Source: an optimization exercise on an open RTL-to-GDS flow (aim: small area, a short achievable clock period and few clock cycles). Production flows keep margins and buffers that such runs may drop. Function was checked by simulation only, so behaviour that the tests miss may differ from the original. Not every run is shown, and edits may drop behaviour that the tests do not exercise.

==> flow/design.v <==
`timescale 1ns / 1ps
module alu(
    input [31:0] A,
    input [31:0] B,
    input [3:0] ALUOp,
    output reg [31:0] C,
    output N,
    output Z,
    output reg V,
    output reg Carry
    );
	assign N = C[31];
	assign Z = ~(|C);
	reg CS;
	integer i;
	always @(*) begin
		V = 0;
		Carry = 0;
		CS = 0;
		C = 32'b0;
		case (ALUOp)
			4'b0000: begin
				C = 32'b0;
			end
			4'b0001: begin
				{CS, C[30:0]} = A[30:0] + B[30:0];
				{Carry, C[31]} = A[31] + B[31] + CS;
				V = CS ^ Carry;
			end
			4'b0010: begin
				{CS, C[30:0]} = A[30:0] - B[30:0];
				{Carry, C[31]} = A[31] - B[31] - CS;
				V = CS ^ Carry;
			end
			4'b0011: begin
				C = A & B;
			end
			4'b0100: begin
				C = A | B;
			end
			4'b0101: begin
				C = ~(A|B);
			end
			4'b0110: begin
				C = A ^ B;
			end
			4'b0111: begin
				C = ($signed(A)<$signed(B)) ? 32'b1 : 32'b0;
			end
			4'b1000: begin
				C = ($unsigned(A)<$unsigned(B)) ? 32'b1 : 32'b0;
			end
			4'b1001: begin
				C = B << A[4:0];
			end
			4'b1010: begin
				C = $signed(B) >>> A[4:0];
			end
			4'b1011: begin
				C = B >> A[4:0];
			end
		endcase
	end
endmodule
`timescale 1ns / 1ps
module be(
    input [31:0] Addr,
    input [1:0] BEOp,
    output reg [3:0] Be,
    output reg ade
    );
	assign timer = (($unsigned(Addr) >= 32'h00007f00 && $unsigned(Addr) <= 32'h00007f0b) ||
									($unsigned(Addr) >= 32'h00007f10 && $unsigned(Addr) <= 32'h00007f1b)) ? 1 : 0;
	always @(*) begin
		case (BEOp)
			2'b00: begin
				Be = (Addr[1:0] == 2'b00) ? 4'b0001 :
						(Addr[1:0] == 2'b01) ? 4'b0010 :
						(Addr[1:0] == 2'b10) ? 4'b0100 :
						(Addr[1:0] == 2'b11) ? 4'b1000 :
						4'b0000;
				ade = timer;
			end
			2'b01: begin
				Be = (Addr[1] == 1'b0) ? 4'b0011 : 
						(Addr[1] == 1'b1) ? 4'b1100 :
						4'b0000;
				ade = Addr[0] || timer;
			end
			2'b10: begin
				Be = 4'b1111;
				ade = (Addr[1:0] == 2'b00) ? 0 : 1;
			end
			default: begin
				Be = 4'b1111;
				ade = (Addr[1:0] == 2'b00) ? 0 : 1;
			end
		endcase
	end
endmodule
`timescale 1ns / 1ps
module bridge(
    input [31:2] PrAddr,
    output [31:0] PrRD,
    input [31:0] PrWD,
    input PrWe,
    output [1:0] timer_addr,
    input [31:0] timer1_RD,
    input [31:0] timer2_RD,
    output [31:0] timer_WD,
    output timer1_We,
	 output timer2_We
    );
	assign timer1_hit = (PrAddr[31:4] == 28'h00007f0) ? 1 : 0;
	assign timer2_hit = (PrAddr[31:4] == 28'h00007f1) ? 1 : 0;
	assign timer1_We = (PrWe && timer1_hit) ? 1 : 0;
	assign timer2_We = (PrWe && timer2_hit) ? 1 : 0;
	assign timer_addr = PrAddr[4:2];
	assign PrRD = (timer1_hit) ? timer1_RD :
							(timer2_hit) ? timer2_RD :
							32'h17230000;
	assign timer_WD = PrWD;
endmodule
`timescale 1ns / 1ps
module cmp(
    input [31:0] Rd1,
    input [31:0] Rd2,
    input [2:0] CmpOp,
    output Branch
    );
	assign Branch = ((CmpOp == 3'b000 && Rd1 == Rd2) || 
							(CmpOp == 3'b001 && $signed(Rd1) >= 0) || 
							(CmpOp == 3'b010 && $signed(Rd1) > 0) ||
							(CmpOp == 3'b011 && $signed(Rd1) <= 0) || 
							(CmpOp == 3'b100 && $signed(Rd1) < 0) || 
							(CmpOp == 3'b101 && Rd1 != Rd2)) ? 1 : 0;
endmodule
`timescale 1ns / 1ps
module cp0(
	 input bdM,
    input [4:0] Addr,
    input [31:0] Din,
    input [31:0] PC4M,
    input [31:0] IRW,
    input [6:2] ExcCodeM,
    input [15:10] HWInt,
    input We,
	 input EXLSet,
    input EXLClr,
    input Clk,
    input Reset,
    output IntReq,
    output [31:0] ePC,
	 output exl,
    output [31:0] Dout
    );
	reg [7:2] IM;
	reg EXL, IE;
	assign exl = EXL;
	reg BD;
	reg [7:2] IP;
	reg [6:2] ExcCode;
	reg [31:2] EPC;
	assign ePC = {EPC, 2'b00};
	reg [31:0] PrID;
	assign Dout = ({1, Addr} == 6'b101100) ? {16'b0, IM[7:2], 8'b0, EXL, IE} :
						({1, Addr} == 6'b101101) ? {BD, 15'b0, IP[7:2], 3'b0, ExcCode[6:2], 2'b0} :
						({1, Addr} == 6'b101110) ? {EPC, 2'b00} :
						({1, Addr} == 6'b101111) ? PrID :
						32'h17230005;
	wire [3:0] ic;
	assign IntReq = (|(HWInt & IM) && IE && ~EXL) ? 1 : 0;
	integer i;
	always @(posedge Clk) begin
		if (Reset) begin
			IM <= 6'b0;
			EXL <= 0;
			IE <= 0;
			BD <= 0;
			IP <= 6'b0;
			ExcCode <= 5'b11111;
			EPC <= 0;
			PrID <= 0;
		end else begin
			if (~EXL)
				IP <= HWInt;
			if (EXLSet || IntReq) begin
				EXL <= 1;
				BD <= ((ic == 4'b0101 && bdM) || (ic == 4'b0110 && IRW != 32'h4200_0018) || ic == 4'b0111 || ic == 4'b1000 || ic == 4'b1001) ? 1 : 0;
				ExcCode <= ExcCodeM;
				EPC <= ((((ic == 4'b0101 && bdM) || (ic == 4'b0110 && IRW != 32'h4200_0018) || ic == 4'b0111 || ic == 4'b1000 || ic == 4'b1001) ? 1 : 0) ? PC4M - 8 : PC4M - 4) >> 2;
			end else if (EXLClr) begin
				EXL <= 0;
			end else if (We) begin
				case ({1, Addr})
					6'b101100: begin
						IM <= Din[15:10];
						{EXL, IE} <= {Din[1:0]};
					end
					6'b101110: EPC <= Din >> 2;
				endcase
			end
		end
	end
	ctrl atCP0 (
    .instr(IRW), 
    .ic(ic)
    );
endmodule
`timescale 1ns / 1ps
module ctrl(
    input [31:0] instr,
	 output [1:0] NPC_Sel,
	 output NPCOp,
	 output [2:0] CmpOp,
    output [1:0] ExtOp,
	 output ALUASrc,
	 output ALUBSrc,
    output [3:0] ALUOp,
	 output [2:0] MuDiOp,
	 output MuDiWrite,
	 output MuDiStart,
	 output AOSrc, 
	 output [1:0] BEOp, 
	 output MemWrite,
	 output [1:0] RegDst,
	 output LoadExtOp, 
	 output [1:0] DataSrc,
    output RegWrite,
	 output [3:0] ic,
	 output [5:0] A1,
	 output [5:0] A2,
	 output [5:0] A3,
	 output RI_exp,
	 output iseret,
	 output iscp0,
	 output cp0_we
    );
	wire [31:26] OpCode; 
	wire [25:21] rs; 
	wire [20:16] rt; 
	wire [15:11] rd; 
	wire [10:6] Shamt; 
	wire [5:0] Funct;
	wire [15:0] imm;
	wire [25:0] instr_index;
	assign OpCode = instr[31:26];
	assign rs = instr[25:21];
	assign rt = instr[20:16];
	assign rd = instr[15:11];
	assign Shamt = instr[10:6];
	assign Funct = instr[5:0];
	assign imm = instr[15:0];
	assign instr_index = instr[25:0];
		assign nop = (instr == 32'h0000_0000) ? 1 : 0;
		assign sll = (OpCode == 6'b000000 && rs == 5'b0 && (rt != 5'b0 || rd != 5'b0 || Shamt != 5'b0) && Funct == 6'b000000) ? 1 : 0;
		assign srl = (OpCode == 6'b000000 && rs == 5'b0 && Funct == 6'b000010) ? 1 : 0;
		assign sra = (OpCode == 6'b000000 && rs == 5'b0 && Funct == 6'b000011) ? 1 : 0;
		assign sllv = (OpCode == 6'b000000 && Shamt == 5'b0 && Funct == 6'b000100) ? 1 : 0;
		assign srlv = (OpCode == 6'b000000 && Shamt == 5'b0 && Funct == 6'b000110) ? 1 : 0;
		assign srav = (OpCode == 6'b000000 && Shamt == 5'b0 && Funct == 6'b000111) ? 1 : 0;
		assign jr = (OpCode == 6'b000000 && rt == 5'b0 && rd == 5'b0 && Shamt == 5'b0 && Funct == 6'b001000) ? 1 : 0;
		assign jalr = (OpCode == 6'b000000 && rt == 5'b0 && Shamt == 5'b0 && Funct == 6'b001001) ? 1 : 0;
		assign mfhi = (OpCode == 6'b000000 && rs == 5'b0 &&rt == 5'b0 && Shamt == 5'b0 && Funct == 6'b010000) ? 1 : 0;
		assign mthi = (OpCode == 6'b000000 && rt == 5'b0 && rd == 5'b0 && Shamt == 5'b0 && Funct == 6'b010001) ? 1 : 0;
		assign mflo = (OpCode == 6'b000000 && rs == 5'b0 &&rt == 5'b0 && Shamt == 5'b0 && Funct == 6'b010010) ? 1 : 0;
		assign mtlo = (OpCode == 6'b000000 && rt == 5'b0 && rd == 5'b0 && Shamt == 5'b0 && Funct == 6'b010011) ? 1 : 0;
		assign mult = (OpCode == 6'b000000 && rd == 5'b0 && Shamt == 5'b0 && Funct == 6'b011000) ? 1 : 0;
		assign multu = (OpCode == 6'b000000 && rd == 5'b0 && Shamt == 5'b0 && Funct == 6'b011001) ? 1 : 0;
		assign div = (OpCode == 6'b000000 && rd == 5'b0 && Shamt == 5'b0 && Funct == 6'b011010) ? 1 : 0;
		assign divu = (OpCode == 6'b000000 && rd == 5'b0 && Shamt == 5'b0 && Funct == 6'b011011) ? 1 : 0;
		assign add = (OpCode == 6'b000000 && Shamt == 5'b0 && Funct == 6'b100000) ? 1 : 0;
		assign addu = (OpCode == 6'b000000 && Shamt == 5'b0 && Funct == 6'b100001) ? 1 : 0;
		assign sub = (OpCode == 6'b000000 && Shamt == 5'b0 && Funct == 6'b100010) ? 1 : 0;
		assign subu = (OpCode == 6'b000000 && Shamt == 5'b0 && Funct == 6'b100011) ? 1 : 0;
		assign is_and = (OpCode == 6'b000000 && Shamt == 5'b0 && Funct == 6'b100100) ? 1 : 0;
		assign is_nor = (OpCode == 6'b000000 && Shamt == 5'b0 && Funct == 6'b100111) ? 1 : 0;
		assign is_or = (OpCode == 6'b000000 && Shamt == 5'b0 && Funct == 6'b100101) ? 1 : 0;
		assign is_xor = (OpCode == 6'b000000 && Shamt == 5'b0 && Funct == 6'b100110) ? 1 : 0;
		assign slt = (OpCode == 6'b000000 && Shamt == 5'b0 && Funct == 6'b101010) ? 1 : 0;
		assign sltu = (OpCode == 6'b000000 && Shamt == 5'b0 && Funct == 6'b101011) ? 1 : 0;
		assign bgez = (OpCode == 6'b000001 && rt == 5'b00001) ? 1 : 0;
		assign bltz = (OpCode == 6'b000001 && rt == 5'b00000) ? 1 : 0;
		assign beq = (OpCode == 6'b000100) ? 1 : 0;
		assign bne = (OpCode == 6'b000101) ? 1 : 0;
		assign blez = (OpCode == 6'b000110 && rt == 5'b00000) ? 1 : 0;
		assign bgtz = (OpCode == 6'b000111 && rt == 5'b00000) ? 1 : 0;
		assign addi = (OpCode == 6'b001000) ? 1 : 0;
		assign addiu = (OpCode == 6'b001001) ? 1 : 0;
		assign slti = (OpCode == 6'b001010) ? 1 : 0;
		assign sltiu = (OpCode == 6'b001011) ? 1 : 0;
		assign andi = (OpCode == 6'b001100) ? 1 : 0;
		assign ori = (OpCode == 6'b001101) ? 1 : 0;
		assign xori = (OpCode == 6'b001110) ? 1 : 0;
		assign lui = (OpCode == 6'b001111 && rs == 5'b0) ? 1 : 0;
		assign lb = (OpCode == 6'b100000) ? 1 : 0;
		assign lh = (OpCode == 6'b100001) ? 1 : 0;
		assign lw = (OpCode == 6'b100011) ? 1 : 0;
		assign lbu = (OpCode == 6'b100100) ? 1 : 0;
		assign lhu = (OpCode == 6'b100101) ? 1 : 0;
		assign sb = (OpCode == 6'b101000) ? 1 : 0;
		assign sh = (OpCode == 6'b101001) ? 1 : 0;
		assign sw = (OpCode == 6'b101011) ? 1 : 0;
		assign j = (OpCode == 6'b000010) ? 1 : 0;
		assign jal = (OpCode == 6'b000011) ? 1 : 0;
		assign mfc0 = (OpCode == 6'b010000 && rs == 5'b0 && Shamt == 5'b0 && Funct == 6'b0) ? 1 : 0;
		assign mtc0 = (OpCode == 6'b010000 && rs == 5'b00100 && Shamt == 5'b0 && Funct == 6'b0) ? 1 : 0;
		assign eret = (instr == 32'h4200_0018) ? 1 : 0;
	assign iseret = eret;
	assign cp0_we = mtc0;
	assign iscp0 = (mfc0 || mtc0) ? 1 : 0;
	assign RI_exp = (ic == 4'b1111) ? 1 : 0;
	assign ic = (add + addu + is_and + is_nor + is_or + sll + sllv + slt + sltu + sra + srav + srl + srlv + sub + subu + is_xor) ? 4'b0001 : 
	            (addi + addiu + andi + lui + ori + slti + sltiu + xori) ? 4'b0010 :
					(lb + lbu + lh + lhu + lw) ? 4'b0011 :
					(sb + sh + sw) ? 4'b0100 :
					(beq + bgez + bgtz + blez + bltz + bne) ? 4'b0101 :
					(j + eret) ? 4'b0110 :
					(jr) ? 4'b0111 :
					(jal) ? 4'b1000 :
					(jalr) ? 4'b1001 :
					(mfhi + mflo) ? 4'b1010 :
					(mthi + mtlo) ? 4'b1011 : 
					(div + divu + mult + multu) ? 4'b1100 :
					(mfc0) ? 4'b1101 :
					(mtc0) ? 4'b1110 :
					(nop) ? 4'b0000 :
					4'b1111;
	assign A1 = (ic == 4'b0101 || (ic == 4'b0010 && ~lui) || (ic == 4'b0001 && ~sll && ~sra && ~srl) || jalr || jr || ic == 4'b0011 || ic == 4'b1011 || ic == 4'b1100 || ic == 4'b0100) ? {1'b0, rs} :
					(ic == 4'b1101) ? {1, rd} :
					(mfhi) ? 6'b100001 :
					(mflo) ? 6'b100010 :
					6'b0;
	assign A2 = (beq || bne || ic == 4'b0001 || ic == 4'b1100 || mtc0 || ic == 4'b0100) ? {1'b0, rt} :
					6'b0;
	assign A3 = (ic == 4'b0001 || jalr || ic == 4'b1010) ? {0, rd} :
					(ic == 4'b0010 || ic == 4'b0011 || mfc0) ? {0, rt} :
					(jal) ? 6'b011111 :
					(mthi) ? 6'b100001 :
					(mtlo) ? 6'b100010 :
					(mtc0) ? {1, rd} :
					6'b0;
	assign NPC_Sel = (ic == 4'b0000 || ic == 4'b0010 || ic == 4'b0001 || ic == 4'b0011 || mfc0 || ic == 4'b1010 || ic == 4'b1011 || ic == 4'b1100 || mtc0 || ic == 4'b0100) ? 2'b00 :
	                 (j + jal) ? 2'b01 :
						  (ic == 4'b0101) ? 2'b10 :
						  (jr + jalr) ? 2'b11 :
						  2'b00;
	assign NPCOp = (j + jal) ? 1'b1 :
	               (ic == 4'b0101) ? 1'b0 :
						1'b0;
	assign CmpOp = (beq) ? 3'b000 :
						(bgez) ? 3'b001 :
						(bgtz) ? 3'b010 :
						(blez) ? 3'b011 :
						(bltz) ? 3'b100 :
						(bne) ? 3'b101 :
						3'b000;
	assign ExtOp = (andi + xori + ori) ? 2'b00 :
	               (addi || addiu || slti || sltiu || ic == 4'b0011 || ic == 4'b0100) ? 2'b01 :
						(lui) ? 2'b10 :
						2'b11; 
	assign ALUASrc = (ic == 4'b0010 || (ic == 4'b0001 && ~sll && ~sra && ~srl) || ic == 4'b0011 || ic == 4'b0100 || ic == 4'b1100) ? 1'b0 :
							(sll + sra + srl) ? 1'b1 :
							1'b0;
	assign ALUBSrc = (ic == 4'b0001 || ic == 4'b1100) ? 1'b0 :
	                (ic == 4'b0010 || ic == 4'b0011 || ic == 4'b0100) ? 1'b1 :
						 1'b0;
	assign ALUOp = ((addi + addiu + add + addu) || ic == 4'b0011 || ic == 4'b0100) ? 4'b0001 :
	               (sub + subu) ? 4'b0010 :
						(andi + is_and) ? 4'b0011 : 
						(lui + ori + is_or) ? 4'b0100 :
						(is_nor) ? 4'b0101 :
						(xori + is_xor) ? 4'b0110 :
						(slti + slt) ? 4'b0111 :
						(sltiu + sltu) ? 4'b1000 :
						(sll + sllv) ? 4'b1001 :
						(sra + srav) ? 4'b1010 :
						(srl + srlv) ? 4'b1011 :
						4'b0000;
	assign MuDiOp = (div) ? 3'b000 :
							(divu) ? 3'b001 :
							(mult) ? 3'b010 :
							(multu) ? 3'b011 :
							(mthi) ? 3'b110 :
							(mtlo) ? 3'b111 :
							(mfhi) ? 3'b100 :
							(mflo) ? 3'b101 :
							3'b000;
	assign MuDiWrite = (ic == 4'b1011) ? 1 : 0;
	assign MuDiStart = (ic == 4'b1100) ? 1 : 0;
	assign AOSrc = (ic == 4'b1010) ? 1'b0 : 1'b1;
	assign BEOp = (lb + lbu + sb) ? 2'b00 :
						(lh + lhu + sh) ? 2'b01 :
						(lw + sw) ? 2'b10 :
						2'b10; 
	assign MemWrite = (ic == 4'b0100) ? 1 : 0;
	assign RegDst = (ic == 4'b0001 || jalr || ic == 4'b1010) ? 2'b00 :
	                (ic == 4'b0010 || ic == 4'b0011 || mfc0) ? 2'b01 :
						 (jal) ? 2'b10 :
						 2'b00;
	assign LoadExtOp = (lb + lh) ? 1'b0 :
								(lbu + lhu) ? 1'b1 : 
								1'b0;
	assign DataSrc = (ic == 4'b0001 || ic == 4'b0010 || ic == 4'b1010) ? 2'b00 :
	                 (ic == 4'b0011 || mfc0) ? 2'b01 :
						  (jalr + jal) ? 2'b10 :
						  2'b00;
	assign RegWrite = (ic == 4'b0010 || ic == 4'b0001 || ic == 4'b0011 || jal || jalr || mfc0 || ic == 4'b1010) ? 1 : 0;
endmodule
`timescale 1ns / 1ps
module D(
	 input bdD,
    input [31:0] IRD,
    input [31:0] PC4D,
    input Clk,
    input Reset,
    input FlushE,
    input [2:0] Forward_RS_D_Sel,
    input [2:0] Forward_RT_D_Sel,
    input [31:0] PC4fromE,
    input [31:0] AO,
    input [31:0] PC4fromM,
    input [31:0] MUX_RF_WD_OUT,
    output Branch,
    output [1:0] NPC_Sel,
    output [31:0] NPC,
	 output [31:0] MF_RS_D_OUT,
    output reg [31:0] IRE,
    output reg [31:0] PC4E,
    output reg [31:0] RSE,
    output reg [31:0] RTE,
    output reg [31:0] EXTE,
    input [4:0] MUX_RF_A3_OUT,
    input We,
	 input exp_in,
	 input [6:2] ExcCodeF,
	 output iseretD,
	 output reg [6:2] ExcCodeE,
	 output reg bdE
    );
	wire [31:0] Rd1, Rd2, Ext, MF_RT_D_OUT;
	wire [2:0] CmpOp;
	wire [1:0] ExtOp;
	wire NPCOp;
	wire [6:2] ExcCode;
	always @(posedge Clk) begin
		if (Reset || exp_in) begin
			IRE <= 32'b0;
			PC4E <= 32'b0;
			RSE <= 32'b0;
			RTE <= 32'b0;
			EXTE <= 32'b0;
			ExcCodeE <= 5'b11111;
			bdE <= 0;
		end else if (FlushE) begin
			IRE <= 32'b0;
			PC4E <= PC4D;
			RSE <= 32'b0;
			RTE <= 32'b0;
			EXTE <= 32'b0;
			ExcCodeE <= 5'b11111;
			bdE <= 0;
		end else begin
			IRE <= IRD;
			PC4E <= PC4D;
			RSE <= MF_RS_D_OUT;
			RTE <= MF_RT_D_OUT;
			EXTE <= Ext;
			ExcCodeE <= ExcCode;
			bdE <= bdD;
		end
	end
	expD EXPD (
    .ExcCodeF(ExcCodeF), 
    .IRD(IRD), 
    .ExcCodeE(ExcCode)
    );
	ctrl controllerD (
    .instr(IRD),
    .NPC_Sel(NPC_Sel), 
	 .NPCOp(NPCOp),
	 .CmpOp(CmpOp),
    .ExtOp(ExtOp),
	 .iseret(iseretD)
    );
	grf GRFD (
    .A1(IRD[25:21]), 
    .A2(IRD[20:16]), 
    .A3(MUX_RF_A3_OUT), 
    .Wd(MUX_RF_WD_OUT), 
    .We(We), 
    .Clk(Clk), 
    .Reset(Reset), 
    .Rd1(Rd1), 
    .Rd2(Rd2)
    );
	cmp CMPD (
    .Rd1(MF_RS_D_OUT), 
    .Rd2(MF_RT_D_OUT), 
    .CmpOp(CmpOp), 
    .Branch(Branch)
    );
	npc NPCD (
    .PC4(PC4D), 
    .I26(IRD[25:0]), 
    .NPCOp(NPCOp), 
    .NPC(NPC)
    );
	ext EXTD (
    .ExtOp(ExtOp), 
    .Imm(IRD[15:0]), 
    .Ext(Ext)
    );
	mf MF_RS_D (
    .PC4E(PC4fromE), 
    .AO(AO), 
    .PC4M(PC4fromM), 
    .Wd(MUX_RF_WD_OUT), 
    .Rd(Rd1), 
    .Forward_Sel(Forward_RS_D_Sel), 
    .MF_OUT(MF_RS_D_OUT)
    );
	mf MF_RT_D (
    .PC4E(PC4fromE), 
    .AO(AO), 
    .PC4M(PC4fromM), 
    .Wd(MUX_RF_WD_OUT), 
    .Rd(Rd2), 
    .Forward_Sel(Forward_RT_D_Sel), 
    .MF_OUT(MF_RT_D_OUT)
    );
endmodule
`timescale 1ns / 1ps
module E(
	 input bdE,
    input [31:0] IRE,
    input [31:0] PC4E,
    input [31:0] RSE,
    input [31:0] RTE,
    input [31:0] EXTE,
    input Clk,
    input Reset,
	 output MuDiBusy,
	 output MuDiStart,
    output reg [31:0] IRM,
    output reg [31:0] PC4M,
    output reg [31:0] AOM,
    output reg [31:0] RTM,
    input [2:0] Forward_RS_E_Sel,
    input [2:0] Forward_RT_E_Sel,
    input [31:0] AO,
    input [31:0] PC4fromM,
    input [31:0] MUX_RF_WD_OUT,
	 input exp_in,
	 input [6:2] ExcCodeE,
	 output reg [6:2] ExcCodeM,
	 output reg bdM
    );
	wire [31:0] ALUASrcOut, ALUBSrcOut, C, MF_RS_E_OUT, MF_RT_E_OUT, MuDiOut;
	wire [3:0] ALUOp;
	wire [2:0] MuDiOp;
	wire ALUASrc, ALUBSrc, N, Z, V, Carry, MuDiWrite, AOSrc;
	wire [6:2] ExcCode;
	always @(posedge Clk) begin
		if (Reset || exp_in) begin
			IRM <= 32'b0;
			PC4M <= 32'b0;
			AOM <= 32'b0;
			RTM <= 32'b0;
			ExcCodeM <= 5'b11111;
			bdM <= 0;
		end else begin
			IRM <= IRE;
			PC4M <= PC4E;
			AOM <= (AOSrc == 1'b1) ? C : MuDiOut;
			RTM <= MF_RT_E_OUT;
			ExcCodeM <= ExcCode;
			bdM <= bdE;
		end
	end
	expE EXPE (
    .ExcCodeE(ExcCodeE), 
    .V(V), 
    .IRE(IRE), 
    .ExcCodeM(ExcCode)
    );
	ctrl controllerE (
    .instr(IRE),
    .ALUASrc(ALUASrc),
	 .ALUBSrc(ALUBSrc),
    .ALUOp(ALUOp),
	 .MuDiOp(MuDiOp),
	 .MuDiWrite(MuDiWrite),
	 .MuDiStart(MuDiStart),
	 .AOSrc(AOSrc)
    );
	mudi MuDi (
    .A(ALUASrcOut), 
    .B(ALUBSrcOut), 
    .MuDiOp(MuDiOp), 
    .start(MuDiStart), 
    .We(MuDiWrite), 
    .Din(MF_RS_E_OUT), 
    .Clk(Clk), 
    .Reset(Reset), 
    .buzy(MuDiBusy), 
    .Dout(MuDiOut), 
    .exp_in(exp_in)
    );
	alu ALUE (
    .A(ALUASrcOut), 
    .B(ALUBSrcOut), 
    .ALUOp(ALUOp), 
    .C(C), 
    .N(N), 
    .Z(Z), 
    .V(V), 
    .Carry(Carry)
    );
	MUX_ALU_A mux_alu_a_E (
    .Rd1(MF_RS_E_OUT), 
    .Shamt({27'b0, IRE[10:6]}), 
    .ALUSrc(ALUASrc), 
    .ALUSrcOut(ALUASrcOut)
    );
	MUX_ALU_B mux_alu_b_E (
    .Rd2(MF_RT_E_OUT), 
    .Ext(EXTE), 
    .ALUSrc(ALUBSrc), 
    .ALUSrcOut(ALUBSrcOut)
    );
	mf MF_RS_E (
    .AO(AO), 
    .PC4M(PC4fromM), 
    .Wd(MUX_RF_WD_OUT), 
    .Rd(RSE), 
    .Forward_Sel(Forward_RS_E_Sel), 
    .MF_OUT(MF_RS_E_OUT)
    );
	mf MF_RT_E (
    .AO(AO), 
    .PC4M(PC4fromM), 
    .Wd(MUX_RF_WD_OUT), 
    .Rd(RTE), 
    .Forward_Sel(Forward_RT_E_Sel), 
    .MF_OUT(MF_RT_E_OUT)
    );
endmodule
`timescale 1ns / 1ps
module F(
    input [31:0] NPC,
    input [1:0] NPC_Sel,
	 input Branch,
	 input [31:0] MF_RS_D_OUT,
    input Clk,
    input Reset,
    input StallF,
    input StallD,
    output reg [31:0] IRD,
    output reg [31:0] PC4D,
	 input exp_in,
	 input iseretD,
	 input [31:0] EPC,
	 output reg [6:2] ExcCodeF,
	 output reg bdD,
	 output [31:0] IAddr,
	 input [31:0] IData
    );
	wire [31:0] PCF_OUT, Instr, PC4, MUX_PC_OUT, NPC_exp;
	wire [6:2] ExcCode;
	assign PC4 = PCF_OUT + 4;
	assign NPC_exp = (exp_in) ? 32'h0000_4180 :
								(iseretD) ? EPC :
								MUX_PC_OUT;
	always @(posedge Clk) begin
		if (Reset || exp_in) begin
			IRD <= 32'b0;
			PC4D <= 32'b0;
			ExcCodeF <= 5'b11111;
			bdD <= 0;
		end else if (iseretD && ~StallD) begin
			IRD <= 32'b0;
			PC4D <= EPC + 4;
			ExcCodeF <= 5'b11111;
			bdD <= 0;
		end else if (~StallD) begin
			IRD <= (ExcCode == 5'b00100) ? 32'h8c001723 : Instr;
			PC4D <= PC4;
			ExcCodeF <= ExcCode;
			bdD <= Branch;
		end
	end
	expF EXPF (
    .PC(PCF_OUT), 
    .ExcCodeF(ExcCode)
    );
	pc PCF (
    .NPC(NPC_exp), 
    .Clk(Clk), 
    .Reset(Reset), 
    .En(exp_in || ~StallF), 
    .PC(PCF_OUT)
    );
	assign IAddr = PCF_OUT;
	assign Instr = IData;
	MUX_PC mux_pc_F (
    .add4(PC4), 
    .NPC(NPC), 
    .mf(MF_RS_D_OUT), 
    .NPC_Sel(NPC_Sel), 
    .Branch(Branch), 
    .MUX_PC_OUT(MUX_PC_OUT)
    );
endmodule
`timescale 1ns / 1ps
module M(
    input [31:0] IRM,
    input [31:0] PC4M,
    input [31:0] AOM,
    input [31:0] RTM,
    input Clk,
    input Reset,
    output reg [31:0] IRW,
    output reg [31:0] PC4W,
    output reg [31:0] AOW,
    output reg [31:0] DRW,
    input [2:0] Forward_RT_M_Sel,
    input [31:0] MUX_RF_WD_OUT,
	 output [31:0] D2write,
	 input [31:0] Dread_exp,
	 input exp_in,
	 input [6:2] ExcCodeM,
	 output [6:2] ExcCode,
	 input [31:0] PrRD,
	 output [31:2] PrAddr,
	 output [31:0] PrWD,
	 output PrWe,
	 output [11:0] DAddr,
	 output [31:0] DWData,
	 output [3:0] DBe,
	 output DWe,
	 input [31:0] DRData
    );
	wire [31:0] MF_RT_M_OUT, Dout;
	wire [3:0] Be;
	wire [1:0] BEOp;
	wire MemWrite;
	wire iscp0, ade_be;
	assign D2write = MF_RT_M_OUT;
	assign PrAddr = AOM[31:2];
	assign PrWD = MF_RT_M_OUT;
	assign PrWe = MemWrite;
	always @(posedge Clk) begin
		if (Reset || exp_in) begin
			IRW <= 32'b0;
			PC4W <= 32'b0;
			AOW <= 32'b0;
			DRW <= 32'b0;
		end else begin
			IRW <= IRM;
			PC4W <= PC4M;
			AOW <= AOM;
			DRW <= (iscp0) ? Dread_exp : 
						($unsigned(AOM) < 32'h0000_3000) ? Dout :
						PrRD;
		end
	end
	expM EXPM (
    .ExcCodeM(ExcCodeM), 
    .AOM(AOM), 
    .IRM(IRM), 
	 .ade_be(ade_be),
    .ExcCode(ExcCode)
    );
	ctrl controllerM (
    .instr(IRM),
    .MemWrite(MemWrite), 
	 .BEOp(BEOp), 
	 .iscp0(iscp0)
    );
	be BE (
    .Addr(AOM), 
    .BEOp(BEOp), 
    .Be(Be), 
    .ade(ade_be)
    );
	assign DAddr = AOM[13:2];
	assign DWData = MF_RT_M_OUT;
	assign DBe = Be;
	assign DWe = MemWrite && ~exp_in;
	assign Dout = DRData;
	mf MF_RT_M (
    .Wd(MUX_RF_WD_OUT), 
    .Rd(RTM), 
    .Forward_Sel(Forward_RT_M_Sel), 
    .MF_OUT(MF_RT_M_OUT)
    );
endmodule
`timescale 1ns / 1ps
module W(
    input [31:0] IRW,
    input [31:0] PC4W,
    input [31:0] AOW,
    input [31:0] DRW,
    output [4:0] MUX_RF_A3_OUT,
    output [31:0] MUX_RF_WD_OUT,
	 output RegWrite
    );
	wire [31:0] load_ext_out;
	wire [1:0] RegDst, DataSrc, BEOp;
	wire LoadExtOp;
	ctrl contorllerW (
    .instr(IRW),
	 .BEOp(BEOp),
	 .LoadExtOp(LoadExtOp),
    .RegDst(RegDst), 
    .DataSrc(DataSrc), 
    .RegWrite(RegWrite)
    );
	MUX_RF_A3 mux_rf_a3_W (
    .A3(IRW[15:11]), 
    .A2(IRW[20:16]), 
    .RegDst(RegDst), 
    .RegDstOut(MUX_RF_A3_OUT)
    );
	loadExt load_ext (
    .Dr(DRW), 
    .Addr(AOW[1:0]), 
    .BEOp(BEOp), 
    .LoadExtOp(LoadExtOp), 
    .Ext(load_ext_out)
    );
	MUX_RF_WD mux_rf_wd_W (
    .C(AOW), 
    .Dout(load_ext_out), 
    .PC(PC4W+4), 
    .DataSrc(DataSrc), 
    .DataSrcOut(MUX_RF_WD_OUT)
    );
endmodule
`timescale 1ns / 1ps
module datapath(
    input StallF,
    input StallD,
    input FlushE,
    input [2:0] Forward_RS_D_Sel,
    input [2:0] Forward_RT_D_Sel,
    input [2:0] Forward_RS_E_Sel,
    input [2:0] Forward_RT_E_Sel,
    input [2:0] Forward_RT_M_Sel,
    input Clk,
    input Reset,
    output [31:0] IRD,
	 output MuDiBusy,
	 output MuDiStart,
	 input [7:2] HWInt,
	 input [31:0] PrRD,
	 output [31:2] PrAddr,
	 output [31:0] PrWD,
	 output PrWe,
	 output [31:0] IAddr,
	 input [31:0] IData,
	 output [11:0] DAddr,
	 output [31:0] DWData,
	 output [3:0] DBe,
	 output DWe,
	 input [31:0] DRData
    );
	wire EXLSet, iseretD, cp0_we;
	wire [6:2] ExcCodeF, ExcCodeE, ExcCodeM, ExcCode;
	wire [31:0] EPC, D2write, Dread_exp;
	wire RegWrite, PrWeDM;
	assign PrWe = (PrWeDM && ~EXLSet) ? 1 : 0;
	wire [31:0] PC4D;
	wire [31:0] IRE, PC4E, RSE, RTE, EXTE;
	wire [31:0] IRM, PC4M, AOM, RTM;
	wire [31:0] IRW, PC4W, AOW, DRW;
	wire [31:0] NPC, MF_RS_D_OUT, MUX_RF_WD_OUT;
	wire [4:0] MUX_RF_A3_OUT;
	wire [1:0] NPC_Sel;
	wire Branch, bdD, bdE, bdM;
	wire [31:0] MF_EPC_OUT;
	assign MF_EPC_OUT = (IRD == 32'h4200_0018 && IRM[31:26] == 6'b010000 && IRM[25:21] == 5'b00100 && {1, IRM[15:11]} == 6'b101110) ?
								D2write : EPC;
	exception EXP (
    .Clk(Clk), 
    .Reset(Reset), 
	 .bdM(bdM),
    .IRM(IRM), 
    .D2write(D2write), 
    .PC4M(PC4M), 
    .IRW(IRW), 
    .ExcCode(ExcCode), 
    .HWInt(HWInt), 
    .EXLSet(EXLSet), 
    .EPC(EPC), 
    .Dread(Dread_exp)
    );
	F f (
    .NPC(NPC), 
    .NPC_Sel(NPC_Sel), 
    .Branch(Branch), 
	 .MF_RS_D_OUT(MF_RS_D_OUT),
    .Clk(Clk), 
    .Reset(Reset), 
    .StallF(StallF), 
    .StallD(StallD), 
    .IRD(IRD), 
    .PC4D(PC4D),
	 .exp_in(EXLSet),
	 .iseretD(iseretD),
	 .EPC(MF_EPC_OUT),
	 .ExcCodeF(ExcCodeF),
	 .bdD(bdD),
	 .IAddr(IAddr),
	 .IData(IData)
    );
	D d (
	 .bdD(bdD),
    .IRD(IRD), 
    .PC4D(PC4D), 
    .Clk(Clk), 
    .Reset(Reset), 
    .FlushE(FlushE), 
    .Forward_RS_D_Sel(Forward_RS_D_Sel), 
    .Forward_RT_D_Sel(Forward_RT_D_Sel), 
    .PC4fromE(PC4E), 
    .AO(AOM), 
    .PC4fromM(PC4M), 
    .MUX_RF_WD_OUT(MUX_RF_WD_OUT), 
    .Branch(Branch), 
    .NPC_Sel(NPC_Sel), 
    .NPC(NPC), 
	 .MF_RS_D_OUT(MF_RS_D_OUT),
    .IRE(IRE), 
    .PC4E(PC4E), 
    .RSE(RSE), 
    .RTE(RTE), 
    .EXTE(EXTE), 
    .MUX_RF_A3_OUT(MUX_RF_A3_OUT), 
    .We(RegWrite),
	 .exp_in(EXLSet),
	 .ExcCodeF(ExcCodeF),
	 .iseretD(iseretD),
	 .ExcCodeE(ExcCodeE),
	 .bdE(bdE)
    );
	E e (
	 .bdE(bdE),
    .IRE(IRE), 
    .PC4E(PC4E), 
    .RSE(RSE), 
    .RTE(RTE), 
    .EXTE(EXTE), 
	 .MuDiBusy(MuDiBusy),
	 .MuDiStart(MuDiStart),
    .Clk(Clk), 
    .Reset(Reset), 
    .IRM(IRM), 
    .PC4M(PC4M), 
    .AOM(AOM), 
    .RTM(RTM), 
    .Forward_RS_E_Sel(Forward_RS_E_Sel), 
    .Forward_RT_E_Sel(Forward_RT_E_Sel), 
    .AO(AOM), 
    .PC4fromM(PC4M), 
    .MUX_RF_WD_OUT(MUX_RF_WD_OUT),
	 .exp_in(EXLSet),
	 .ExcCodeE(ExcCodeE),
	 .ExcCodeM(ExcCodeM),
	 .bdM(bdM)
    );
	M m (
    .IRM(IRM), 
    .PC4M(PC4M), 
    .AOM(AOM), 
    .RTM(RTM), 
    .Clk(Clk), 
    .Reset(Reset), 
    .IRW(IRW), 
    .PC4W(PC4W), 
    .AOW(AOW), 
    .DRW(DRW), 
    .Forward_RT_M_Sel(Forward_RT_M_Sel), 
    .MUX_RF_WD_OUT(MUX_RF_WD_OUT),
	 .D2write(D2write),
	 .Dread_exp(Dread_exp),
	 .exp_in(EXLSet),
	 .ExcCodeM(ExcCodeM),
	 .ExcCode(ExcCode),
	 .PrRD(PrRD),
	 .PrAddr(PrAddr),
	 .PrWD(PrWD),
	 .PrWe(PrWeDM),
	 .DAddr(DAddr),
	 .DWData(DWData),
	 .DBe(DBe),
	 .DWe(DWe),
	 .DRData(DRData)
    );
	W w (
    .IRW(IRW), 
    .PC4W(PC4W), 
    .AOW(AOW), 
    .DRW(DRW), 
    .MUX_RF_A3_OUT(MUX_RF_A3_OUT), 
    .MUX_RF_WD_OUT(MUX_RF_WD_OUT), 
    .RegWrite(RegWrite)
    );
endmodule
`timescale 1ns / 1ps
module exception(
    input Clk,
    input Reset,
	 input bdM,
	 input [31:0] IRM,
	 input [31:0] D2write,
	 input [31:0] PC4M,
	 input [31:0] IRW,
	 input [6:2] ExcCode,
	 input [7:2] HWInt,
	 output EXLSet, 
	 output [31:0] EPC,
	 output [31:0] Dread
    );
	wire EXL, iseret, cp0_we, IntReq;
	assign EXLSet = ((~EXL && ExcCode != 5'b11111) || IntReq) ? 1 : 0;
	wire [6:2] ExcCode_int;
	assign ExcCode_int = (IntReq) ? 5'b0 : ExcCode;
	cp0 CP0 (
	 .bdM(bdM),
    .Addr(IRM[15:11]), 
    .Din(D2write), 
    .PC4M(PC4M), 
    .IRW(IRW), 
    .ExcCodeM(ExcCode_int), 
    .HWInt(HWInt), 
    .We(cp0_we), 
    .EXLSet(EXLSet), 
    .EXLClr(iseret), 
    .Clk(Clk), 
    .Reset(Reset), 
    .IntReq(IntReq), 
    .ePC(EPC), 
	 .exl(EXL),
    .Dout(Dread)
    );
	ctrl controllerExp (
    .instr(IRM),
    .iseret(iseret), 
    .cp0_we(cp0_we)
    );
endmodule
`timescale 1ns / 1ps
module expD(
    input [6:2] ExcCodeF,
    input [31:0] IRD,
    output [6:2] ExcCodeE
    );
	wire RI_exp;
	assign ExcCodeE = (RI_exp) ? 5'b01010 :
								ExcCodeF;
	ctrl riD (
    .instr(IRD),
    .RI_exp(RI_exp)
    );
endmodule
`timescale 1ns / 1ps
module expE(
    input [6:2] ExcCodeE,
    input V,
    input [31:0] IRE,
    output [6:2] ExcCodeM
    );
	wire cal_ov;
	assign cal_ov = ((IRE[31:26] == 6'b000000 && IRE[10:6] == 5'b0 && IRE[5:0] == 6'b100000) ||
							(IRE[31:26] == 6'b000000 && IRE[10:6] == 5'b0 && IRE[5:0] == 6'b100010) || 
							(IRE[31:26] == 6'b001000)) ? 1 : 0;
	wire [3:0] ic;
	assign ExcCodeM = (V && ic == 4'b0011) ? 5'b00100 :
								(V && ic == 4'b0100) ? 5'b00101 :
								(V && cal_ov) ? 5'b01100 :
								ExcCodeE;
	ctrl atE (
    .instr(IRE), 
    .ic(ic)
    );
endmodule
`timescale 1ns / 1ps
module expF(
    input [31:0] PC,
    output [6:2] ExcCodeF
    );
	assign ExcCodeF = (PC[1:0] != 2'b00 || 
								$unsigned(PC) > 32'h0000_4fff ||
								$unsigned(PC) < 32'h0000_3000) ? 5'b00100 :
								5'b11111;
endmodule
`timescale 1ns / 1ps
module expM(
    input [6:2] ExcCodeM,
    input [31:0] AOM,
    input [31:0] IRM,
	 input ade_be,
    output [6:2] ExcCode
    );
	wire [3:0] ic;
	assign addr_overflow = ($unsigned(AOM) < 32'h0000_3000 || 
										($unsigned(AOM) >= 32'h00007f00 && $unsigned(AOM) <= 32'h00007f0b) ||
										($unsigned(AOM) >= 32'h00007f10 && $unsigned(AOM) <= 32'h00007f1b)) ? 0 : 1;
	assign ExcCode = ((addr_overflow || ade_be) && ic == 4'b0011) ? 5'b00100 :
								((addr_overflow || ade_be || AOM == 32'h00007f08 || AOM == 32'h00007f18) && ic == 4'b0100) ? 
								5'b00101 : ExcCodeM;
	ctrl atM (
    .instr(IRM), 
    .ic(ic)
    );
endmodule
`timescale 1ns / 1ps
module ext(
    input [1:0] ExtOp,
    input [15:0] Imm,
    output reg [31:0] Ext
    );
	always @(*) begin
		case (ExtOp)
			2'b00: begin
				Ext = {16'b0, Imm};
			end
			2'b01: begin
				Ext = {{16{Imm[15]}}, Imm};
			end
			2'b10: begin
				Ext = {Imm, 16'b0};
			end
			2'b11: begin
				Ext = 32'h17230006;
			end
		endcase
	end
endmodule
`timescale 1ns / 1ps
module grf(
    input [4:0] A1,
    input [4:0] A2,
    input [4:0] A3,
    input [31:0] Wd,
    input We,
    input Clk,
    input Reset,
    output [31:0] Rd1,
    output [31:0] Rd2
    );
	reg [31:0] generalRegister[31:0];
	integer i;
	assign Rd1 = generalRegister[A1];
	assign Rd2 = generalRegister[A2];
	always @(posedge Clk) begin
		if (Reset) begin
			for(i=0; i<32; i=i+1) begin
				generalRegister[i] <= 0;
			end
		end else begin
			if (We == 1 && A3 != 0) begin
				generalRegister[A3] <= Wd;
			end
		end
	end
endmodule
`timescale 1ns / 1ps
module hazard(
    input [31:0] Instr,
	 input MuDiBusy,
    input Clk,
    input Reset,
    output stall,
    output [2:0] Forward_RS_D_Sel,
    output [2:0] Forward_RT_D_Sel,
    output [2:0] Forward_RS_E_Sel,
    output [2:0] Forward_RT_E_Sel,
    output [2:0] Forward_RT_M_Sel
    );
	wire [5:0] A1D, A2D, A3D;
	wire [3:0] icD;
	reg [5:0] A1E, A2E, A3E, A1M, A2M, A3M, A1W, A2W, A3W;
	reg [3:0] icE, icM, icW;
	wire stall_E, stall_M, stall_E_cal_r, stall_E_cal_i, stall_E_load, stall_M_load;
	assign stall = stall_E || stall_M || 
							(Instr == 32'h4200_0018 && icE == 4'b1110 && A3E == 6'b101110) ||  
							(((icD == 4'b1010) || (icD == 4'b1011) || (icD == 4'b1100)) && MuDiBusy); 
		assign stall_E = (A3E != 6'b0 && (
							  (icE == 4'b0001 && stall_E_cal_r) || 
							  (icE == 4'b0010 && stall_E_cal_i) || 
							  (icE == 4'b1010 && stall_E_mf) ||
							  (icE == 4'b0011 && stall_E_load) ||
							  (icE == 4'b1101 && stall_E_cp0_load)));
			assign stall_E_cal_r = ((icD == 4'b0101 && 
												((A1D != 6'b0 && A1D == A3E) || (A2D != 6'b0 && A2D == A3E))) || 
										  (icD == 4'b0111 && 
												A1D != 6'b0 && A1D == A3E) || 
										  (icD == 4'b1001 && 
												A1D != 6'b0 && A1D == A3E));
			assign stall_E_cal_i = stall_E_cal_r;
			assign stall_E_mf = stall_E_cal_r;
			assign stall_E_load = ((icD == 4'b0101 && 
												((A1D != 6'b0 && A1D == A3E) || (A2D != 6'b0 && A2D == A3E))) ||
										 (icD == 4'b0001 && 
												((A1D != 6'b0 && A1D == A3E) || (A2D != 6'b0 && A2D == A3E))) ||
										 (icD == 4'b0010 && 
												A1D != 6'b0 && A1D == A3E) ||
										 (icD == 4'b0011 && 
												A1D != 6'b0 && A1D == A3E) ||
										 (icD == 4'b0100 && 
												A1D != 6'b0 && A1D == A3E) ||
										 (icD == 4'b0111 && 
												A1D != 6'b0 && A1D == A3E) || 
										 (icD == 4'b1001 && 
												A1D != 6'b0 && A1D == A3E) ||
										 (icD == 4'b1100 && 
												((A1D != 6'b0 && A1D == A3E) || (A2D != 6'b0 && A2D == A3E))) || 
										 (icD == 4'b1011 && 
												A1D != 6'b0 && A1D == A3E));
			assign stall_E_cp0_load = stall_E_load;
		assign stall_M = (A3M != 6'b0 && (
								(icM == 4'b0011 && stall_M_load) ||
								(icM == 4'b1101 && stall_M_cp0_load)));
			assign stall_M_load = ((icD == 4'b0101 && 
												(A1D != 6'b0 && A1D == A3M || A2D != 6'b0 && A2D == A3M)) || 
										 (icD == 4'b0111 && 
												A1D != 6'b0 && A1D == A3M) || 
										 (icD == 4'b1001 && 
												A1D != 6'b0 && A1D == A3M));
			assign stall_M_cp0_load = stall_M_load;
	assign Forward_RS_D_Sel = ((A1D != 6'b0 && A3E != 6'b0 && A1D == A3E && 
												(icE == 4'b1000 || icE == 4'b1001)) ? 3'b100 :
										(A1D != 6'b0 && A3M != 6'b0 && A1D == A3M && 
												(icM == 4'b0001 || icM == 4'b0010 || icM == 4'b1010)) ? 3'b011 :
										(A1D != 6'b0 && A3M != 6'b0 && A1D == A3M && 
												(icM == 4'b1000 || icM == 4'b1001)) ? 3'b010 :
										(A1D != 6'b0 && A3W != 6'b0 && A1D == A3W && 
												(icW == 4'b0001 || icW == 4'b0010 || icW == 4'b0011 || icW == 4'b1000 || icW == 4'b1001 || icW == 4'b1010 || icW == 4'b1101)) ? 3'b001 :
										3'b000);
	assign Forward_RT_D_Sel = ((A2D != 6'b0 && A3E != 6'b0 && A2D == A3E && 
												(icE == 4'b1000 || icE == 4'b1001)) ? 3'b100 :
										(A2D != 6'b0 && A3M != 6'b0 && A2D == A3M && 
												(icM == 4'b0001 || icM == 4'b0010 || icM == 4'b1010)) ? 3'b011 :
										(A2D != 6'b0 && A3M != 6'b0 && A2D == A3M && 
												(icM == 4'b1000 || icM == 4'b1001)) ? 3'b010 :
										(A2D != 6'b0 && A3W != 6'b0 && A2D == A3W && 
												(icW == 4'b0001 || icW == 4'b0010 || icW == 4'b0011 || icW == 4'b1000 || icW == 4'b1001 || icW == 4'b1010 || icW == 4'b1101)) ? 3'b001 :
										3'b000);
	assign Forward_RS_E_Sel = ((A1E != 6'b0 && A3M != 6'b0 && A1E == A3M && 
												(icM == 4'b0001 || icM == 4'b0010 || icM == 4'b1010)) ? 3'b011 :
										(A1E != 6'b0 && A3M != 6'b0 && A1E == A3M && 
												(icM == 4'b1000 || icM == 4'b1001)) ? 3'b010 :
										(A1E != 6'b0 && A3W != 6'b0 && A1E == A3W && 
												(icW == 4'b0001 || icW == 4'b0010 || icW == 4'b0011 || icW == 4'b1000 || icW == 4'b1001 || icW == 4'b1010 || icW == 4'b1101)) ? 3'b001 :
										3'b000);
	assign Forward_RT_E_Sel = ((A2E != 6'b0 && A3M != 6'b0 && A2E == A3M && 
												(icM == 4'b0001 || icM == 4'b0010 || icM == 4'b1010)) ? 3'b011 :
										(A2E != 6'b0 && A3M != 6'b0 && A2E == A3M && 
												(icM == 4'b1000 || icM == 4'b1001)) ? 3'b010 :
										(A2E != 6'b0 && A3W != 6'b0 && A2E == A3W && 
												(icW == 4'b0001 || icW == 4'b0010 || icW == 4'b0011 || icW == 4'b1000 || icW == 4'b1001 || icW == 4'b1010 || icW == 4'b1101)) ? 3'b001 :
										3'b000);
	assign Forward_RT_M_Sel = ((A2M != 6'b0 && A3W != 6'b0 && A2M == A3W && 
												(icW == 4'b0001 || icW == 4'b0010 || icW == 4'b0011 || icW == 4'b1000 || icW == 4'b1001 || icW == 4'b1010 || icW == 4'b1101)) ? 3'b001 :
										3'b000);
	always @(posedge Clk) begin
		if (Reset) begin
			A1E <= 6'b0; A2E <= 6'b0; A3E <= 6'b0; 
			A1M <= 6'b0; A2M <= 6'b0; A3M <= 6'b0; 
			A1W <= 6'b0; A2W <= 6'b0; A3W <= 6'b0; 
			icE <= 4'b0; icM <= 4'b0; icW <= 4'b0;
		end else if (stall) begin
			A1E <= 6'b0; A2E <= 6'b0; A3E <= 6'b0; 
			A1M <= A1E; A2M <= A2E; A3M <= A3E; 
			A1W <= A1M; A2W <= A2M; A3W <= A3M; 
			icE <= icD; icM <= icE; icW <= icM;
		end else begin
			A1E <= A1D; A2E <= A2D; A3E <= A3D; 
			A1M <= A1E; A2M <= A2E; A3M <= A3E; 
			A1W <= A1M; A2W <= A2M; A3W <= A3M; 
			icE <= icD; icM <= icE; icW <= icM;
		end
	end
	ctrl at (
    .instr(Instr), 
    .A1(A1D), 
    .A2(A2D), 
    .A3(A3D), 
    .ic(icD)
    );
endmodule
`timescale 1ns / 1ps
module loadExt(
    input [31:0] Dr,
    input [1:0] Addr,
    input [1:0] BEOp,
    input LoadExtOp,
    output reg [31:0] Ext
    );
	always @(*) begin
		Ext = Dr;
		case (BEOp) 
			2'b00: begin
				case (Addr)
					2'b00: Ext = (LoadExtOp == 1'b0) ? {{24{Dr[7]}}, Dr[7:0]} : {24'b0, Dr[7:0]};
					2'b01: Ext = (LoadExtOp == 1'b0) ? {{24{Dr[15]}}, Dr[15:8]} : {24'b0, Dr[15:8]};
					2'b10: Ext = (LoadExtOp == 1'b0) ? {{24{Dr[23]}}, Dr[23:16]} : {24'b0, Dr[23:16]};
					2'b11: Ext = (LoadExtOp == 1'b0) ? {{24{Dr[31]}}, Dr[31:24]} : {24'b0, Dr[31:24]};
				endcase
			end
			2'b01: begin
				case (Addr[1])
					1'b0: Ext = (LoadExtOp == 1'b0) ? {{16{Dr[15]}}, Dr[15:0]} : {16'b0, Dr[15:0]};
					1'b1: Ext = (LoadExtOp == 1'b0) ? {{16{Dr[31]}}, Dr[31:16]} : {16'b0, Dr[31:16]};
				endcase
			end
			2'b10: begin
				Ext = Dr;
			end
		endcase
	end
endmodule
`timescale 1ns / 1ps
module mf(
    input [31:0] PC4E,
    input [31:0] AO,
    input [31:0] PC4M,
    input [31:0] Wd,
    input [31:0] Rd,
    input [2:0] Forward_Sel,
    output [31:0] MF_OUT
    );
	assign MF_OUT = (Forward_Sel == 3'b100) ? (PC4E+4) : 
	                (Forward_Sel == 3'b011) ? AO : 
						 (Forward_Sel == 3'b010) ? (PC4M+4) : 
						 (Forward_Sel == 3'b001) ? Wd : 
						 (Forward_Sel == 3'b000) ? Rd : 
						 32'h17230007; 
endmodule
`timescale 1ns / 1ps
module mudi(
    input [31:0] A,
    input [31:0] B,
    input [2:0] MuDiOp,
	 input start,
    input We,
    input [31:0] Din,
	 input Clk,
	 input Reset,
	 output buzy,
    output [31:0] Dout,
	 input exp_in
    );
	reg [31:0] hi_temp, lo_temp, hi, lo;
	reg is_mt_M;
	reg is_mudi_M;
	reg [31:0] dvsr;
	reg neg_q, neg_r, is_div;
	reg [32:0] part_rem;
	integer counter;
	assign buzy = (counter == 0) ? 0 : 1;
	assign Dout = (MuDiOp == 3'b100) ? hi : 
						(MuDiOp == 3'b101) ? lo :
						32'h17230004;
	always @(posedge Clk) begin
		if (Reset) begin
			hi_temp <= 32'b0;
			lo_temp <= 32'b0;
			hi <= 32'b0;
			lo <= 32'b0;
			is_mt_M <= 0;
			is_mudi_M <= 0;
			counter <= 0;
			is_div <= 0;
		end else if (exp_in) begin
			if (is_mt_M) begin
				hi <= hi_temp;
				lo <= lo_temp;
				hi_temp <= 0;
				lo_temp <= 0;
				is_mt_M <= 0;
				is_mudi_M <= 0;
				counter <= 0;
			end else if (is_mudi_M) begin
				hi_temp <= 0;
				lo_temp <= 0;
				is_mt_M <= 0;
				is_mudi_M <= 0;
				counter <= 0;
			end
		end else if (counter == 0 && start) begin
			case (MuDiOp)
				3'b000: begin
					if (B != 32'h0000_0000) begin
						lo_temp <= A[31] ? -A : A;
						hi_temp <= 32'b0;
						dvsr <= B[31] ? -B : B;
						neg_q <= A[31] ^ B[31];
						neg_r <= A[31];
						is_div <= 1;
						counter <= 34;
					end
				end
				3'b001: begin
					if (B != 32'h0000_0000) begin
						lo_temp <= A;
						hi_temp <= 32'b0;
						dvsr <= B;
						neg_q <= 0;
						neg_r <= 0;
						is_div <= 1;
						counter <= 34;
					end
				end
				3'b010: begin
					{hi_temp, lo_temp} <= $signed(A) * $signed(B);
					is_div <= 0;
					counter <= 5;
				end
				3'b011: begin
					{hi_temp, lo_temp} <= $unsigned(A) * $unsigned(B);
					is_div <= 0;
					counter <= 5;
				end
			endcase
		end else if (counter == 0 && ~start && We) begin
			case (MuDiOp)
				3'b110: begin
					hi_temp <= hi;
					lo_temp <= lo;
					hi <= Din;
				end
				3'b111: begin
					hi_temp <= hi;
					lo_temp <= lo;
					lo <= Din;
				end
			endcase
		end else if (counter == 1) begin
			hi <= hi_temp;
			lo <= lo_temp;
			hi_temp <= 0;
			lo_temp <= 0;
			counter <= 0;
		end else if (counter > 1) begin
			if (is_div && counter > 2) begin
				part_rem = {hi_temp, lo_temp[31]};
				if (part_rem >= {1'b0, dvsr}) begin
					hi_temp <= part_rem[31:0] - dvsr;
					lo_temp <= {lo_temp[30:0], 1'b1};
				end else begin
					hi_temp <= part_rem[31:0];
					lo_temp <= {lo_temp[30:0], 1'b0};
				end
			end else if (is_div) begin
				if (neg_q) lo_temp <= -lo_temp;
				if (neg_r) hi_temp <= -hi_temp;
			end
			counter <= counter - 1;
		end
		is_mt_M <= We;
		is_mudi_M <= start;
	end
endmodule
`timescale 1ns / 1ps
module MUX_RF_A3(
    input [4:0] A3,
    input [4:0] A2,
    input [1:0] RegDst,
    output reg [4:0] RegDstOut
    );
	always @(*) begin
		RegDstOut = A3;
		case(RegDst)
			2'b00: begin
				RegDstOut = A3;
			end
			2'b01: begin
				RegDstOut = A2;
			end
			2'b10: begin
				RegDstOut = 31;
			end
		endcase
	end
endmodule
module MUX_ALU_A(
    input [31:0] Rd1,
	 input [31:0] Shamt,
	 input ALUSrc,
	 output [31:0] ALUSrcOut
	 );
	assign ALUSrcOut = (ALUSrc == 1'b1) ? Shamt : Rd1;
endmodule
module MUX_ALU_B(
    input [31:0] Rd2,
	 input [31:0] Ext,
	 input ALUSrc,
	 output [31:0] ALUSrcOut
	 );
	assign ALUSrcOut = (ALUSrc == 1'b1) ? Ext : Rd2;
endmodule
module MUX_RF_WD(
    input [31:0] C,
	 input [31:0] Dout,
	 input [31:0] PC,
	 input [1:0] DataSrc,
	 output reg [31:0] DataSrcOut
	 );
	always @(*) begin
		DataSrcOut = C;
		case (DataSrc)
			2'b00: begin
				DataSrcOut = C;
			end
			2'b01: begin
				DataSrcOut = Dout;
			end
			2'b10: begin
				DataSrcOut = PC;
			end
		endcase
	end
endmodule
module MUX_PC(
	 input [31:0] add4,
	 input [31:0] NPC,
	 input [31:0] mf,
	 input [1:0] NPC_Sel,
	 input Branch,
	 output reg [31:0] MUX_PC_OUT
	 );
	always @(*) begin
		case (NPC_Sel)
			2'b00: begin
				MUX_PC_OUT = add4;
			end
			2'b01: begin
				MUX_PC_OUT = NPC;
			end
			2'b10: begin
				MUX_PC_OUT = (Branch == 1) ? NPC : add4;
			end
			2'b11: begin
				MUX_PC_OUT = mf;
			end
		endcase
	end
endmodule
`timescale 1ns / 1ps
module npc(
    input [31:0] PC4,
    input [25:0] I26,
    input NPCOp,
    output [31:0] NPC
    );
	assign NPC = (NPCOp == 1'b1) ? {PC4[31:28], I26[25:0], 2'b00} :
						(NPCOp == 1'b0) ? PC4 + {{14{I26[15]}}, I26[15:0], 2'b00} :
						32'h17230003;
endmodule
`timescale 1ns / 1ps
module pc(
    input [31:0] NPC,
    input Clk,
    input Reset,
    input En,
    output reg [31:0] PC
    );
	always @(posedge Clk) begin
		if (Reset) begin
			PC <= 32'h0000_3000;
		end else begin
			if (En) begin
				PC <= NPC;
			end
		end
	end
endmodule
`timescale 1ns / 1ps
module timer(
    input [1:0] Addr,
    input [31:0] Wd,
    input We,
	 input Clk,
	 input Reset,
    output [31:0] Rd,
    output IRQ
    );
	reg [1:0] state;
	reg IM, Enable;
	reg [2:1] Mode;
	reg [31:0] preset;
	reg [31:0] count;
	reg IR;
	assign Rd = (Addr == 2'b00) ? {28'b0, IM, Mode, Enable} :
						(Addr == 2'b01) ? preset :
						(Addr == 2'b10) ? count :
						32'h17230001;
	assign IRQ = (IR && IM) ? 1 : 0;
	always @(posedge Clk) begin
		if (Reset) begin
			IR <= 0;
			state <= 2'b00;
			{IM, Mode, Enable} <= 4'b0;
			preset <= 32'b0;
			count <= 32'b0;
		end else if (We) begin
			case (Addr)
				2'b00: {IM, Mode, Enable} <= Wd[3:0];
				2'b01: preset <= Wd;
			endcase
		end else begin
			case(state)
				2'b00: begin
					if (Enable) begin
						IR <= 0;
						state <= 2'b01;
					end
				end
				2'b01: begin
					count <= preset;
					state <= 2'b10;
				end
				2'b10: begin
					count <= count - 1;
					if (Enable == 1'b0) state <= 2'b00;
					else if (count == 32'd1) begin
						IR <= 1;
						state <= 2'b11;
					end
				end
				2'b11: begin
					if (Mode == 2'b01) begin
						IR <= 0;
					end
					if (Mode == 2'b00) Enable <= 0;
					state <= 2'b00;
				end
			endcase
		end
	end
endmodule
`timescale 1ns / 1ps
module cpu(
    input Clk,
    input Reset,
	 input [7:2] HWInt,
	 input [31:0] PrRD,
	 output [31:2] PrAddr,
	 output [31:0] PrWD,
	 output PrWe,
	 output [31:0] IAddr,
	 input [31:0] IData,
	 output [11:0] DAddr,
	 output [31:0] DWData,
	 output [3:0] DBe,
	 output DWe,
	 input [31:0] DRData
    );
	wire Stall, MuDiBusy, MuDiStart;
	wire [2:0] Forward_RS_D_Sel, Forward_RT_D_Sel, Forward_RS_E_Sel, Forward_RT_E_Sel, Forward_RT_M_Sel;
	wire [31:0] Instr;
	datapath pipeline_dp (
    .StallF(Stall), 
    .StallD(Stall), 
    .FlushE(Stall), 
    .Forward_RS_D_Sel(Forward_RS_D_Sel), 
    .Forward_RT_D_Sel(Forward_RT_D_Sel), 
    .Forward_RS_E_Sel(Forward_RS_E_Sel), 
    .Forward_RT_E_Sel(Forward_RT_E_Sel), 
    .Forward_RT_M_Sel(Forward_RT_M_Sel), 
    .Clk(Clk), 
    .Reset(Reset), 
    .IRD(Instr),
	 .MuDiBusy(MuDiBusy),
	 .MuDiStart(MuDiStart),
	 .HWInt(HWInt),
	 .PrRD(PrRD),
	 .PrAddr(PrAddr),
	 .PrWD(PrWD),
	 .PrWe(PrWe),
	 .IAddr(IAddr),
	 .IData(IData),
	 .DAddr(DAddr),
	 .DWData(DWData),
	 .DBe(DBe),
	 .DWe(DWe),
	 .DRData(DRData)
    );
	hazard pipeline_hzd (
    .Instr(Instr), 
	 .MuDiBusy(MuDiBusy || MuDiStart),
    .Clk(Clk), 
    .Reset(Reset), 
    .stall(Stall), 
    .Forward_RS_D_Sel(Forward_RS_D_Sel), 
    .Forward_RT_D_Sel(Forward_RT_D_Sel), 
    .Forward_RS_E_Sel(Forward_RS_E_Sel), 
    .Forward_RT_E_Sel(Forward_RT_E_Sel), 
    .Forward_RT_M_Sel(Forward_RT_M_Sel)
    );
endmodule
`timescale 1ns / 1ps
module mips(
    input clk,
    input reset,
    output [31:0] i_addr,
    input [31:0] i_data,
    output [11:0] d_addr,
    output [31:0] d_wdata,
    output [3:0] d_be,
    output d_we,
    input [31:0] d_rdata
    );
	wire [31:2] PrAddr;
	wire [31:0] PrRD, PrWD, timer1_RD, timer2_RD, timer_WD;
	wire PrWe, timer1_We, timer2_We, IRQ1, IRQ2;
	wire [1:0] timer_addr;
	cpu CPU ( 
    .Clk(clk), 
    .Reset(reset), 
    .HWInt({4'b0, IRQ2, IRQ1}), 
    .PrRD(PrRD), 
    .PrAddr(PrAddr), 
    .PrWD(PrWD), 
    .PrWe(PrWe),
    .IAddr(i_addr),
    .IData(i_data),
    .DAddr(d_addr),
    .DWData(d_wdata),
    .DBe(d_be),
    .DWe(d_we),
    .DRData(d_rdata)
    );
	bridge Bridge (
    .PrAddr(PrAddr), 
    .PrRD(PrRD), 
    .PrWD(PrWD), 
    .PrWe(PrWe), 
    .timer_addr(timer_addr), 
    .timer1_RD(timer1_RD), 
    .timer2_RD(timer2_RD), 
    .timer_WD(timer_WD), 
    .timer1_We(timer1_We), 
    .timer2_We(timer2_We)
    );
	timer timer1 (
    .Addr(timer_addr), 
    .Wd(timer_WD), 
    .We(timer1_We), 
    .Clk(clk), 
    .Reset(reset), 
    .Rd(timer1_RD), 
    .IRQ(IRQ1)
    );
	timer timer2 (
    .Addr(timer_addr), 
    .Wd(timer_WD), 
    .We(timer2_We), 
    .Clk(clk), 
    .Reset(reset), 
    .Rd(timer2_RD), 
    .IRQ(IRQ2)
    );
endmodule
==> flow/run.sh <==
#!/bin/bash
# synth_recipe.tcl (not shown) runs the flow's synth.tcl, then flattens the netlist and writes it again
# the make line also repeats each setting of config.mk as NAME=value (left out here)
make -C /OpenROAD-flow-scripts/flow DESIGN_CONFIG=/design/flow/config.mk WORK_HOME=/design/flow/orfs CLKGATE_MAP_FILE= SYNTH_SCRIPT=/design/flow/synth_recipe.tcl finish
==> flow/config.mk <==
export PLATFORM = sky130hd
export DESIGN_NAME = mips
export DESIGN_NICKNAME = mips
export VERILOG_FILES = /design/flow/design.v
export SDC_FILE = /design/flow/constraint.sdc
export NUM_CORES = 4
export LEC_CHECK = 0
export CAP_MARGIN = 20
export CORE_MARGIN = 2
export CORE_UTILIZATION = 35
export PLACE_DENSITY = 0.6
export SLEW_MARGIN = 20
==> flow/constraint.sdc <==
create_clock -name core_clock -period 18.0 [get_ports {clk}]
set_input_delay 3.6000 -clock core_clock [delete_from_list [all_inputs] [get_ports {clk}]]
set_output_delay 3.6000 -clock core_clock [all_outputs]
set_load 0.01 [all_outputs]
==> flow_metrics.env, run 1 <==
export IMPL_syn_to_final_growth_pct=10.55
export IMPL_clkTransAtPathRegs_ns=0.06
export IMPL_endpoint_kind="register"
export IMPL_multi_input_area_mm2=0.1077
export IMPL_avgSynthCellArea_um2=9.305
export IMPL_post_cts_setup_buffers=0
export IMPL_start_util_pct=35.16
export IMPL_fin_crit_ns=15.54
export IMPL_min_delay_worst_endpoint="timer2.preset[4]$_SDFFE_PP0P_"
export IMPL_worst_path_most_repeated_cell="fa_1"
export IMPL_vias_per_cell=6.162
export IMPL_grt_pass1_vias=143974
export IMPL_setup_viol=0
export IMPL_track_usage_pct=32.57
export IMPL_grt_overflow=0
export IMPL_synth_edff_count=1058
export IMPL_fillers=47820
export IMPL_cts_made_buffers=221
export IMPL_synth_xor_area_share_pct=2.582
export IMPL_worstReg2RegStart="CPU.pipeline_dp.m.IRW[9]$_SDFF_PP0_"
export IMPL_seq_area_mm2=0.05044
export IMPL_ys_ff_latch=1989
export IMPL_outcome="no timing/DRC/antenna violations"
export IMPL_slowest_delay_ns=0.87
export IMPL_endpoint="CPU.pipeline_dp.e.MuDi.hi_temp[29]$_SDFFE_PP0P_"
export IMPL_drc_errors=0
export IMPL_cts_buffer_depth=4
export IMPL_drive_gt1_share_pct=10.94
export IMPL_nets=20042
export IMPL_min_from="timer2.preset[4]$_SDFFE_PP0P_"
export IMPL_max_freq_ghz=0.06434
export IMPL_grt_max_degree=162
export IMPL_rsz0062_at_grt="false"
export IMPL_cp_data_required_time_ns=18.79
export IMPL_synth_top_family_by_area="adder cells"
export IMPL_cp_arrival_ns=16.34
export IMPL_cts_max_level=4
export IMPL_synth_top_area_share_pct=18.73
export IMPL_die_area_mm2=0.4902
export IMPL_insertion_delay_ns=0.96
export IMPL_cts_sinks=1989
export IMPL_hold_viol=0
export IMPL_slew_violations=0
Testbench counts for the RTL of run 1, summed over its fixed seeds: cycles 63,897.
## run 1: area by class of cell
cell class	instances	share of cell area, %
repair buffers	743	3.254
multi-input cells	12914	57.45
flip-flops and latches	1989	26.90
clock buffers	281	3.201
diodes	90	0.1201
inverters	2046	4.100
clock inverters	122	0.6800
well taps	6425	4.287
## run 1: Yosys cell counts, types with 88 or more instances
cell type and count:
a211oi_1 275, a21o_1 114, a21oi_1 1031, a221oi_1 104, a22oi_1 118, a31oi_1 125
and3_1 312, buf_1 167, clkbuf_1 1051, dfxtp_1 931, edfxtp_1 1058, fa_1 1476
ha_1 585, inv_1 2019, mux2i_1 167, mux4_2 648, nand2_1 1612, nand3_1 286
nand4_1 103, nor2_1 2901, nor2b_1 88, nor3_1 295, nor4_1 112, o211ai_1 119
o21ai_0 563, o22ai_1 125, or3_1 105, xnor2_1 296, xor2_1 204
## run 1: critical path: cells and delay by family (launching register included)
| family | cells | cell delay [ns] |
|---|---|---|
| fa+ha+maj | 9 | 4.67 |
| compound gates | 14 | 4.58 |
| simple gates | 12 | 3.61 |
| buf+inv | 9 | 2.01 |
| flops | 1 | 0.30 |
| xor+xnor | 1 | 0.17 |
## run 1: per-stage QoR
| stage | cells | cell area, um2 | worst slack (ns) | utilization (%) |
|---|---|---|---|---|
| final | 24610 | 187500 | 2.457 | 38.87 |
| after detailed placement | 24112 | 179900 | 2.746 | 37.29 |
| after CTS | 24515 | 187200 | 2.624 | 38.80 |
| after global routing | 24539 | 187300 | 1.977 | 38.83 |
| after global placement | 24111 | 179900 | 2.610 | 37.28 |
| after floorplan | 18259 | 169700 | 5.201 | - |
## run 1: metal layers
layer / global-route usage [%] / vias up / wire [um]
met5: 1.049 / - / 1032
met4: 19.14 / 76 / 59040
met3: 13.14 / 2460 / 124100
met2: 45.67 / 11369 / 331700
met1: 41.96 / 75745 / 303700
li1: - / 62004 / -
==> run_1/met1.png <==
Drawn at 1 px/um.
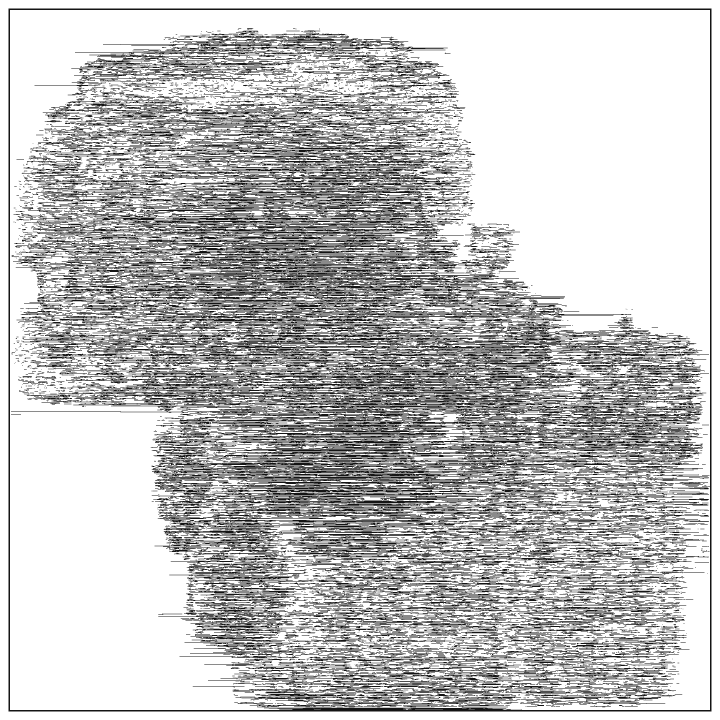
main direction	horizontal
nets with wire on the layer	19059
wire length on this layer	304 mm
met1 usage: 41.96%
vias: 151654
Final Routed Wirelength: 819600 um

==> run_1/met2.png <==
Drawn at 1 px/um.
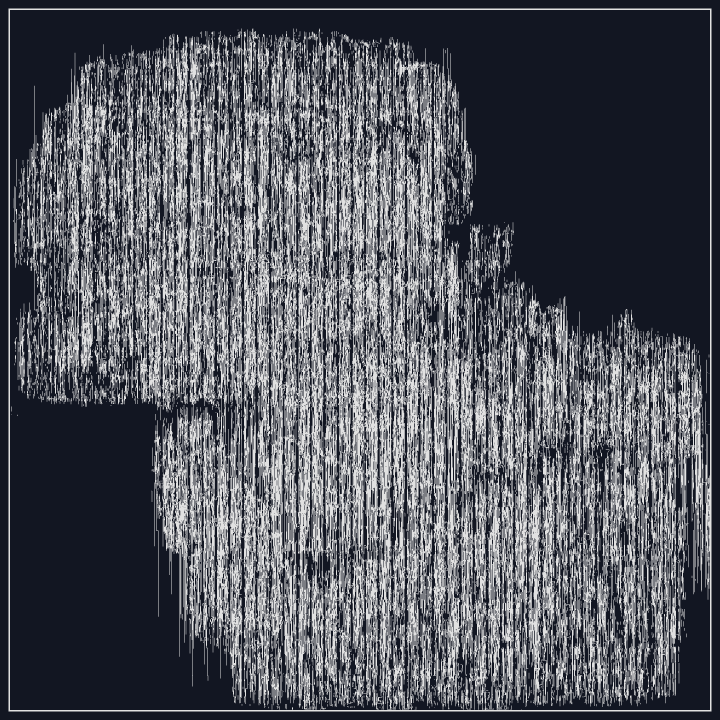
share of all routed wire	40%
longest straight run	224 um
grt met2 use: 45.67%

==> run_1/met3.png <==
Drawn at 1 px/um.
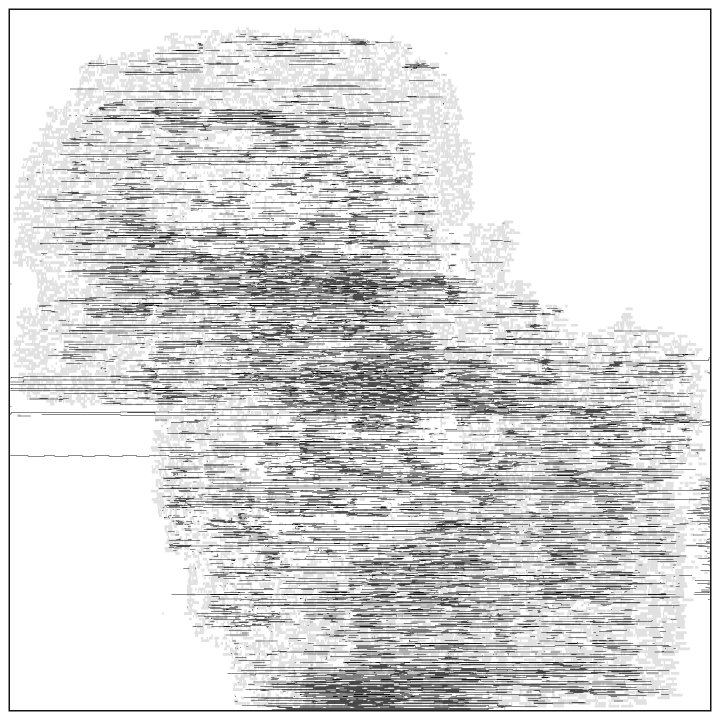
longest straight run	275 um
main direction	horizontal
wire length on this layer	124 mm
share of all routed wire	15%
nets with wire on the layer	2511
met3 Resource Use GR: 13.14%

## Run 2: what changed since run 1
--- a/flow/design.v
+++ b/flow/design.v
@@ -1354,112 +1354,152 @@
     output [31:0] Dout,
 	 input exp_in
     );
-	reg [31:0] hi_temp, lo_temp, hi, lo;
-	reg is_mt_M;
-	reg is_mudi_M;
-	reg [31:0] dvsr;
-	reg neg_q, neg_r, is_div;
-	reg [32:0] part_rem;
-	integer counter;
-	assign buzy = (counter == 0) ? 0 : 1;
-	assign Dout = (MuDiOp == 3'b100) ? hi : 
-						(MuDiOp == 3'b101) ? lo :
-						32'h17230004;
+	localparam R = 4;
+	localparam NIT = 32 / R;
+	localparam S_IDLE = 3'd0;
+	localparam S_MUL  = 3'd1;
+	localparam S_NORM = 3'd2;
+	localparam S_DIV  = 3'd3;
+	localparam S_FIX  = 3'd4;
+	reg [31:0] hi, lo;
+	reg [2:0] state;
+	reg [32:0] acc;    
+	reg [31:0] ql;     
+	reg [32:0] mc;     
+	reg [4:0] cnt;
+	reg sgn, neg_q, neg_r, undo_hi;
+	reg is_mt_M, is_mudi_M;
+	assign buzy = (state != S_IDLE);
+	assign Dout = MuDiOp[0] ? lo : hi;
+	wire last_mul = (cnt == NIT - 1);
+	wire signed [R:0] digit = {ql[R-1] & sgn & last_mul, ql[R-1:0]};
+	wire signed [R+34:0] prod = $signed(mc) * digit;
+	wire signed [R+34:0] msum = $signed({{(R+2){acc[32]}}, acc}) + prod;
+	wire [32:0] acc_n = msum[R+32:R];
+	wire [31:0] ql_n = {msum[R-1:0], ql[31:R]};
+	function [5:0] clz32;
+		input [31:0] x;
+		integer i;
+		reg found;
+		begin
+			clz32 = 6'd32;
+			found = 1'b0;
+			for (i = 31; i >= 0; i = i - 1)
+				if (!found && x[i]) begin
+					clz32 = 6'd31 - i[5:0];
+					found = 1'b1;
+				end
+		end
+	endfunction
+	wire [5:0] la = clz32(acc[31:0]);
+	wire [5:0] lb = clz32(mc[31:0]);
+	wire [5:0] kdiff = lb - la;
+	wire a_small = (la > lb);
+	wire [32:0] dsub = {1'b0, acc[31:0]} - {1'b0, mc[31:0]};
+	wire dge = ~dsub[32];
 	always @(posedge Clk) begin
 		if (Reset) begin
-			hi_temp <= 32'b0;
-			lo_temp <= 32'b0;
 			hi <= 32'b0;
 			lo <= 32'b0;
-			is_mt_M <= 0;
-			is_mudi_M <= 0;
-			counter <= 0;
-			is_div <= 0;
+			state <= S_IDLE;
+			cnt <= 5'd0;
 		end else if (exp_in) begin
 			if (is_mt_M) begin
-				hi <= hi_temp;
-				lo <= lo_temp;
-				hi_temp <= 0;
-				lo_temp <= 0;
-				is_mt_M <= 0;
-				is_mudi_M <= 0;
-				counter <= 0;
+				if (undo_hi) hi <= acc[31:0];
+				else lo <= acc[31:0];
+				state <= S_IDLE;
 			end else if (is_mudi_M) begin
-				hi_temp <= 0;
-				lo_temp <= 0;
-				is_mt_M <= 0;
-				is_mudi_M <= 0;
-				counter <= 0;
+				state <= S_IDLE;
 			end
-		end else if (counter == 0 && start) begin
-			case (MuDiOp)
-				3'b000: begin
-					if (B != 32'h0000_0000) begin
-						lo_temp <= A[31] ? -A : A;
-						hi_temp <= 32'b0;
-						dvsr <= B[31] ? -B : B;
-						neg_q <= A[31] ^ B[31];
-						neg_r <= A[31];
-						is_div <= 1;
-						counter <= 34;
+		end else begin
+			case (state)
+				S_IDLE: begin
+					if (start) begin
+						case (MuDiOp)
+							3'b000: begin
+								if (B != 32'h0000_0000) begin
+									acc <= {1'b0, A[31] ? -A : A};
+									mc <= {1'b0, B[31] ? -B : B};
+									neg_q <= A[31] ^ B[31];
+									neg_r <= A[31];
+									state <= S_NORM;
+								end
+							end
+							3'b001: begin
+								if (B != 32'h0000_0000) begin
+									acc <= {1'b0, A};
+									mc <= {1'b0, B};
+									neg_q <= 1'b0;
+									neg_r <= 1'b0;
+									state <= S_NORM;
+								end
+							end
+							3'b010: begin
+								acc <= 33'b0;
+								mc <= {A[31], A};
+								ql <= B;
+								sgn <= 1'b1;
+								cnt <= 5'd0;
+								state <= S_MUL;
+							end
+							3'b011: begin
+								acc <= 33'b0;
+								mc <= {1'b0, A};
+								ql <= B;
+								sgn <= 1'b0;
+								cnt <= 5'd0;
+								state <= S_MUL;
+							end
+						endcase
+					end else if (We) begin
+						case (MuDiOp)
+							3'b110: begin
+								acc <= {1'b0, hi};
+								undo_hi <= 1'b1;
+								hi <= Din;
+							end
+							3'b111: begin
+								acc <= {1'b0, lo};
+								undo_hi <= 1'b0;
+								lo <= Din;
+							end
+						endcase
 					end
 				end
-				3'b001: begin
-					if (B != 32'h0000_0000) begin
-						lo_temp <= A;
-						hi_temp <= 32'b0;
-						dvsr <= B;
-						neg_q <= 0;
-						neg_r <= 0;
-						is_div <= 1;
-						counter <= 34;
+				S_MUL: begin
+					acc <= acc_n;
+					ql <= ql_n;
+					cnt <= cnt + 5'd1;
+					if (last_mul) begin
+						hi <= acc_n[31:0];
+						lo <= ql_n;
+						state <= S_IDLE;
 					end
 				end
-				3'b010: begin
-					{hi_temp, lo_temp} <= $signed(A) * $signed(B);
-					is_div <= 0;
-					counter <= 5;
-				end
-				3'b011: begin
-					{hi_temp, lo_temp} <= $unsigned(A) * $unsigned(B);
-					is_div <= 0;
-					counter <= 5;
+				S_NORM: begin
+					ql <= 32'b0;
+					if (a_small) begin
+						state <= S_FIX;
+					end else begin
+						mc <= {1'b0, mc[31:0] << kdiff[4:0]};
+						cnt <= kdiff[4:0];
+						state <= S_DIV;
+					end
 				end
-			endcase
-		end else if (counter == 0 && ~start && We) begin
-			case (MuDiOp)
-				3'b110: begin
-					hi_temp <= hi;
-					lo_temp <= lo;
-					hi <= Din;
-				end
-				3'b111: begin
-					hi_temp <= hi;
-					lo_temp <= lo;
-					lo <= Din;
+				S_DIV: begin
+					if (dge) acc <= dsub;
+					ql <= {ql[30:0], dge};
+					mc <= {1'b0, 1'b0, mc[31:1]};
+					cnt <= cnt - 5'd1;
+					if (cnt == 5'd0) state <= S_FIX;
+				end
+				S_FIX: begin
+					hi <= neg_r ? -acc[31:0] : acc[31:0];
+					lo <= neg_q ? -ql : ql;
+					state <= S_IDLE;
 				end
+				default: state <= S_IDLE;
 			endcase
-		end else if (counter == 1) begin
-			hi <= hi_temp;
-			lo <= lo_temp;
-			hi_temp <= 0;
-			lo_temp <= 0;
-			counter <= 0;
-		end else if (counter > 1) begin
-			if (is_div && counter > 2) begin
-				part_rem = {hi_temp, lo_temp[31]};
-				if (part_rem >= {1'b0, dvsr}) begin
-					hi_temp <= part_rem[31:0] - dvsr;
-					lo_temp <= {lo_temp[30:0], 1'b1};
-				end else begin
-					hi_temp <= part_rem[31:0];
-					lo_temp <= {lo_temp[30:0], 1'b0};
-				end
-			end else if (is_div) begin
-				if (neg_q) lo_temp <= -lo_temp;
-				if (neg_r) hi_temp <= -hi_temp;
-			end
-			counter <= counter - 1;
 		end
 		is_mt_M <= We;
 		is_mudi_M <= start;
==> run 2 against run 1 <==
  * Still clean
  * Non-clock buffer count down 166
  * Setup slack better by 4.9 ns
  * Die area down 25%
  * Clock-buffer cell count up 19
  * Synthesized area down 25%
  * Hold slack worse by 0.036 ns
  * Design area down 25%
  * Sequential cell count down 21
  * Via count down 25%
  * First-iteration DRC count down 27%
  * Largest cell class unchanged
==> flow_metrics.env, run 2 <==
export IMPL_cp_data_required_time_ns=18.79
export IMPL_slew_violations=0
export IMPL_worstReg2RegStart="CPU.pipeline_dp.m.IRW[28]$_SDFF_PP0_"
export IMPL_start_util_pct=35.20
export IMPL_rsz0062_at_grt="false"
export IMPL_avgSynthCellArea_um2=9.535
export IMPL_min_delay_worst_endpoint="CPU.pipeline_dp.e.IRM[15]$_SDFF_PP0_"
export IMPL_synth_common_cells="2260 x nor2_1, 1180 x nand2_1, 1126 x edfxtp_1, 923 x clkbuf_1, 918 x a21oi_1"
export IMPL_syn_to_final_growth_pct=11.74
export IMPL_outcome="no timing/DRC/antenna violations"
export IMPL_grt_pass1_vias=105935
export IMPL_endpoint_kind="register"
export IMPL_grt_max_degree=98
export IMPL_grt_overflow=0
export IMPL_synth_edff_count=1126
export IMPL_max_freq_ghz=0.09357
export IMPL_drc_errors=0
export IMPL_final_area_mm2=0.1413
export IMPL_drive_gt1_share_pct=13.53
export IMPL_cts_sinks=1968
export IMPL_track_usage_pct=31.58
export IMPL_synth_top_area_share_pct=26.74
export IMPL_endpoint="CPU.pipeline_dp.e.ExcCodeM[2]$_SDFF_PP1_"
export IMPL_vias_per_cell=6.304
export IMPL_slowest_delay_ns=0.77
export IMPL_hold_viol=0
export IMPL_clkTransAtPathRegs_ns=0.06
export IMPL_worst_path_most_repeated_cell="a21oi_1"
export IMPL_min_from="CPU.pipeline_dp.d.IRE[15]$_SDFF_PP0_"
export IMPL_die_area_mm2=0.3661
export IMPL_post_cts_setup_buffers=0
export IMPL_die_h_um=605.1
export IMPL_cp_arrival_ns=11.48
export IMPL_cts_max_level=4
export IMPL_setup_viol=0
Testbench counts for the RTL of run 2, summed over its fixed seeds: cycles 58,994.
## run 2: final cells by class
class | instances | area (um2)
Antenna cell | 25 | 62.56
Clock buffer | 300 | 6168
Clock inverter | 105 | 1069
Fill cell | 35599 | 217900
Inverter | 392 | 1471
Multi-Input combinational cell | 9826 | 71080
Sequential cell | 1968 | 50710
Tap cell | 4773 | 5972
Timing Repair Buffer | 577 | 4750
## run 2: logic make-up (layout without fill, tap and decap cells)
kind of cell    Yosys count  in the layout  share of synthesized area (%)
simple gates           5025           5025                          17.83
compound gates         2929           2929                          14.99
flops                  1968           1968                          40.07
buf+inv                1498           1374                          4.577
mux                    1013           1013                          14.74
fa+ha+maj               417            417                          4.958
xor+xnor                410            410                          2.840
other cells               1             57                       0.002966
## run 2: through the flow
step	util, %	hold slack [ns]	std cells	worst slack [ns]
floorplan	-	0.3988	13292	9.318
global placement	37.28	0.4187	17534	7.730
detailed placement	37.29	0.4367	17535	7.805
finish	39.33	0.4359	17966	7.313
CTS	39.30	0.4328	17940	7.675
global route	39.32	0.4543	17947	6.753
## run 2: critical path: cells and delay by family, from the launching register on
family,cells,cell delay [ns]
muxes,1,0.50
and+or+nand+nor,5,1.24
AOI/OAI and AO/OA,25,5.85
adders and majority gates,2,0.53
buffers and inverters,6,1.95
DFF,1,0.41
## run 2: metal layers
| layer | GRT usage, % | wire length, um |
|---|---|---|
| met4 | 20.51 | 45310 |
| met2 | 46.59 | 253600 |
| met1 | 40.71 | 222800 |
| met5 | 0 | 278 |
| met3 | 8.544 | 73720 |
==> run_2/final_worst_path.png <==
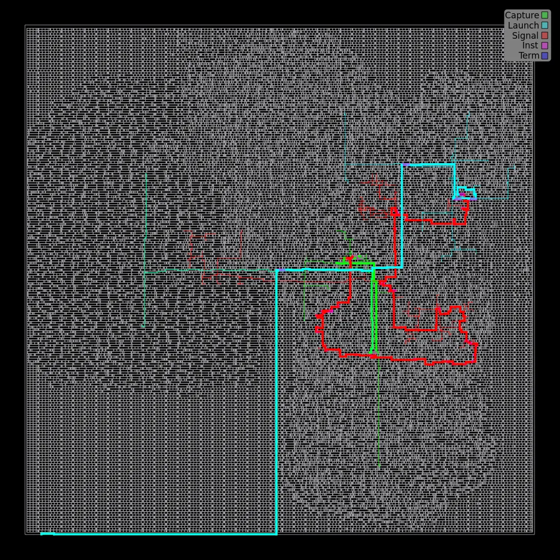
fin util: 39.33%
Final WS setup: 7.313 ns
filler-free cell count of the finished design: 17966
setup TNS: 0 ns
fin crit period: 10.69 ns

==> run_2/final_clocks.png <==
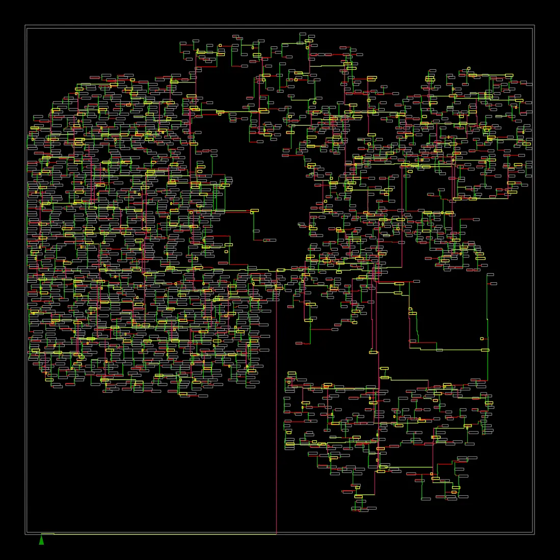
clk_buf instances: 300
seq_cells: 1968
clock latency (worst-skew pair): 0.96 ns
CTS Buf Count: 222

==> run_2/met3.png <==
Drawn at 1 px/um.
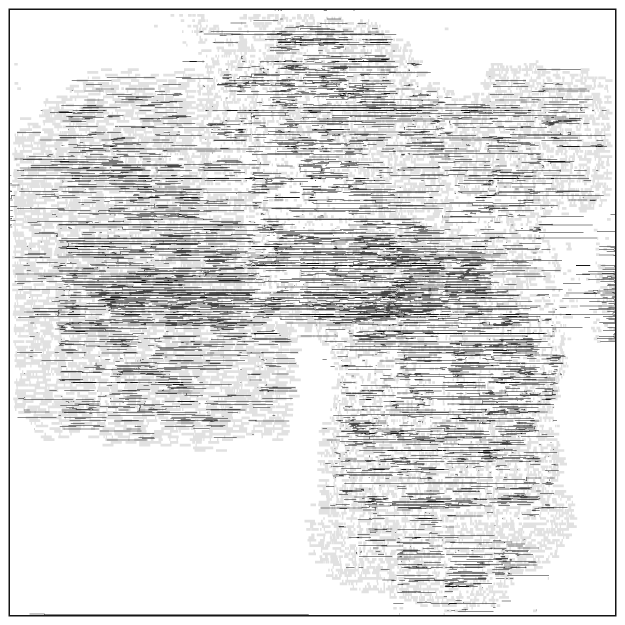
main direction	horizontal
nets with wire on the layer	1858
share of all routed wire	12%
longest straight run	264 um
Final Routed Wirelength: 595800 um
met3 Resource Use GR: 8.544%
vias: 113256

==> run_2/met4.png <==
Drawn at 1 px/um.
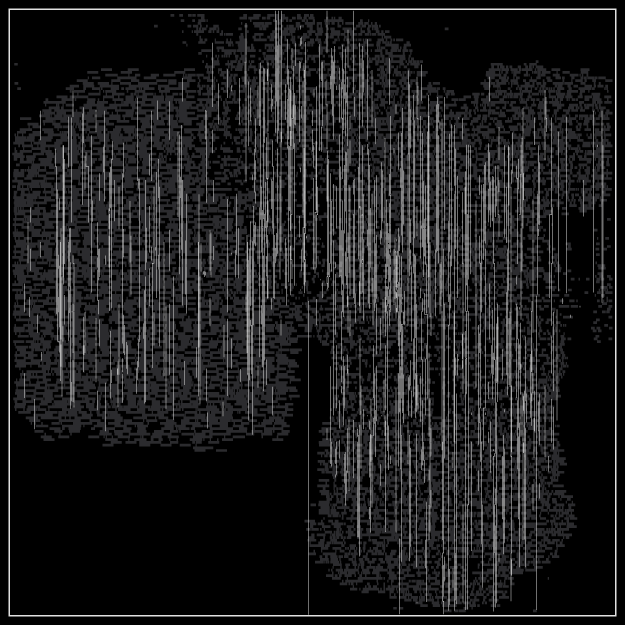
main direction	vertical
share of all routed wire	7.6%
nets with wire on the layer	503
longest straight run	417 um

==> run 3: too many edits to list; what changed since run 2 <==
flow/design.v: 1808 -> 1980 lines; modules unchanged: 15
  alu: edited, 63 -> 53 lines
  cp0: edited, 71 -> 67 lines
  ctrl: edited, 199 -> 199 lines
  dec: new, 38 lines
  pdec: new, 66 lines
  D: edited, 122 -> 130 lines
  E: edited, 115 -> 124 lines
  F: edited, 65 -> 73 lines
  M: edited, 83 -> 131 lines
  W: edited, 41 -> 12 lines
  datapath: edited, 169 -> 186 lines
  exception: edited, 42 -> 40 lines
  expE: edited, 20 -> 13 lines
  expM: edited, 19 -> 15 lines
  grf: edited, 27 -> 32 lines
  hazard: edited, 124 -> 143 lines
  mf: edited, 16 -> 16 lines
  mudi: edited, 164 -> 169 lines
  cpu: edited, 59 -> 62 lines
  mips: edited, 62 -> 64 lines
==> module dec as of run 3 <==
module dec(
    input [31:0] instr,
    output [28:0] ctl
    );
	wire [3:0] ALUOp, ic;
	wire [2:0] MuDiOp;
	wire [1:0] BEOp, RegDst, DataSrc;
	wire ALUASrc, ALUBSrc, MuDiWrite, MuDiStart, AOSrc, MemWrite, iscp0, LoadExtOp, RegWrite, iseret, cp0_we;
	wire cal_ov = ((instr[31:26] == 6'b000000 && instr[10:6] == 5'b0 && instr[5:0] == 6'b100000) ||
						(instr[31:26] == 6'b000000 && instr[10:6] == 5'b0 && instr[5:0] == 6'b100010) || 
						(instr[31:26] == 6'b001000)) ? 1 : 0;
	ctrl c (
    .instr(instr),
    .ALUASrc(ALUASrc),
	 .ALUBSrc(ALUBSrc),
    .ALUOp(ALUOp),
	 .MuDiOp(MuDiOp),
	 .MuDiWrite(MuDiWrite),
	 .MuDiStart(MuDiStart),
	 .AOSrc(AOSrc),
    .MemWrite(MemWrite), 
	 .BEOp(BEOp), 
	 .iscp0(iscp0),
	 .LoadExtOp(LoadExtOp),
    .RegDst(RegDst), 
    .DataSrc(DataSrc), 
    .RegWrite(RegWrite),
	 .ic(ic),
	 .iseret(iseret),
	 .cp0_we(cp0_we)
    );
	assign ctl = {cp0_we, iseret,
	              ((ic == 4'b0110 && instr != 32'h4200_0018) || ic == 4'b0111 || ic == 4'b1000 || ic == 4'b1001),
	              (ic == 4'b0101),
	              RegWrite, DataSrc, RegDst, LoadExtOp, iscp0, BEOp, MemWrite,
	              cal_ov, (ic == 4'b0100), (ic == 4'b0011),
	              AOSrc, MuDiStart, MuDiWrite, MuDiOp, ALUBSrc, ALUASrc, ALUOp};
endmodule
==> module W as of run 3 <==
module W(
    input [31:0] WDW,
    input [4:0] A3W,
    input RegWriteW,
    output [4:0] MUX_RF_A3_OUT,
    output [31:0] MUX_RF_WD_OUT,
	 output RegWrite
    );
	assign MUX_RF_A3_OUT = A3W;
	assign MUX_RF_WD_OUT = WDW;
	assign RegWrite = RegWriteW;
endmodule
==> module hazard as of run 3 <==
module hazard(
    input [31:0] Instr,
    input [22:0] pdD,
	 input MuDiBusy,
    input Clk,
    input Reset,
    output stall,
    output [2:0] Forward_RS_D_Sel,
    output [2:0] Forward_RT_D_Sel,
    output [2:0] Forward_RS_E_Sel,
    output [2:0] Forward_RT_E_Sel,
    output [2:0] Forward_RT_M_Sel
    );
	wire [5:0] A1D, A2D, A3D;
	wire [3:0] icD;
	reg [5:0] A1E, A2E, A3E, A1M, A2M, A3M, A1W, A2W, A3W;
	reg [3:0] icE, icM, icW;
	wire stall_E, stall_M, stall_E_cal_r, stall_E_cal_i, stall_E_load, stall_M_load;
	assign stall = stall_E || stall_M || (icD == 4'b0011 && icE == 4'b0100) ||
							(pdD[6] && icE == 4'b1110 && A3E == 6'b101110 &&
							 fsel_e(A2E, 6'b0, 4'b0, A3M, icM) == 3'b001 &&
							 (icM == 4'b0011 || icM == 4'b1101)) ||
							(((icD == 4'b1010) || (icD == 4'b1011) || (icD == 4'b1100)) && MuDiBusy); 
		assign stall_E = (A3E != 6'b0 && (
							  (icE == 4'b0001 && stall_E_cal_r) || 
							  (icE == 4'b0010 && stall_E_cal_i) || 
							  (icE == 4'b1010 && stall_E_mf) ||
							  (icE == 4'b0011 && stall_E_load) ||
							  (icE == 4'b1101 && stall_E_cp0_load)));
			assign stall_E_cal_r = ((icD == 4'b0101 && 
												((A1D != 6'b0 && A1D == A3E) || (A2D != 6'b0 && A2D == A3E))) || 
										  (icD == 4'b0111 && 
												A1D != 6'b0 && A1D == A3E) || 
										  (icD == 4'b1001 && 
												A1D != 6'b0 && A1D == A3E));
			assign stall_E_cal_i = stall_E_cal_r;
			assign stall_E_mf = stall_E_cal_r;
			assign stall_E_load = ((icD == 4'b0101 && 
												((A1D != 6'b0 && A1D == A3E) || (A2D != 6'b0 && A2D == A3E))) ||
										 (icD == 4'b0001 && 
												((A1D != 6'b0 && A1D == A3E) || (A2D != 6'b0 && A2D == A3E))) ||
										 (icD == 4'b0010 && 
												A1D != 6'b0 && A1D == A3E) ||
										 (icD == 4'b0011 && 
												A1D != 6'b0 && A1D == A3E) ||
										 (icD == 4'b0100 && 
												A1D != 6'b0 && A1D == A3E) ||
										 (icD == 4'b0111 && 
												A1D != 6'b0 && A1D == A3E) || 
										 (icD == 4'b1001 && 
												A1D != 6'b0 && A1D == A3E) ||
										 (icD == 4'b1100 && 
												((A1D != 6'b0 && A1D == A3E) || (A2D != 6'b0 && A2D == A3E))) || 
										 (icD == 4'b1011 && 
												A1D != 6'b0 && A1D == A3E));
			assign stall_E_cp0_load = stall_E_load;
		assign stall_M = (A3M != 6'b0 && (
								(icM == 4'b0011 && stall_M_load) ||
								(icM == 4'b1101 && stall_M_cp0_load)));
			assign stall_M_load = ((icD == 4'b0101 && 
												(A1D != 6'b0 && A1D == A3M || A2D != 6'b0 && A2D == A3M)) || 
										 (icD == 4'b0111 && 
												A1D != 6'b0 && A1D == A3M) || 
										 (icD == 4'b1001 && 
												A1D != 6'b0 && A1D == A3M));
			assign stall_M_cp0_load = stall_M_load;
	assign Forward_RS_D_Sel = ((A1D != 6'b0 && A3E != 6'b0 && A1D == A3E && 
												(icE == 4'b1000 || icE == 4'b1001)) ? 3'b100 :
										(A1D != 6'b0 && A3M != 6'b0 && A1D == A3M && 
												(icM == 4'b0001 || icM == 4'b0010 || icM == 4'b1010)) ? 3'b011 :
										(A1D != 6'b0 && A3M != 6'b0 && A1D == A3M && 
												(icM == 4'b1000 || icM == 4'b1001)) ? 3'b010 :
										(A1D != 6'b0 && A3W != 6'b0 && A1D == A3W && 
												(icW == 4'b0001 || icW == 4'b0010 || icW == 4'b0011 || icW == 4'b1000 || icW == 4'b1001 || icW == 4'b1010 || icW == 4'b1101)) ? 3'b001 :
										3'b000);
	assign Forward_RT_D_Sel = ((A2D != 6'b0 && A3E != 6'b0 && A2D == A3E && 
												(icE == 4'b1000 || icE == 4'b1001)) ? 3'b100 :
										(A2D != 6'b0 && A3M != 6'b0 && A2D == A3M && 
												(icM == 4'b0001 || icM == 4'b0010 || icM == 4'b1010)) ? 3'b011 :
										(A2D != 6'b0 && A3M != 6'b0 && A2D == A3M && 
												(icM == 4'b1000 || icM == 4'b1001)) ? 3'b010 :
										(A2D != 6'b0 && A3W != 6'b0 && A2D == A3W && 
												(icW == 4'b0001 || icW == 4'b0010 || icW == 4'b0011 || icW == 4'b1000 || icW == 4'b1001 || icW == 4'b1010 || icW == 4'b1101)) ? 3'b001 :
										3'b000);
	function [2:0] fsel_e;
		input [5:0] a;
		input [5:0] a3m;
		input [3:0] icm;
		input [5:0] a3w;
		input [3:0] icw;
		begin
			fsel_e = (a != 6'b0 && a3m != 6'b0 && a == a3m && 
							(icm == 4'b0001 || icm == 4'b0010 || icm == 4'b1010)) ? 3'b011 :
						(a != 6'b0 && a3m != 6'b0 && a == a3m && 
							(icm == 4'b1000 || icm == 4'b1001)) ? 3'b010 :
						(a != 6'b0 && a3w != 6'b0 && a == a3w && 
							(icw == 4'b0001 || icw == 4'b0010 || icw == 4'b0011 || icw == 4'b1000 || icw == 4'b1001 || icw == 4'b1010 || icw == 4'b1101)) ? 3'b001 :
						3'b000;
		end
	endfunction
	reg [2:0] fRSE, fRTE, fRTM;
	assign Forward_RS_E_Sel = fRSE;
	assign Forward_RT_E_Sel = fRTE;
	assign Forward_RT_M_Sel = fRTM;
	wire [5:0] A1E_n = stall ? 6'b0 : A1D;
	wire [5:0] A2E_n = stall ? 6'b0 : A2D;
	always @(posedge Clk) begin
		if (Reset) begin
			fRSE <= 3'b000;
			fRTE <= 3'b000;
			fRTM <= 3'b000;
		end else begin
			fRSE <= fsel_e(A1E_n, A3E, icE, A3M, icM);
			fRTE <= fsel_e(A2E_n, A3E, icE, A3M, icM);
			fRTM <= (fsel_e(A2E, 6'b0, 4'b0, A3M, icM) == 3'b001) ? 3'b001 : 3'b000;
		end
	end
	always @(posedge Clk) begin
		if (Reset) begin
			A1E <= 6'b0; A2E <= 6'b0; A3E <= 6'b0; 
			A1M <= 6'b0; A2M <= 6'b0; A3M <= 6'b0; 
			A1W <= 6'b0; A2W <= 6'b0; A3W <= 6'b0; 
			icE <= 4'b0; icM <= 4'b0; icW <= 4'b0;
		end else if (stall) begin
			A1E <= 6'b0; A2E <= 6'b0; A3E <= 6'b0; 
			A1M <= A1E; A2M <= A2E; A3M <= A3E; 
			A1W <= A1M; A2W <= A2M; A3W <= A3M; 
			icE <= icD; icM <= icE; icW <= icM;
		end else begin
			A1E <= A1D; A2E <= A2D; A3E <= A3D; 
			A1M <= A1E; A2M <= A2E; A3M <= A3E; 
			A1W <= A1M; A2W <= A2M; A3W <= A3M; 
			icE <= icD; icM <= icE; icW <= icM;
		end
	end
	ctrl at (
    .instr(Instr), 
    .A3(A3D)
    );
	assign A1D = pdD[12:7];
	assign A2D = pdD[18:13];
	assign icD = pdD[22:19];
endmodule
==> module F as of run 3 <==
module F(
    input [31:0] NPC,
    input [1:0] NPC_Sel,
	 input Branch,
	 input [31:0] MF_RS_D_OUT,
    input Clk,
    input Reset,
    input StallF,
    input StallD,
    output reg [31:0] IRD,
    output reg [31:0] PC4D,
	 input exp_in,
	 input iseretD,
	 input [31:0] EPC,
	 output reg [6:2] ExcCodeF,
	 output reg bdD,
	 output [31:0] IAddr,
	 input [31:0] IData,
	 output reg [22:0] pdD
    );
	wire [31:0] PCF_OUT, Instr, PC4, MUX_PC_OUT, NPC_exp;
	wire [6:2] ExcCode;
	assign PC4 = PCF_OUT + 4;
	assign NPC_exp = (exp_in) ? 32'h0000_4180 :
								(iseretD) ? EPC :
								MUX_PC_OUT;
	wire [31:0] Inext = (ExcCode == 5'b00100) ? 32'h8c001723 : Instr;
	wire [22:0] pd_n, pd_0;
	pdec pdn (.instr(Inext), .pd(pd_n));
	pdec pd0 (.instr(32'b0), .pd(pd_0));
	always @(posedge Clk) begin
		if (Reset || exp_in) begin
			IRD <= 32'b0;
			PC4D <= 32'b0;
			ExcCodeF <= 5'b11111;
			bdD <= 0;
			pdD <= pd_0;
		end else if (iseretD && ~StallD) begin
			IRD <= 32'b0;
			PC4D <= EPC + 4;
			ExcCodeF <= 5'b11111;
			bdD <= 0;
			pdD <= pd_0;
		end else if (~StallD) begin
			IRD <= Inext;
			pdD <= pd_n;
			PC4D <= PC4;
			ExcCodeF <= ExcCode;
			bdD <= Branch;
		end
	end
	expF EXPF (
    .PC(PCF_OUT), 
    .ExcCodeF(ExcCode)
    );
	pc PCF (
    .NPC(NPC_exp), 
    .Clk(Clk), 
    .Reset(Reset), 
    .En(exp_in || ~StallF), 
    .PC(PCF_OUT)
    );
	assign IAddr = PCF_OUT;
	assign Instr = IData;
	MUX_PC mux_pc_F (
    .add4(PC4), 
    .NPC(NPC), 
    .mf(MF_RS_D_OUT), 
    .NPC_Sel(NPC_Sel), 
    .Branch(Branch), 
    .MUX_PC_OUT(MUX_PC_OUT)
    );
endmodule
==> module expM as of run 3 <==
module expM(
    input [6:2] ExcCodeM,
    input [31:0] AOM,
    input isLoad,
    input isStore,
	 input ade_be,
    output [6:2] ExcCode
    );
	assign addr_overflow = ($unsigned(AOM) < 32'h0000_3000 || 
										($unsigned(AOM) >= 32'h00007f00 && $unsigned(AOM) <= 32'h00007f0b) ||
										($unsigned(AOM) >= 32'h00007f10 && $unsigned(AOM) <= 32'h00007f1b)) ? 0 : 1;
	assign ExcCode = ((addr_overflow || ade_be) && isLoad) ? 5'b00100 :
								((addr_overflow || ade_be || AOM == 32'h00007f08 || AOM == 32'h00007f18) && isStore) ? 
								5'b00101 : ExcCodeM;
endmodule
==> flow/flow/run.sh (new file) <==
#!/bin/bash
# The standard layout (standard.sh: ORFS synthesis, floorplan, placement,
# CTS, routing) with two changes to how it is made, none to the constraints:
#  - timing repair aims for a setup slack of MARGIN ns at the design's clock
#    period, so it keeps shortening the critical paths after the period is met;
#  - the buffers ORFS puts on every input and output port are buf_4 cells
#    rather than the delay buffers it picks by default.
# make's full output goes to standard_flow.log; ORFS's per-step logs are under orfs/logs.
set -euo pipefail
MARGIN=12.5
bash standard.sh SETUP_SLACK_MARGIN=$MARGIN "BUFFER_PORTS_ARGS=-buffer_cell sky130_fd_sc_hd__buf_4" finish > standard_flow.log 2>&1
==> flow/standard.sh (new file) <==
#!/bin/bash
# synth_recipe.tcl (not shown) runs the flow's synth.tcl, then flattens the netlist and writes it again
# the make line also repeats each setting of config.mk as NAME=value (left out here)
make -C /OpenROAD-flow-scripts/flow DESIGN_CONFIG=/design/flow/config.mk WORK_HOME=/design/flow/orfs CLKGATE_MAP_FILE= SYNTH_SCRIPT=/design/flow/synth_recipe.tcl "${@:-finish}"
--- a/flow/config.mk
+++ b/flow/config.mk
@@ -6,7 +6,8 @@
 export NUM_CORES = 4
 export LEC_CHECK = 0
-export CAP_MARGIN = 20
+export CAP_MARGIN = 30
 export CORE_MARGIN = 2
-export CORE_UTILIZATION = 35
-export PLACE_DENSITY = 0.6
-export SLEW_MARGIN = 20
+export CORE_UTILIZATION = 50
+export PLACE_DENSITY = 0.62
+export SLEW_MARGIN = 30
+export TNS_END_PERCENT = 10
removed: flow/run.sh
==> run 3 against run 2 <==
  * Design area is 6.5% lower
  * Hold slack got worse by 0.011 ns
  * Now fails the layout checks on capacitance limit, slew limit
  * Synthesized area decreased by 8.9%
==> flow_metrics.env, run 3 <==
export IMPL_cts_buffer_depth=3
export IMPL_slew_violations=5
export IMPL_die_area_mm2=0.2342
export IMPL_fillers=19846
export IMPL_endpoint_kind="register"
export IMPL_violations="capacitance limit, slew limit"
export IMPL_track_usage_pct=52.53
export IMPL_critical_path_top_delay_family="simple AND/OR/NAND/NOR gates"
export IMPL_ys_ff_latch=1967
export IMPL_postLayoutCoreUtil_pct=57.57
export IMPL_worstReg2RegStart="CPU.pipeline_dp.f.IRD[22]$_SDFFE_PP0N_"
export IMPL_placed_area_mm2=0.1209
export IMPL_start_util_pct=50.19
export IMPL_rsz0062_at_grt="true"
export IMPL_worst_path_most_repeated_cell="buf_4"
export IMPL_synth_common_cells="1136 x edfxtp_1, 1123 x nor2_1, 1024 x nand2_1, 831 x dfxtp_1, 807 x a21oi_1"
export IMPL_outcome="complete, but fails checks"
export IMPL_fin_crit_ns=5.969
export IMPL_max_freq_ghz=0.1675
export IMPL_path_buf_inv=3
export IMPL_hold_viol=0
export IMPL_insertion_delay_ns=0.98
export IMPL_maxCapViolCount=1
export IMPL_final_area_mm2=0.1321
Testbench counts for the RTL of run 3, summed over its fixed seeds: cycles 58,881.
==> run 3: changes by cell type in the layout (fill, tap and decap cells not counted), moves of 121 or more <==
cell	before	now
a21oi_1	903	782
mux4_2	674	82
a22oi_1	102	644
clkdlybuf4s50_1	145	0
a22o_1	5	132
nand2_1	1145	1006
nor2_1	2246	1029
nand4_1	79	208
and3_1	103	410
buf_4	426	627
==> run 3: area by class of cell <==
class	count	area (um2)	area share, %
repair inverters	1	7.507	0.005683
inverters	389	1478	1.119
flip-flops and latches	1967	50800	38.46
diodes	56	140.1	0.1061
clock buffers	249	5440	4.118
well taps	3026	3786	2.866
repair buffers	736	6631	5.020
clock inverters	140	1803	1.365
multi-input cells	9063	62010	46.94
==> run 3: worst paths after layout <==
kind,to,slack (ns),depth (start not counted)
worst max-delay path,CPU.pipeline_dp.f.PCF.PC[29]$_SDFFE_PP0P_,12.03,18
worst min register to register,CPU.pipeline_dp.e.ctlM[25]$_SDFF_PP0_,0.42,1
worst max register to register,CPU.pipeline_dp.f.PCF.PC[29]$_SDFFE_PP0P_,12.03,18
worst min-delay path,CPU.pipeline_dp.e.ctlM[25]$_SDFF_PP0_,0.42,1
==> run 3: metal layers <==
metal / up-vias / global-route usage (%) / routed length, um
met5: - / 1.082 / 555
met4: 58 / 40.02 / 66530
li1: 46692 / - / -
met3: 3702 / 24.67 / 108200
met1: 56632 / 64.06 / 219200
met2: 11987 / 71.18 / 248000
==> run 3: logic make-up after synthesis <==
family | count (synthesis) | synth area share [%]
adder cells (fa/ha/maj) | 344 | 4.011
AND/OR/NAND/NOR | 4142 | 17.60
buffers and inverters | 1341 | 4.489
multiplexers | 347 | 3.932
XOR/XNOR | 476 | 3.620
AO/OA/AOI/OAI | 3747 | 22.29
flip-flops | 1967 | 44.07
==> run 3: repair_timing <==
action	CTS	global route
resized for setup	293	111
setup buffers	135	32
endpoints found under the setup margin	624	539
pin swaps	75	21
hold endpoints to repair	0	0
gates cloned	18	4
==> run 3: stage by stage <==
step	worst slack [ns]	std cells	hold WS, ns
floorplan	11.94	12364	0.3461
global placement	9.050	14979	0.4093
detailed placement	10.56	14988	0.4097
CTS	12.29	15530	0.4285
global route	12.15	15576	0.4374
finish	12.03	15627	0.4249
==> run_3/met2.png <==
Drawn at 1 px/um.
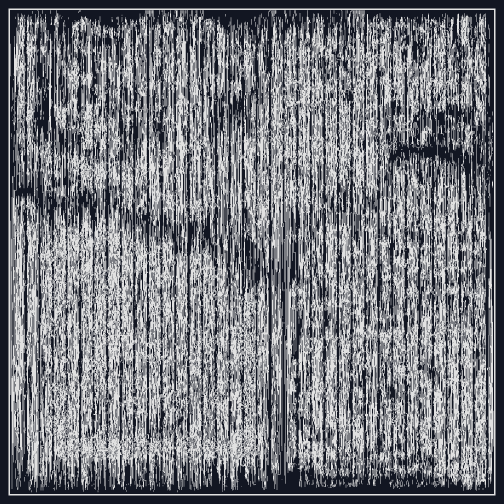
share of all routed wire	39%
main direction	vertical
grt met2 use: 71.18%
vias: 119071

==> run_3/met1.png <==
Drawn at 1 px/um.
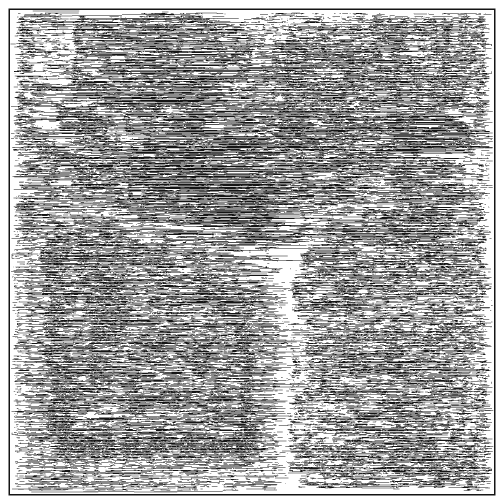
nets with wire on the layer	12143
wire length on this layer	219 mm
longest straight run	147 um
main direction	horizontal
Final Routed Wirelength: 642400 um
met1 usage: 64.06%

==> run_3/met3.png <==
Drawn at 1 px/um.
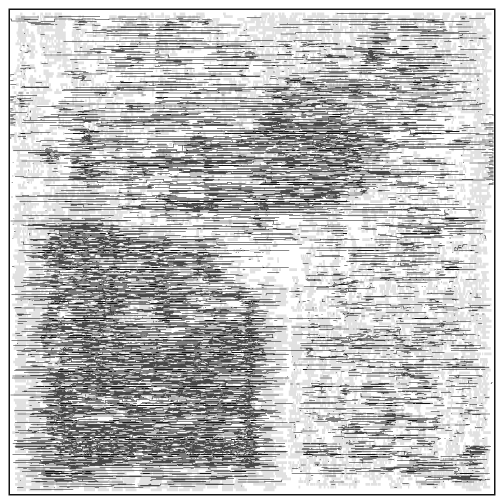
longest straight run	241 um
main direction	horizontal
nets with wire on the layer	2667
met3 Resource Use GR: 24.67%

==> run_3/final_clocks.png <==
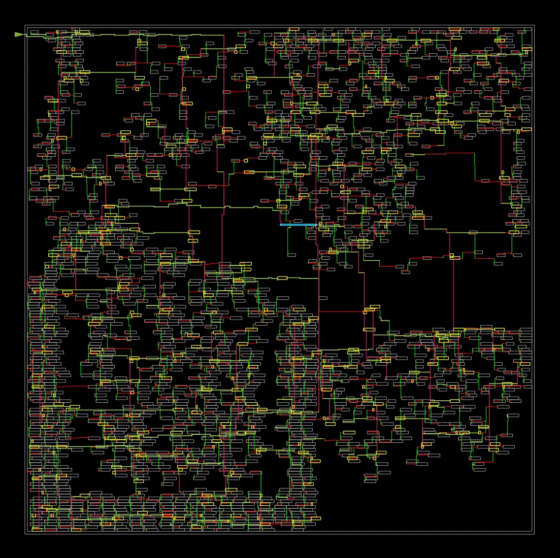
Sink Count: 1967
seq_cells: 1967
CTS Buf Count: 207

==> run_3/met4.png <==
Drawn at 1 px/um.
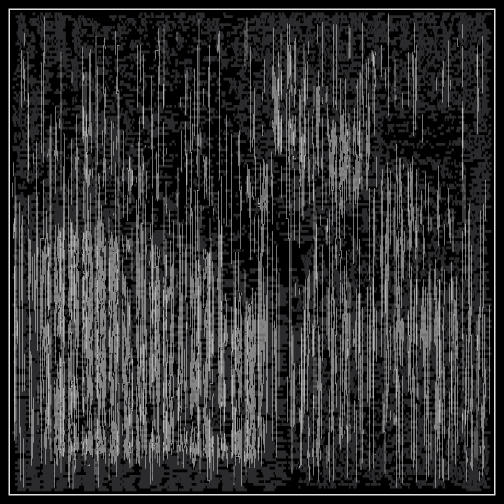

## Run 4: what changed since run 3
==> flow/flow/run.sh (replaced) <==
#!/bin/bash
# The standard layout (standard.sh: ORFS synthesis, floorplan, placement,
# CTS, routing) with three changes to how it is made, none to the constraints:
#  - timing repair aims for a setup slack of MARGIN ns at the design's clock
#    period, so it keeps shortening the critical paths after the period is met;
#  - timing repair does not clone gates (clones add load to their drivers);
#  - the buffers ORFS puts on every input and output port are buf_4 cells
#    rather than the delay buffers it picks by default.
# make's full output goes to standard_flow.log; ORFS's per-step logs are under orfs/logs.
set -euo pipefail
MARGIN=12.5
bash standard.sh SETUP_SLACK_MARGIN=$MARGIN SKIP_GATE_CLONING=1 "BUFFER_PORTS_ARGS=-buffer_cell sky130_fd_sc_hd__buf_4" finish > standard_flow.log 2>&1
--- a/flow/config.mk
+++ b/flow/config.mk
@@ -7,7 +7,7 @@
 export LEC_CHECK = 0
 export CAP_MARGIN = 30
 export CORE_MARGIN = 2
-export CORE_UTILIZATION = 50
-export PLACE_DENSITY = 0.62
+export CORE_UTILIZATION = 35
+export PLACE_DENSITY = 0.55
 export SLEW_MARGIN = 30
-export TNS_END_PERCENT = 10
+export TNS_END_PERCENT = 0
==> run_4/met4.png <==
Drawn at 1 px/um.
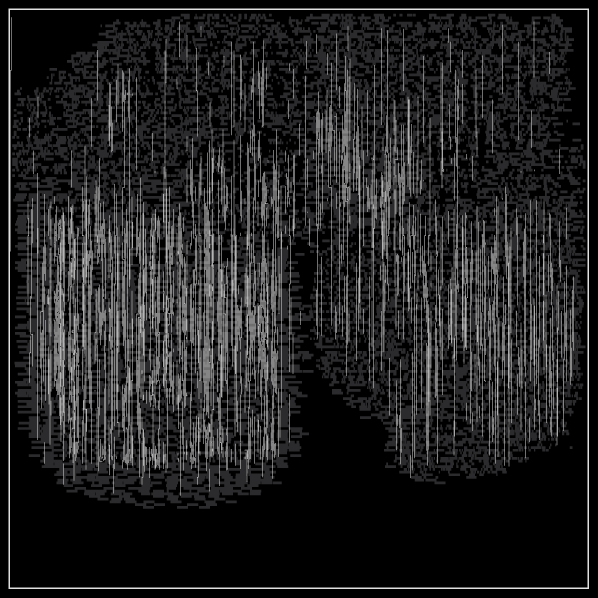
nets with wire on the layer	689
share of all routed wire	8.6%
wire length on this layer	55.5 mm
longest straight run	267 um
Final Routed Wirelength: 643200 um
vias: 115235

==> run_4/final_clocks.png <==
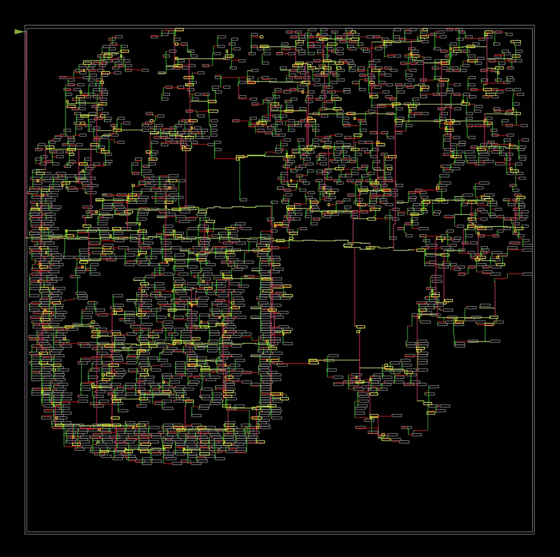
Setup Skew: 0.09810 ns
CTS Buf Count: 221
clock latency (worst-skew pair): 0.97 ns

==> run 4 against run 3 <==
  * The run now finishes clean
  * Synthesized cell count did not move
  * Sequential cell count did not move
  * Utilization fell by 17 points
  * Global-route usage fell by 16 points
  * Fmax rose by 2.5%
  * Non-clock buffer count rose by 15
  * Design area rose by 1.4%
  * Critical path depth rose by 2
  * Clock skew fell by 0.045 ns
  * Largest cell class unchanged
==> flow_metrics.env, run 4 <==
export IMPL_worstHoldPathCells=0
export IMPL_cts_buffer_depth=4
export IMPL_fin_hold_ws_ns=0.4103
export IMPL_die_h_um=577.6
export IMPL_rrSetupSlack_ns=12.18
export IMPL_ys_ff_latch=1967
export IMPL_rows=210
export IMPL_nets=12796
export IMPL_ff2ff_path_depth=20
export IMPL_fillers=32399
export IMPL_slowest_delay_ns=0.61
export IMPL_min_delay_worst_endpoint="CPU.pipeline_dp.e.MuDi.is_mt_M$_DFF_P_"
export IMPL_drc_errors=0
export IMPL_synth_top_area_share_pct=29.62
export IMPL_worst_path_most_repeated_cell="buf_4"
export IMPL_synth_edff_count=1136
export IMPL_min_from="CPU.pipeline_dp.d.ctlE[9]$_SDFF_PP0_"
export IMPL_grt_busiest_layer="met2"
export IMPL_fin_ws_ns=12.18
export IMPL_grt_overflow=0
export IMPL_cts_max_level=4
export IMPL_hold_viol=0
export IMPL_vias_per_cell=6.798
export IMPL_fin_crit_ns=5.822
export IMPL_rsz0062_at_grt="true"
export IMPL_max_freq_ghz=0.1718
export IMPL_cp_start_kind="register"
export IMPL_track_usage_pct=36.61
export IMPL_place_ws_ns=10.80
export IMPL_endpoint_kind="register"
export IMPL_postLayoutCoreUtil_pct=40.90
export IMPL_final_area_mm2=0.1339
export IMPL_syn_to_final_growth_pct=16.27
export IMPL_most_common_layout_cells="1136 x edfxtp_1, 1028 x nor2_1, 1004 x nand2_1, 797 x dfxtp_1, 781 x a21oi_1"
export IMPL_worstReg2RegStart="CPU.pipeline_dp.f.IRD[19]$_SDFFE_PP0N_"
export IMPL_cp_arrival_ns=6.63
export IMPL_outcome="no timing/DRC/antenna violations"
export IMPL_place_inst=16296
export IMPL_synth_most_common_cell="edfxtp_1"
export IMPL_cp_data_required_time_ns=18.81
export IMPL_drive_gt1_share_pct=14.04
export IMPL_synth_common_cells="1136 x edfxtp_1, 1123 x nor2_1, 1024 x nand2_1, 831 x dfxtp_1, 807 x a21oi_1"
export IMPL_path_buf_inv=5
export IMPL_start_util_pct=35.18
export IMPL_regToRegEndpoint="CPU.pipeline_dp.f.PCF.PC[5]$_SDFFE_PP0P_"
export IMPL_grt_max_degree=160
export IMPL_grtUsageMet2_pct=50.50
export IMPL_clkTransAtPathRegs_ns=0.08
export IMPL_maxCapViolCount=0
export IMPL_placed_area_mm2=0.1226
export IMPL_tns_ns=0
export IMPL_avgSynthCellArea_um2=9.315
export IMPL_fin_cells=16952
export IMPL_die_area_mm2=0.3337
export IMPL_setup_viol=0
export IMPL_cts_sinks=1967
==> run_4/met3.png <==
Drawn at 1 px/um.
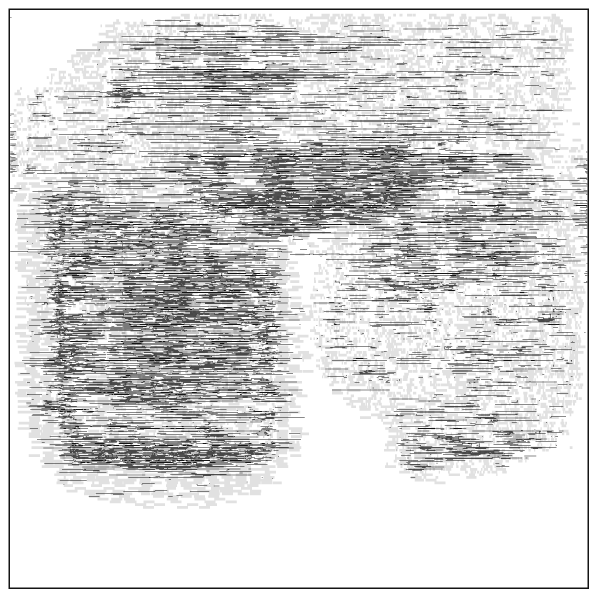
main direction	horizontal
longest straight run	277 um
nets with wire on the layer	2173
met3 Resource Use GR: 15.00%

==> run_4/met1.png <==
Drawn at 1 px/um.
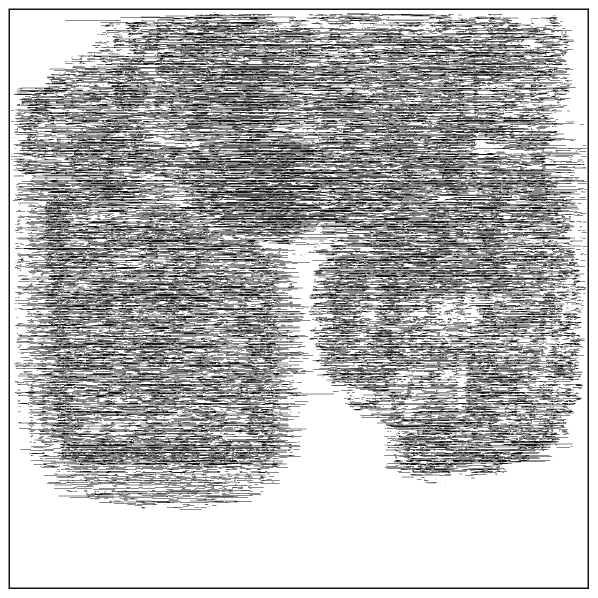
nets with wire on the layer	12162
longest straight run	196 um
main direction	horizontal
met1 usage: 46.41%

## run 4: worst max-delay path by stage
stage | endpoint | slack (ns) | cells past startpoint
5_1_grt | CPU.pipeline_dp.e.MuDi.mc[23]$_DFFE_PP_ | 12.26 | 21
4_1_cts | CPU.pipeline_dp.e.MuDi.hi[27]$_SDFFE_PP0P_ | 12.32 | 25
3_5_place_dp | CPU.pipeline_dp.f.PCF.PC[14]$_SDFFE_PP0P_ | 10.80 | 15
6_report | CPU.pipeline_dp.f.PCF.PC[5]$_SDFFE_PP0P_ | 12.18 | 20
3_3_place_gp | CPU.pipeline_dp.f.PCF.PC[8]$_SDFFE_PP0P_ | 8.31 | 15
2_1_floorplan | CPU.pipeline_dp.f.pdD[19]$_SDFFE_PP0N_ | 11.91 | 12
## run 4: cell type report
cell class | count | area (um2) | share of cell area (%)
diodes | 44 | 110.1 | 0.08223
clock buffers | 265 | 5963 | 4.453
clock inverters | 134 | 1443 | 1.077
inverters | 389 | 1493 | 1.115
multi-input cells | 9056 | 62040 | 46.33
flip-flops and latches | 1967 | 50800 | 37.94
well taps | 4346 | 5438 | 4.061
repair buffers | 751 | 6620 | 4.944
## run 4: layer usage
layer	wire, um	up-vias
met5	628	-
met4	55530	46
met3	95850	2798
met2	252300	9914
met1	238900	55800
li1	-	46677
## run 4: cell families (layout without fill, tap and decap cells)
kind of cell             after synthesis  after routing  synth area share, %
XOR/XNOR                             476            476                3.620
flip-flops                          1967           1967                44.07
buffers and inverters               1341           1539                4.489
AO/OA/AOI/OAI                       3747           3747                22.29
other                                  0             44                    0
adder cells (fa/ha/maj)              344            344                4.011
AND/OR/NAND/NOR                     4142           4142                17.60
multiplexers                         347            347                3.932
## run 4: what timing repair did
action,4_1_cts,5_1_grt
hold buffers,0,0
buffers inserted,102,108
gates cloned,0,0
resized for setup,184,202
endpoints found under the setup margin,363,454
pin swaps,41,55
==> run_4/met2.png <==
Drawn at 1 px/um.
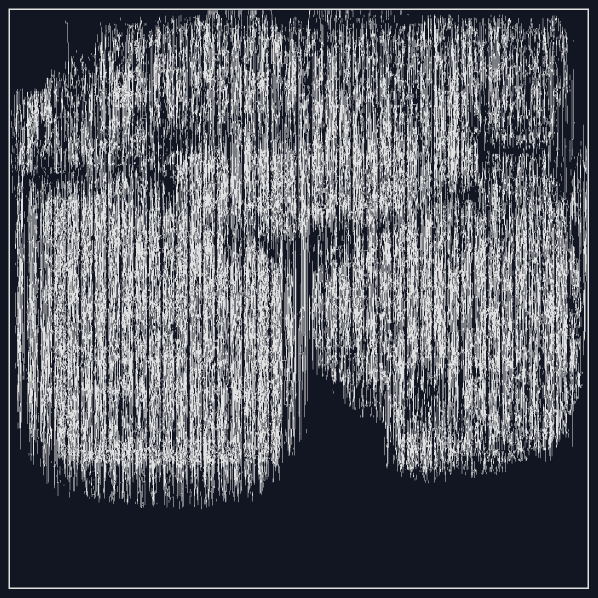

## Run 5: what changed since run 4
==> flow/run.sh (new file) <==
#!/bin/bash
# synth_recipe.tcl (not shown) runs the flow's synth.tcl, then flattens the netlist and writes it again
# the make line also repeats each setting of config.mk as NAME=value (left out here)
make -C /OpenROAD-flow-scripts/flow DESIGN_CONFIG=/design/flow/config.mk WORK_HOME=/design/flow/orfs CLKGATE_MAP_FILE= SYNTH_SCRIPT=/design/flow/synth_recipe.tcl finish
--- a/flow/config.mk
+++ b/flow/config.mk
@@ -7,7 +7,6 @@
 export LEC_CHECK = 0
 export CAP_MARGIN = 30
 export CORE_MARGIN = 2
-export CORE_UTILIZATION = 35
-export PLACE_DENSITY = 0.55
+export CORE_UTILIZATION = 40
+export PLACE_DENSITY = 0.6
 export SLEW_MARGIN = 30
-export TNS_END_PERCENT = 0
removed: flow/flow/run.sh
removed: flow/standard.sh
==> run_5/met2.png <==
Drawn at 1 px/um.
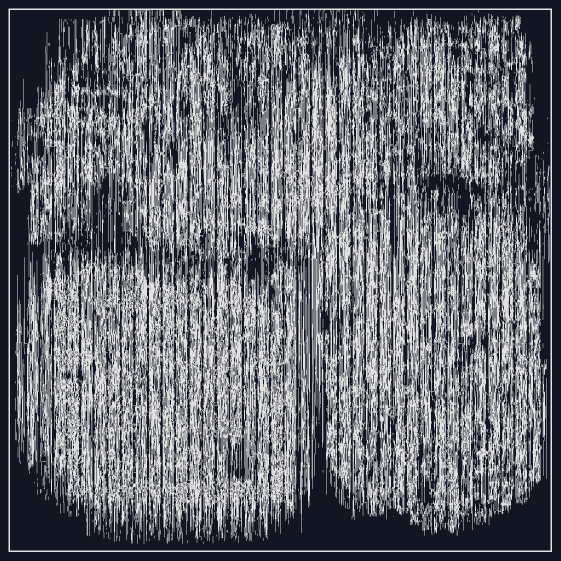
longest straight run	238 um
share of all routed wire	40%
main direction	vertical
wire length on this layer	264 mm
Final Routed Wirelength: 663200 um
grt met2 use: 61.04%
vias: 117175

==> run_5/met3.png <==
Drawn at 1 px/um.
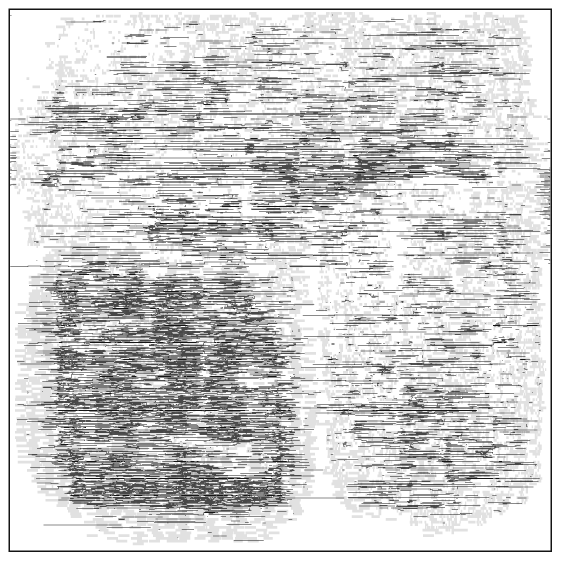
wire length on this layer	95.1 mm
share of all routed wire	14%
main direction	horizontal
longest straight run	237 um
met3 Resource Use GR: 16.22%

==> run 5 against run 4 <==
  * Clock-buffer cell count is 6 higher
  * Critical path depth is 2 lower
  * Setup slack worse by 2.0 ns
  * Wire length is 3.1% higher
  * Clock skew is 0.033 ns higher
  * First-iteration DRC count is 12% higher
  * Synthesized area stayed put
  * Critical path type unchanged
  * Critical endpoint is now CPU.pipeline_dp.f.PCF.PC[8]$_SDFFE_PP0P_
  * Largest cell class unchanged
  * Highest routed layer unchanged
==> flow_metrics.env, run 5 <==
export IMPL_drive_gt1_share_pct=10.40
export IMPL_endpoint_kind="register"
export IMPL_slew_violations=0
export IMPL_rsz0062_at_grt="false"
export IMPL_cts_max_level=4
export IMPL_worstReg2RegStart="CPU.pipeline_dp.f.pdD[13]$_SDFFE_PP0N_"
export IMPL_start_util_pct=40.11
export IMPL_rrSetupSlack_ns=10.13
export IMPL_synth_most_common_cell="edfxtp_1"
export IMPL_cts_repair_resize_count=0
export IMPL_grt_pass1_vias=106475
export IMPL_ff2ff_path_depth=18
export IMPL_cts_buffer_depth=4
export IMPL_place_ws_ns=10.74
export IMPL_min_from="CPU.pipeline_dp.d.ctlE[17]$_SDFF_PP1_"
export IMPL_cp_start_kind="register"
export IMPL_die_h_um=540.6
export IMPL_drc_errors=0
export IMPL_hold_viol=0
export IMPL_tns_ns=0
export IMPL_most_common_layout_cells="1136 x edfxtp_1, 1039 x nor2_1, 1007 x nand2_1, 815 x dfxtp_1, 799 x a21oi_1"
export IMPL_fillers=27128
export IMPL_outcome="no timing/DRC/antenna violations"
export IMPL_vias_per_cell=7.206
export IMPL_fin_hold_ws_ns=0.4013
export IMPL_grt_busiest_layer="met2"
export IMPL_cts_sinks=1967
export IMPL_post_cts_setup_buffers=0
export IMPL_setup_viol=0
export IMPL_cp_arrival_ns=8.67
export IMPL_synth_common_cells="1136 x edfxtp_1, 1123 x nor2_1, 1024 x nand2_1, 831 x dfxtp_1, 807 x a21oi_1"
export IMPL_synth_edff_count=1136
export IMPL_synth_top_area_share_pct=29.62
export IMPL_rows=197
export IMPL_placed_area_mm2=0.1225
export IMPL_ys_ff_latch=1967
export IMPL_syn_to_final_growth_pct=13.50
==> run_5/met1.png <==
Drawn at 1 px/um.
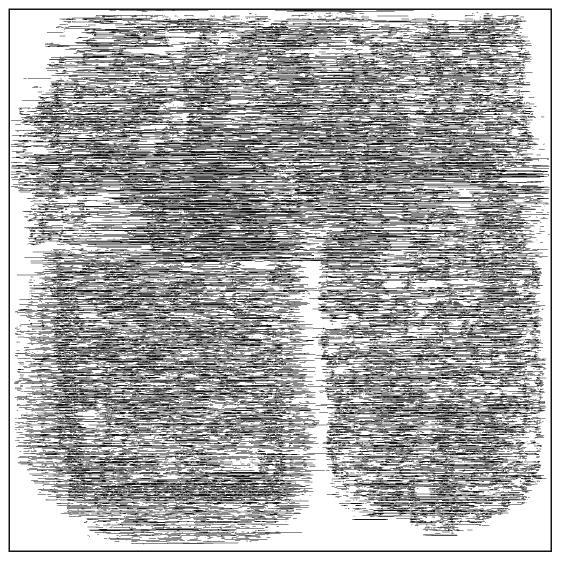
nets with wire on the layer	12063
share of all routed wire	37%
wire length on this layer	246 mm
met1 usage: 55.76%

==> run_5/final_worst_path.png <==
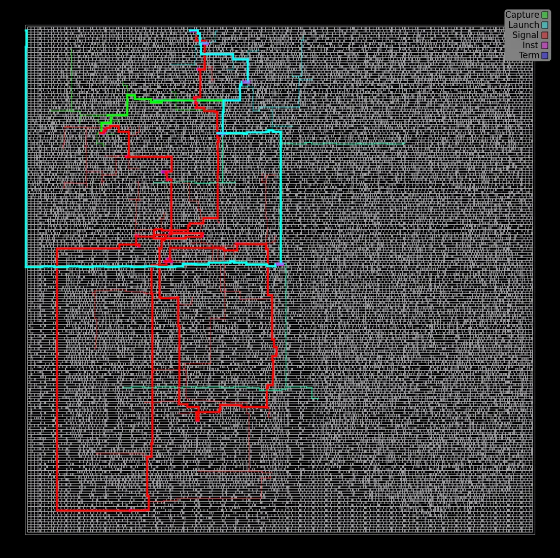
fin crit period: 7.869 ns
filler-free cell count of the finished design: 16261
fin util: 45.52%
Final WS setup: 10.13 ns

## run 5: cell counts after synthesis
Identical to the previous run, type by type.
## run 5: cell type report
cell class                 instances  area [um2]  area share, %
clock buffer                     271        5962          4.561
inverter                         389        1461          1.118
clock inverter                   140        1742          1.332
antenna                           58       145.1         0.1110
tap                             3781        4731          3.619
sequential                      1967       50770          38.84
timing repair buffer             599        5062          3.873
multi-input combinational       9056       60840          46.54
## run 5: metal layers
| layer | vias to the layer above | share of wire (%) |
|---|---|---|
| li1 | 46418 | - |
| met1 | 56788 | 37 |
| met2 | 10888 | 40 |
| met3 | 3051 | 14 |
| met4 | 30 | 8.7 |
| met5 | - | 0.045 |
## run 5: cell families after synthesis
| group | Yosys count | synth area share (%) |
|---|---|---|
| xor+xnor | 476 | 3.620 |
| simple gates | 4142 | 17.60 |
| buf+inv | 1341 | 4.489 |
| compound gates | 3747 | 22.29 |
| mux | 347 | 3.932 |
| flops | 1967 | 44.07 |
| fa+ha+maj | 344 | 4.011 |
## run 5: critical path, stage by stage (launching register included)
cell and delay, ns:
dfxtp_1 0.43, or4_1 0.63, a21oi_1 0.16, or4_2 0.14, buf_4 0.45, buf_4 0.52
nand3_2 0.77, nor2_4 0.59, buf_16 0.23, nand3_1 0.58, o211ai_1 0.43, xnor2_1 0.27
nand4_1 0.22, nor3_1 0.46, nand4_1 0.26, o211ai_4 0.30, a21o_1 0.74, nand3_1 0.15
a221oi_1 0.27
## run 5: how the worst max path moves through the flow
stage                                                      start  cells past startpoint  slack, ns                                       end
after floorplan                                       i_data[29]                     12      11.82    CPU.pipeline_dp.f.pdD[19]$_SDFFE_PP0N_
after global placement    CPU.pipeline_dp.f.pdD[13]$_SDFFE_PP0N_                     17       8.38  CPU.pipeline_dp.f.PCF.PC[8]$_SDFFE_PP0P_
after detailed placement                              i_data[29]                     13      10.74     CPU.pipeline_dp.f.pdD[8]$_SDFFE_PP0N_
after CTS                 CPU.pipeline_dp.f.pdD[13]$_SDFFE_PP0N_                     18      10.74  CPU.pipeline_dp.f.PCF.PC[8]$_SDFFE_PP0P_
after global routing      CPU.pipeline_dp.f.pdD[13]$_SDFFE_PP0N_                     18      10.23  CPU.pipeline_dp.f.PCF.PC[8]$_SDFFE_PP0P_
final                     CPU.pipeline_dp.f.pdD[13]$_SDFFE_PP0N_                     18      10.13  CPU.pipeline_dp.f.PCF.PC[8]$_SDFFE_PP0P_

## what the ideal ports hide
No port has a modelled driver above. Below, the same layouts with a new extraction and two added sets of constraints.
Step 1, drivers: a clkbuf_16 drives clk and a buf_2 each remaining input, both assumed.
Step 2, shift: input delay + t, output delay - t, t = (earliest + latest rising clock arrival at the registers) / 2. This alone moves slack from input paths to output paths.
Three values: no drivers, after step 1, after step 2; two values: the first two.
| run | t (ns) | setup slack, ns | worst register clock-pin slew, ns |
|---|---|---|---|
| run 1 | 1.014 | 2.457 / 2.457 / 2.457 | 0.08 / 0.08 |
| run 2 | 1.007 | 7.313 / 7.313 / 7.313 | 0.08 / 0.08 |
| run 3 | 1.020 | 12.031 / 12.031 / 11.456 | 0.08 / 0.08 |
| run 4 | 1.014 | 12.178 / 12.178 / 11.575 | 0.08 / 0.08 |
| run 5 | 1.038 | 10.131 / 10.131 / 10.131 | 0.07 / 0.07 |
For run 4, which loses most, drivers alone change the setup slack by 0.000 ns; drivers and shift together by -0.603 ns.
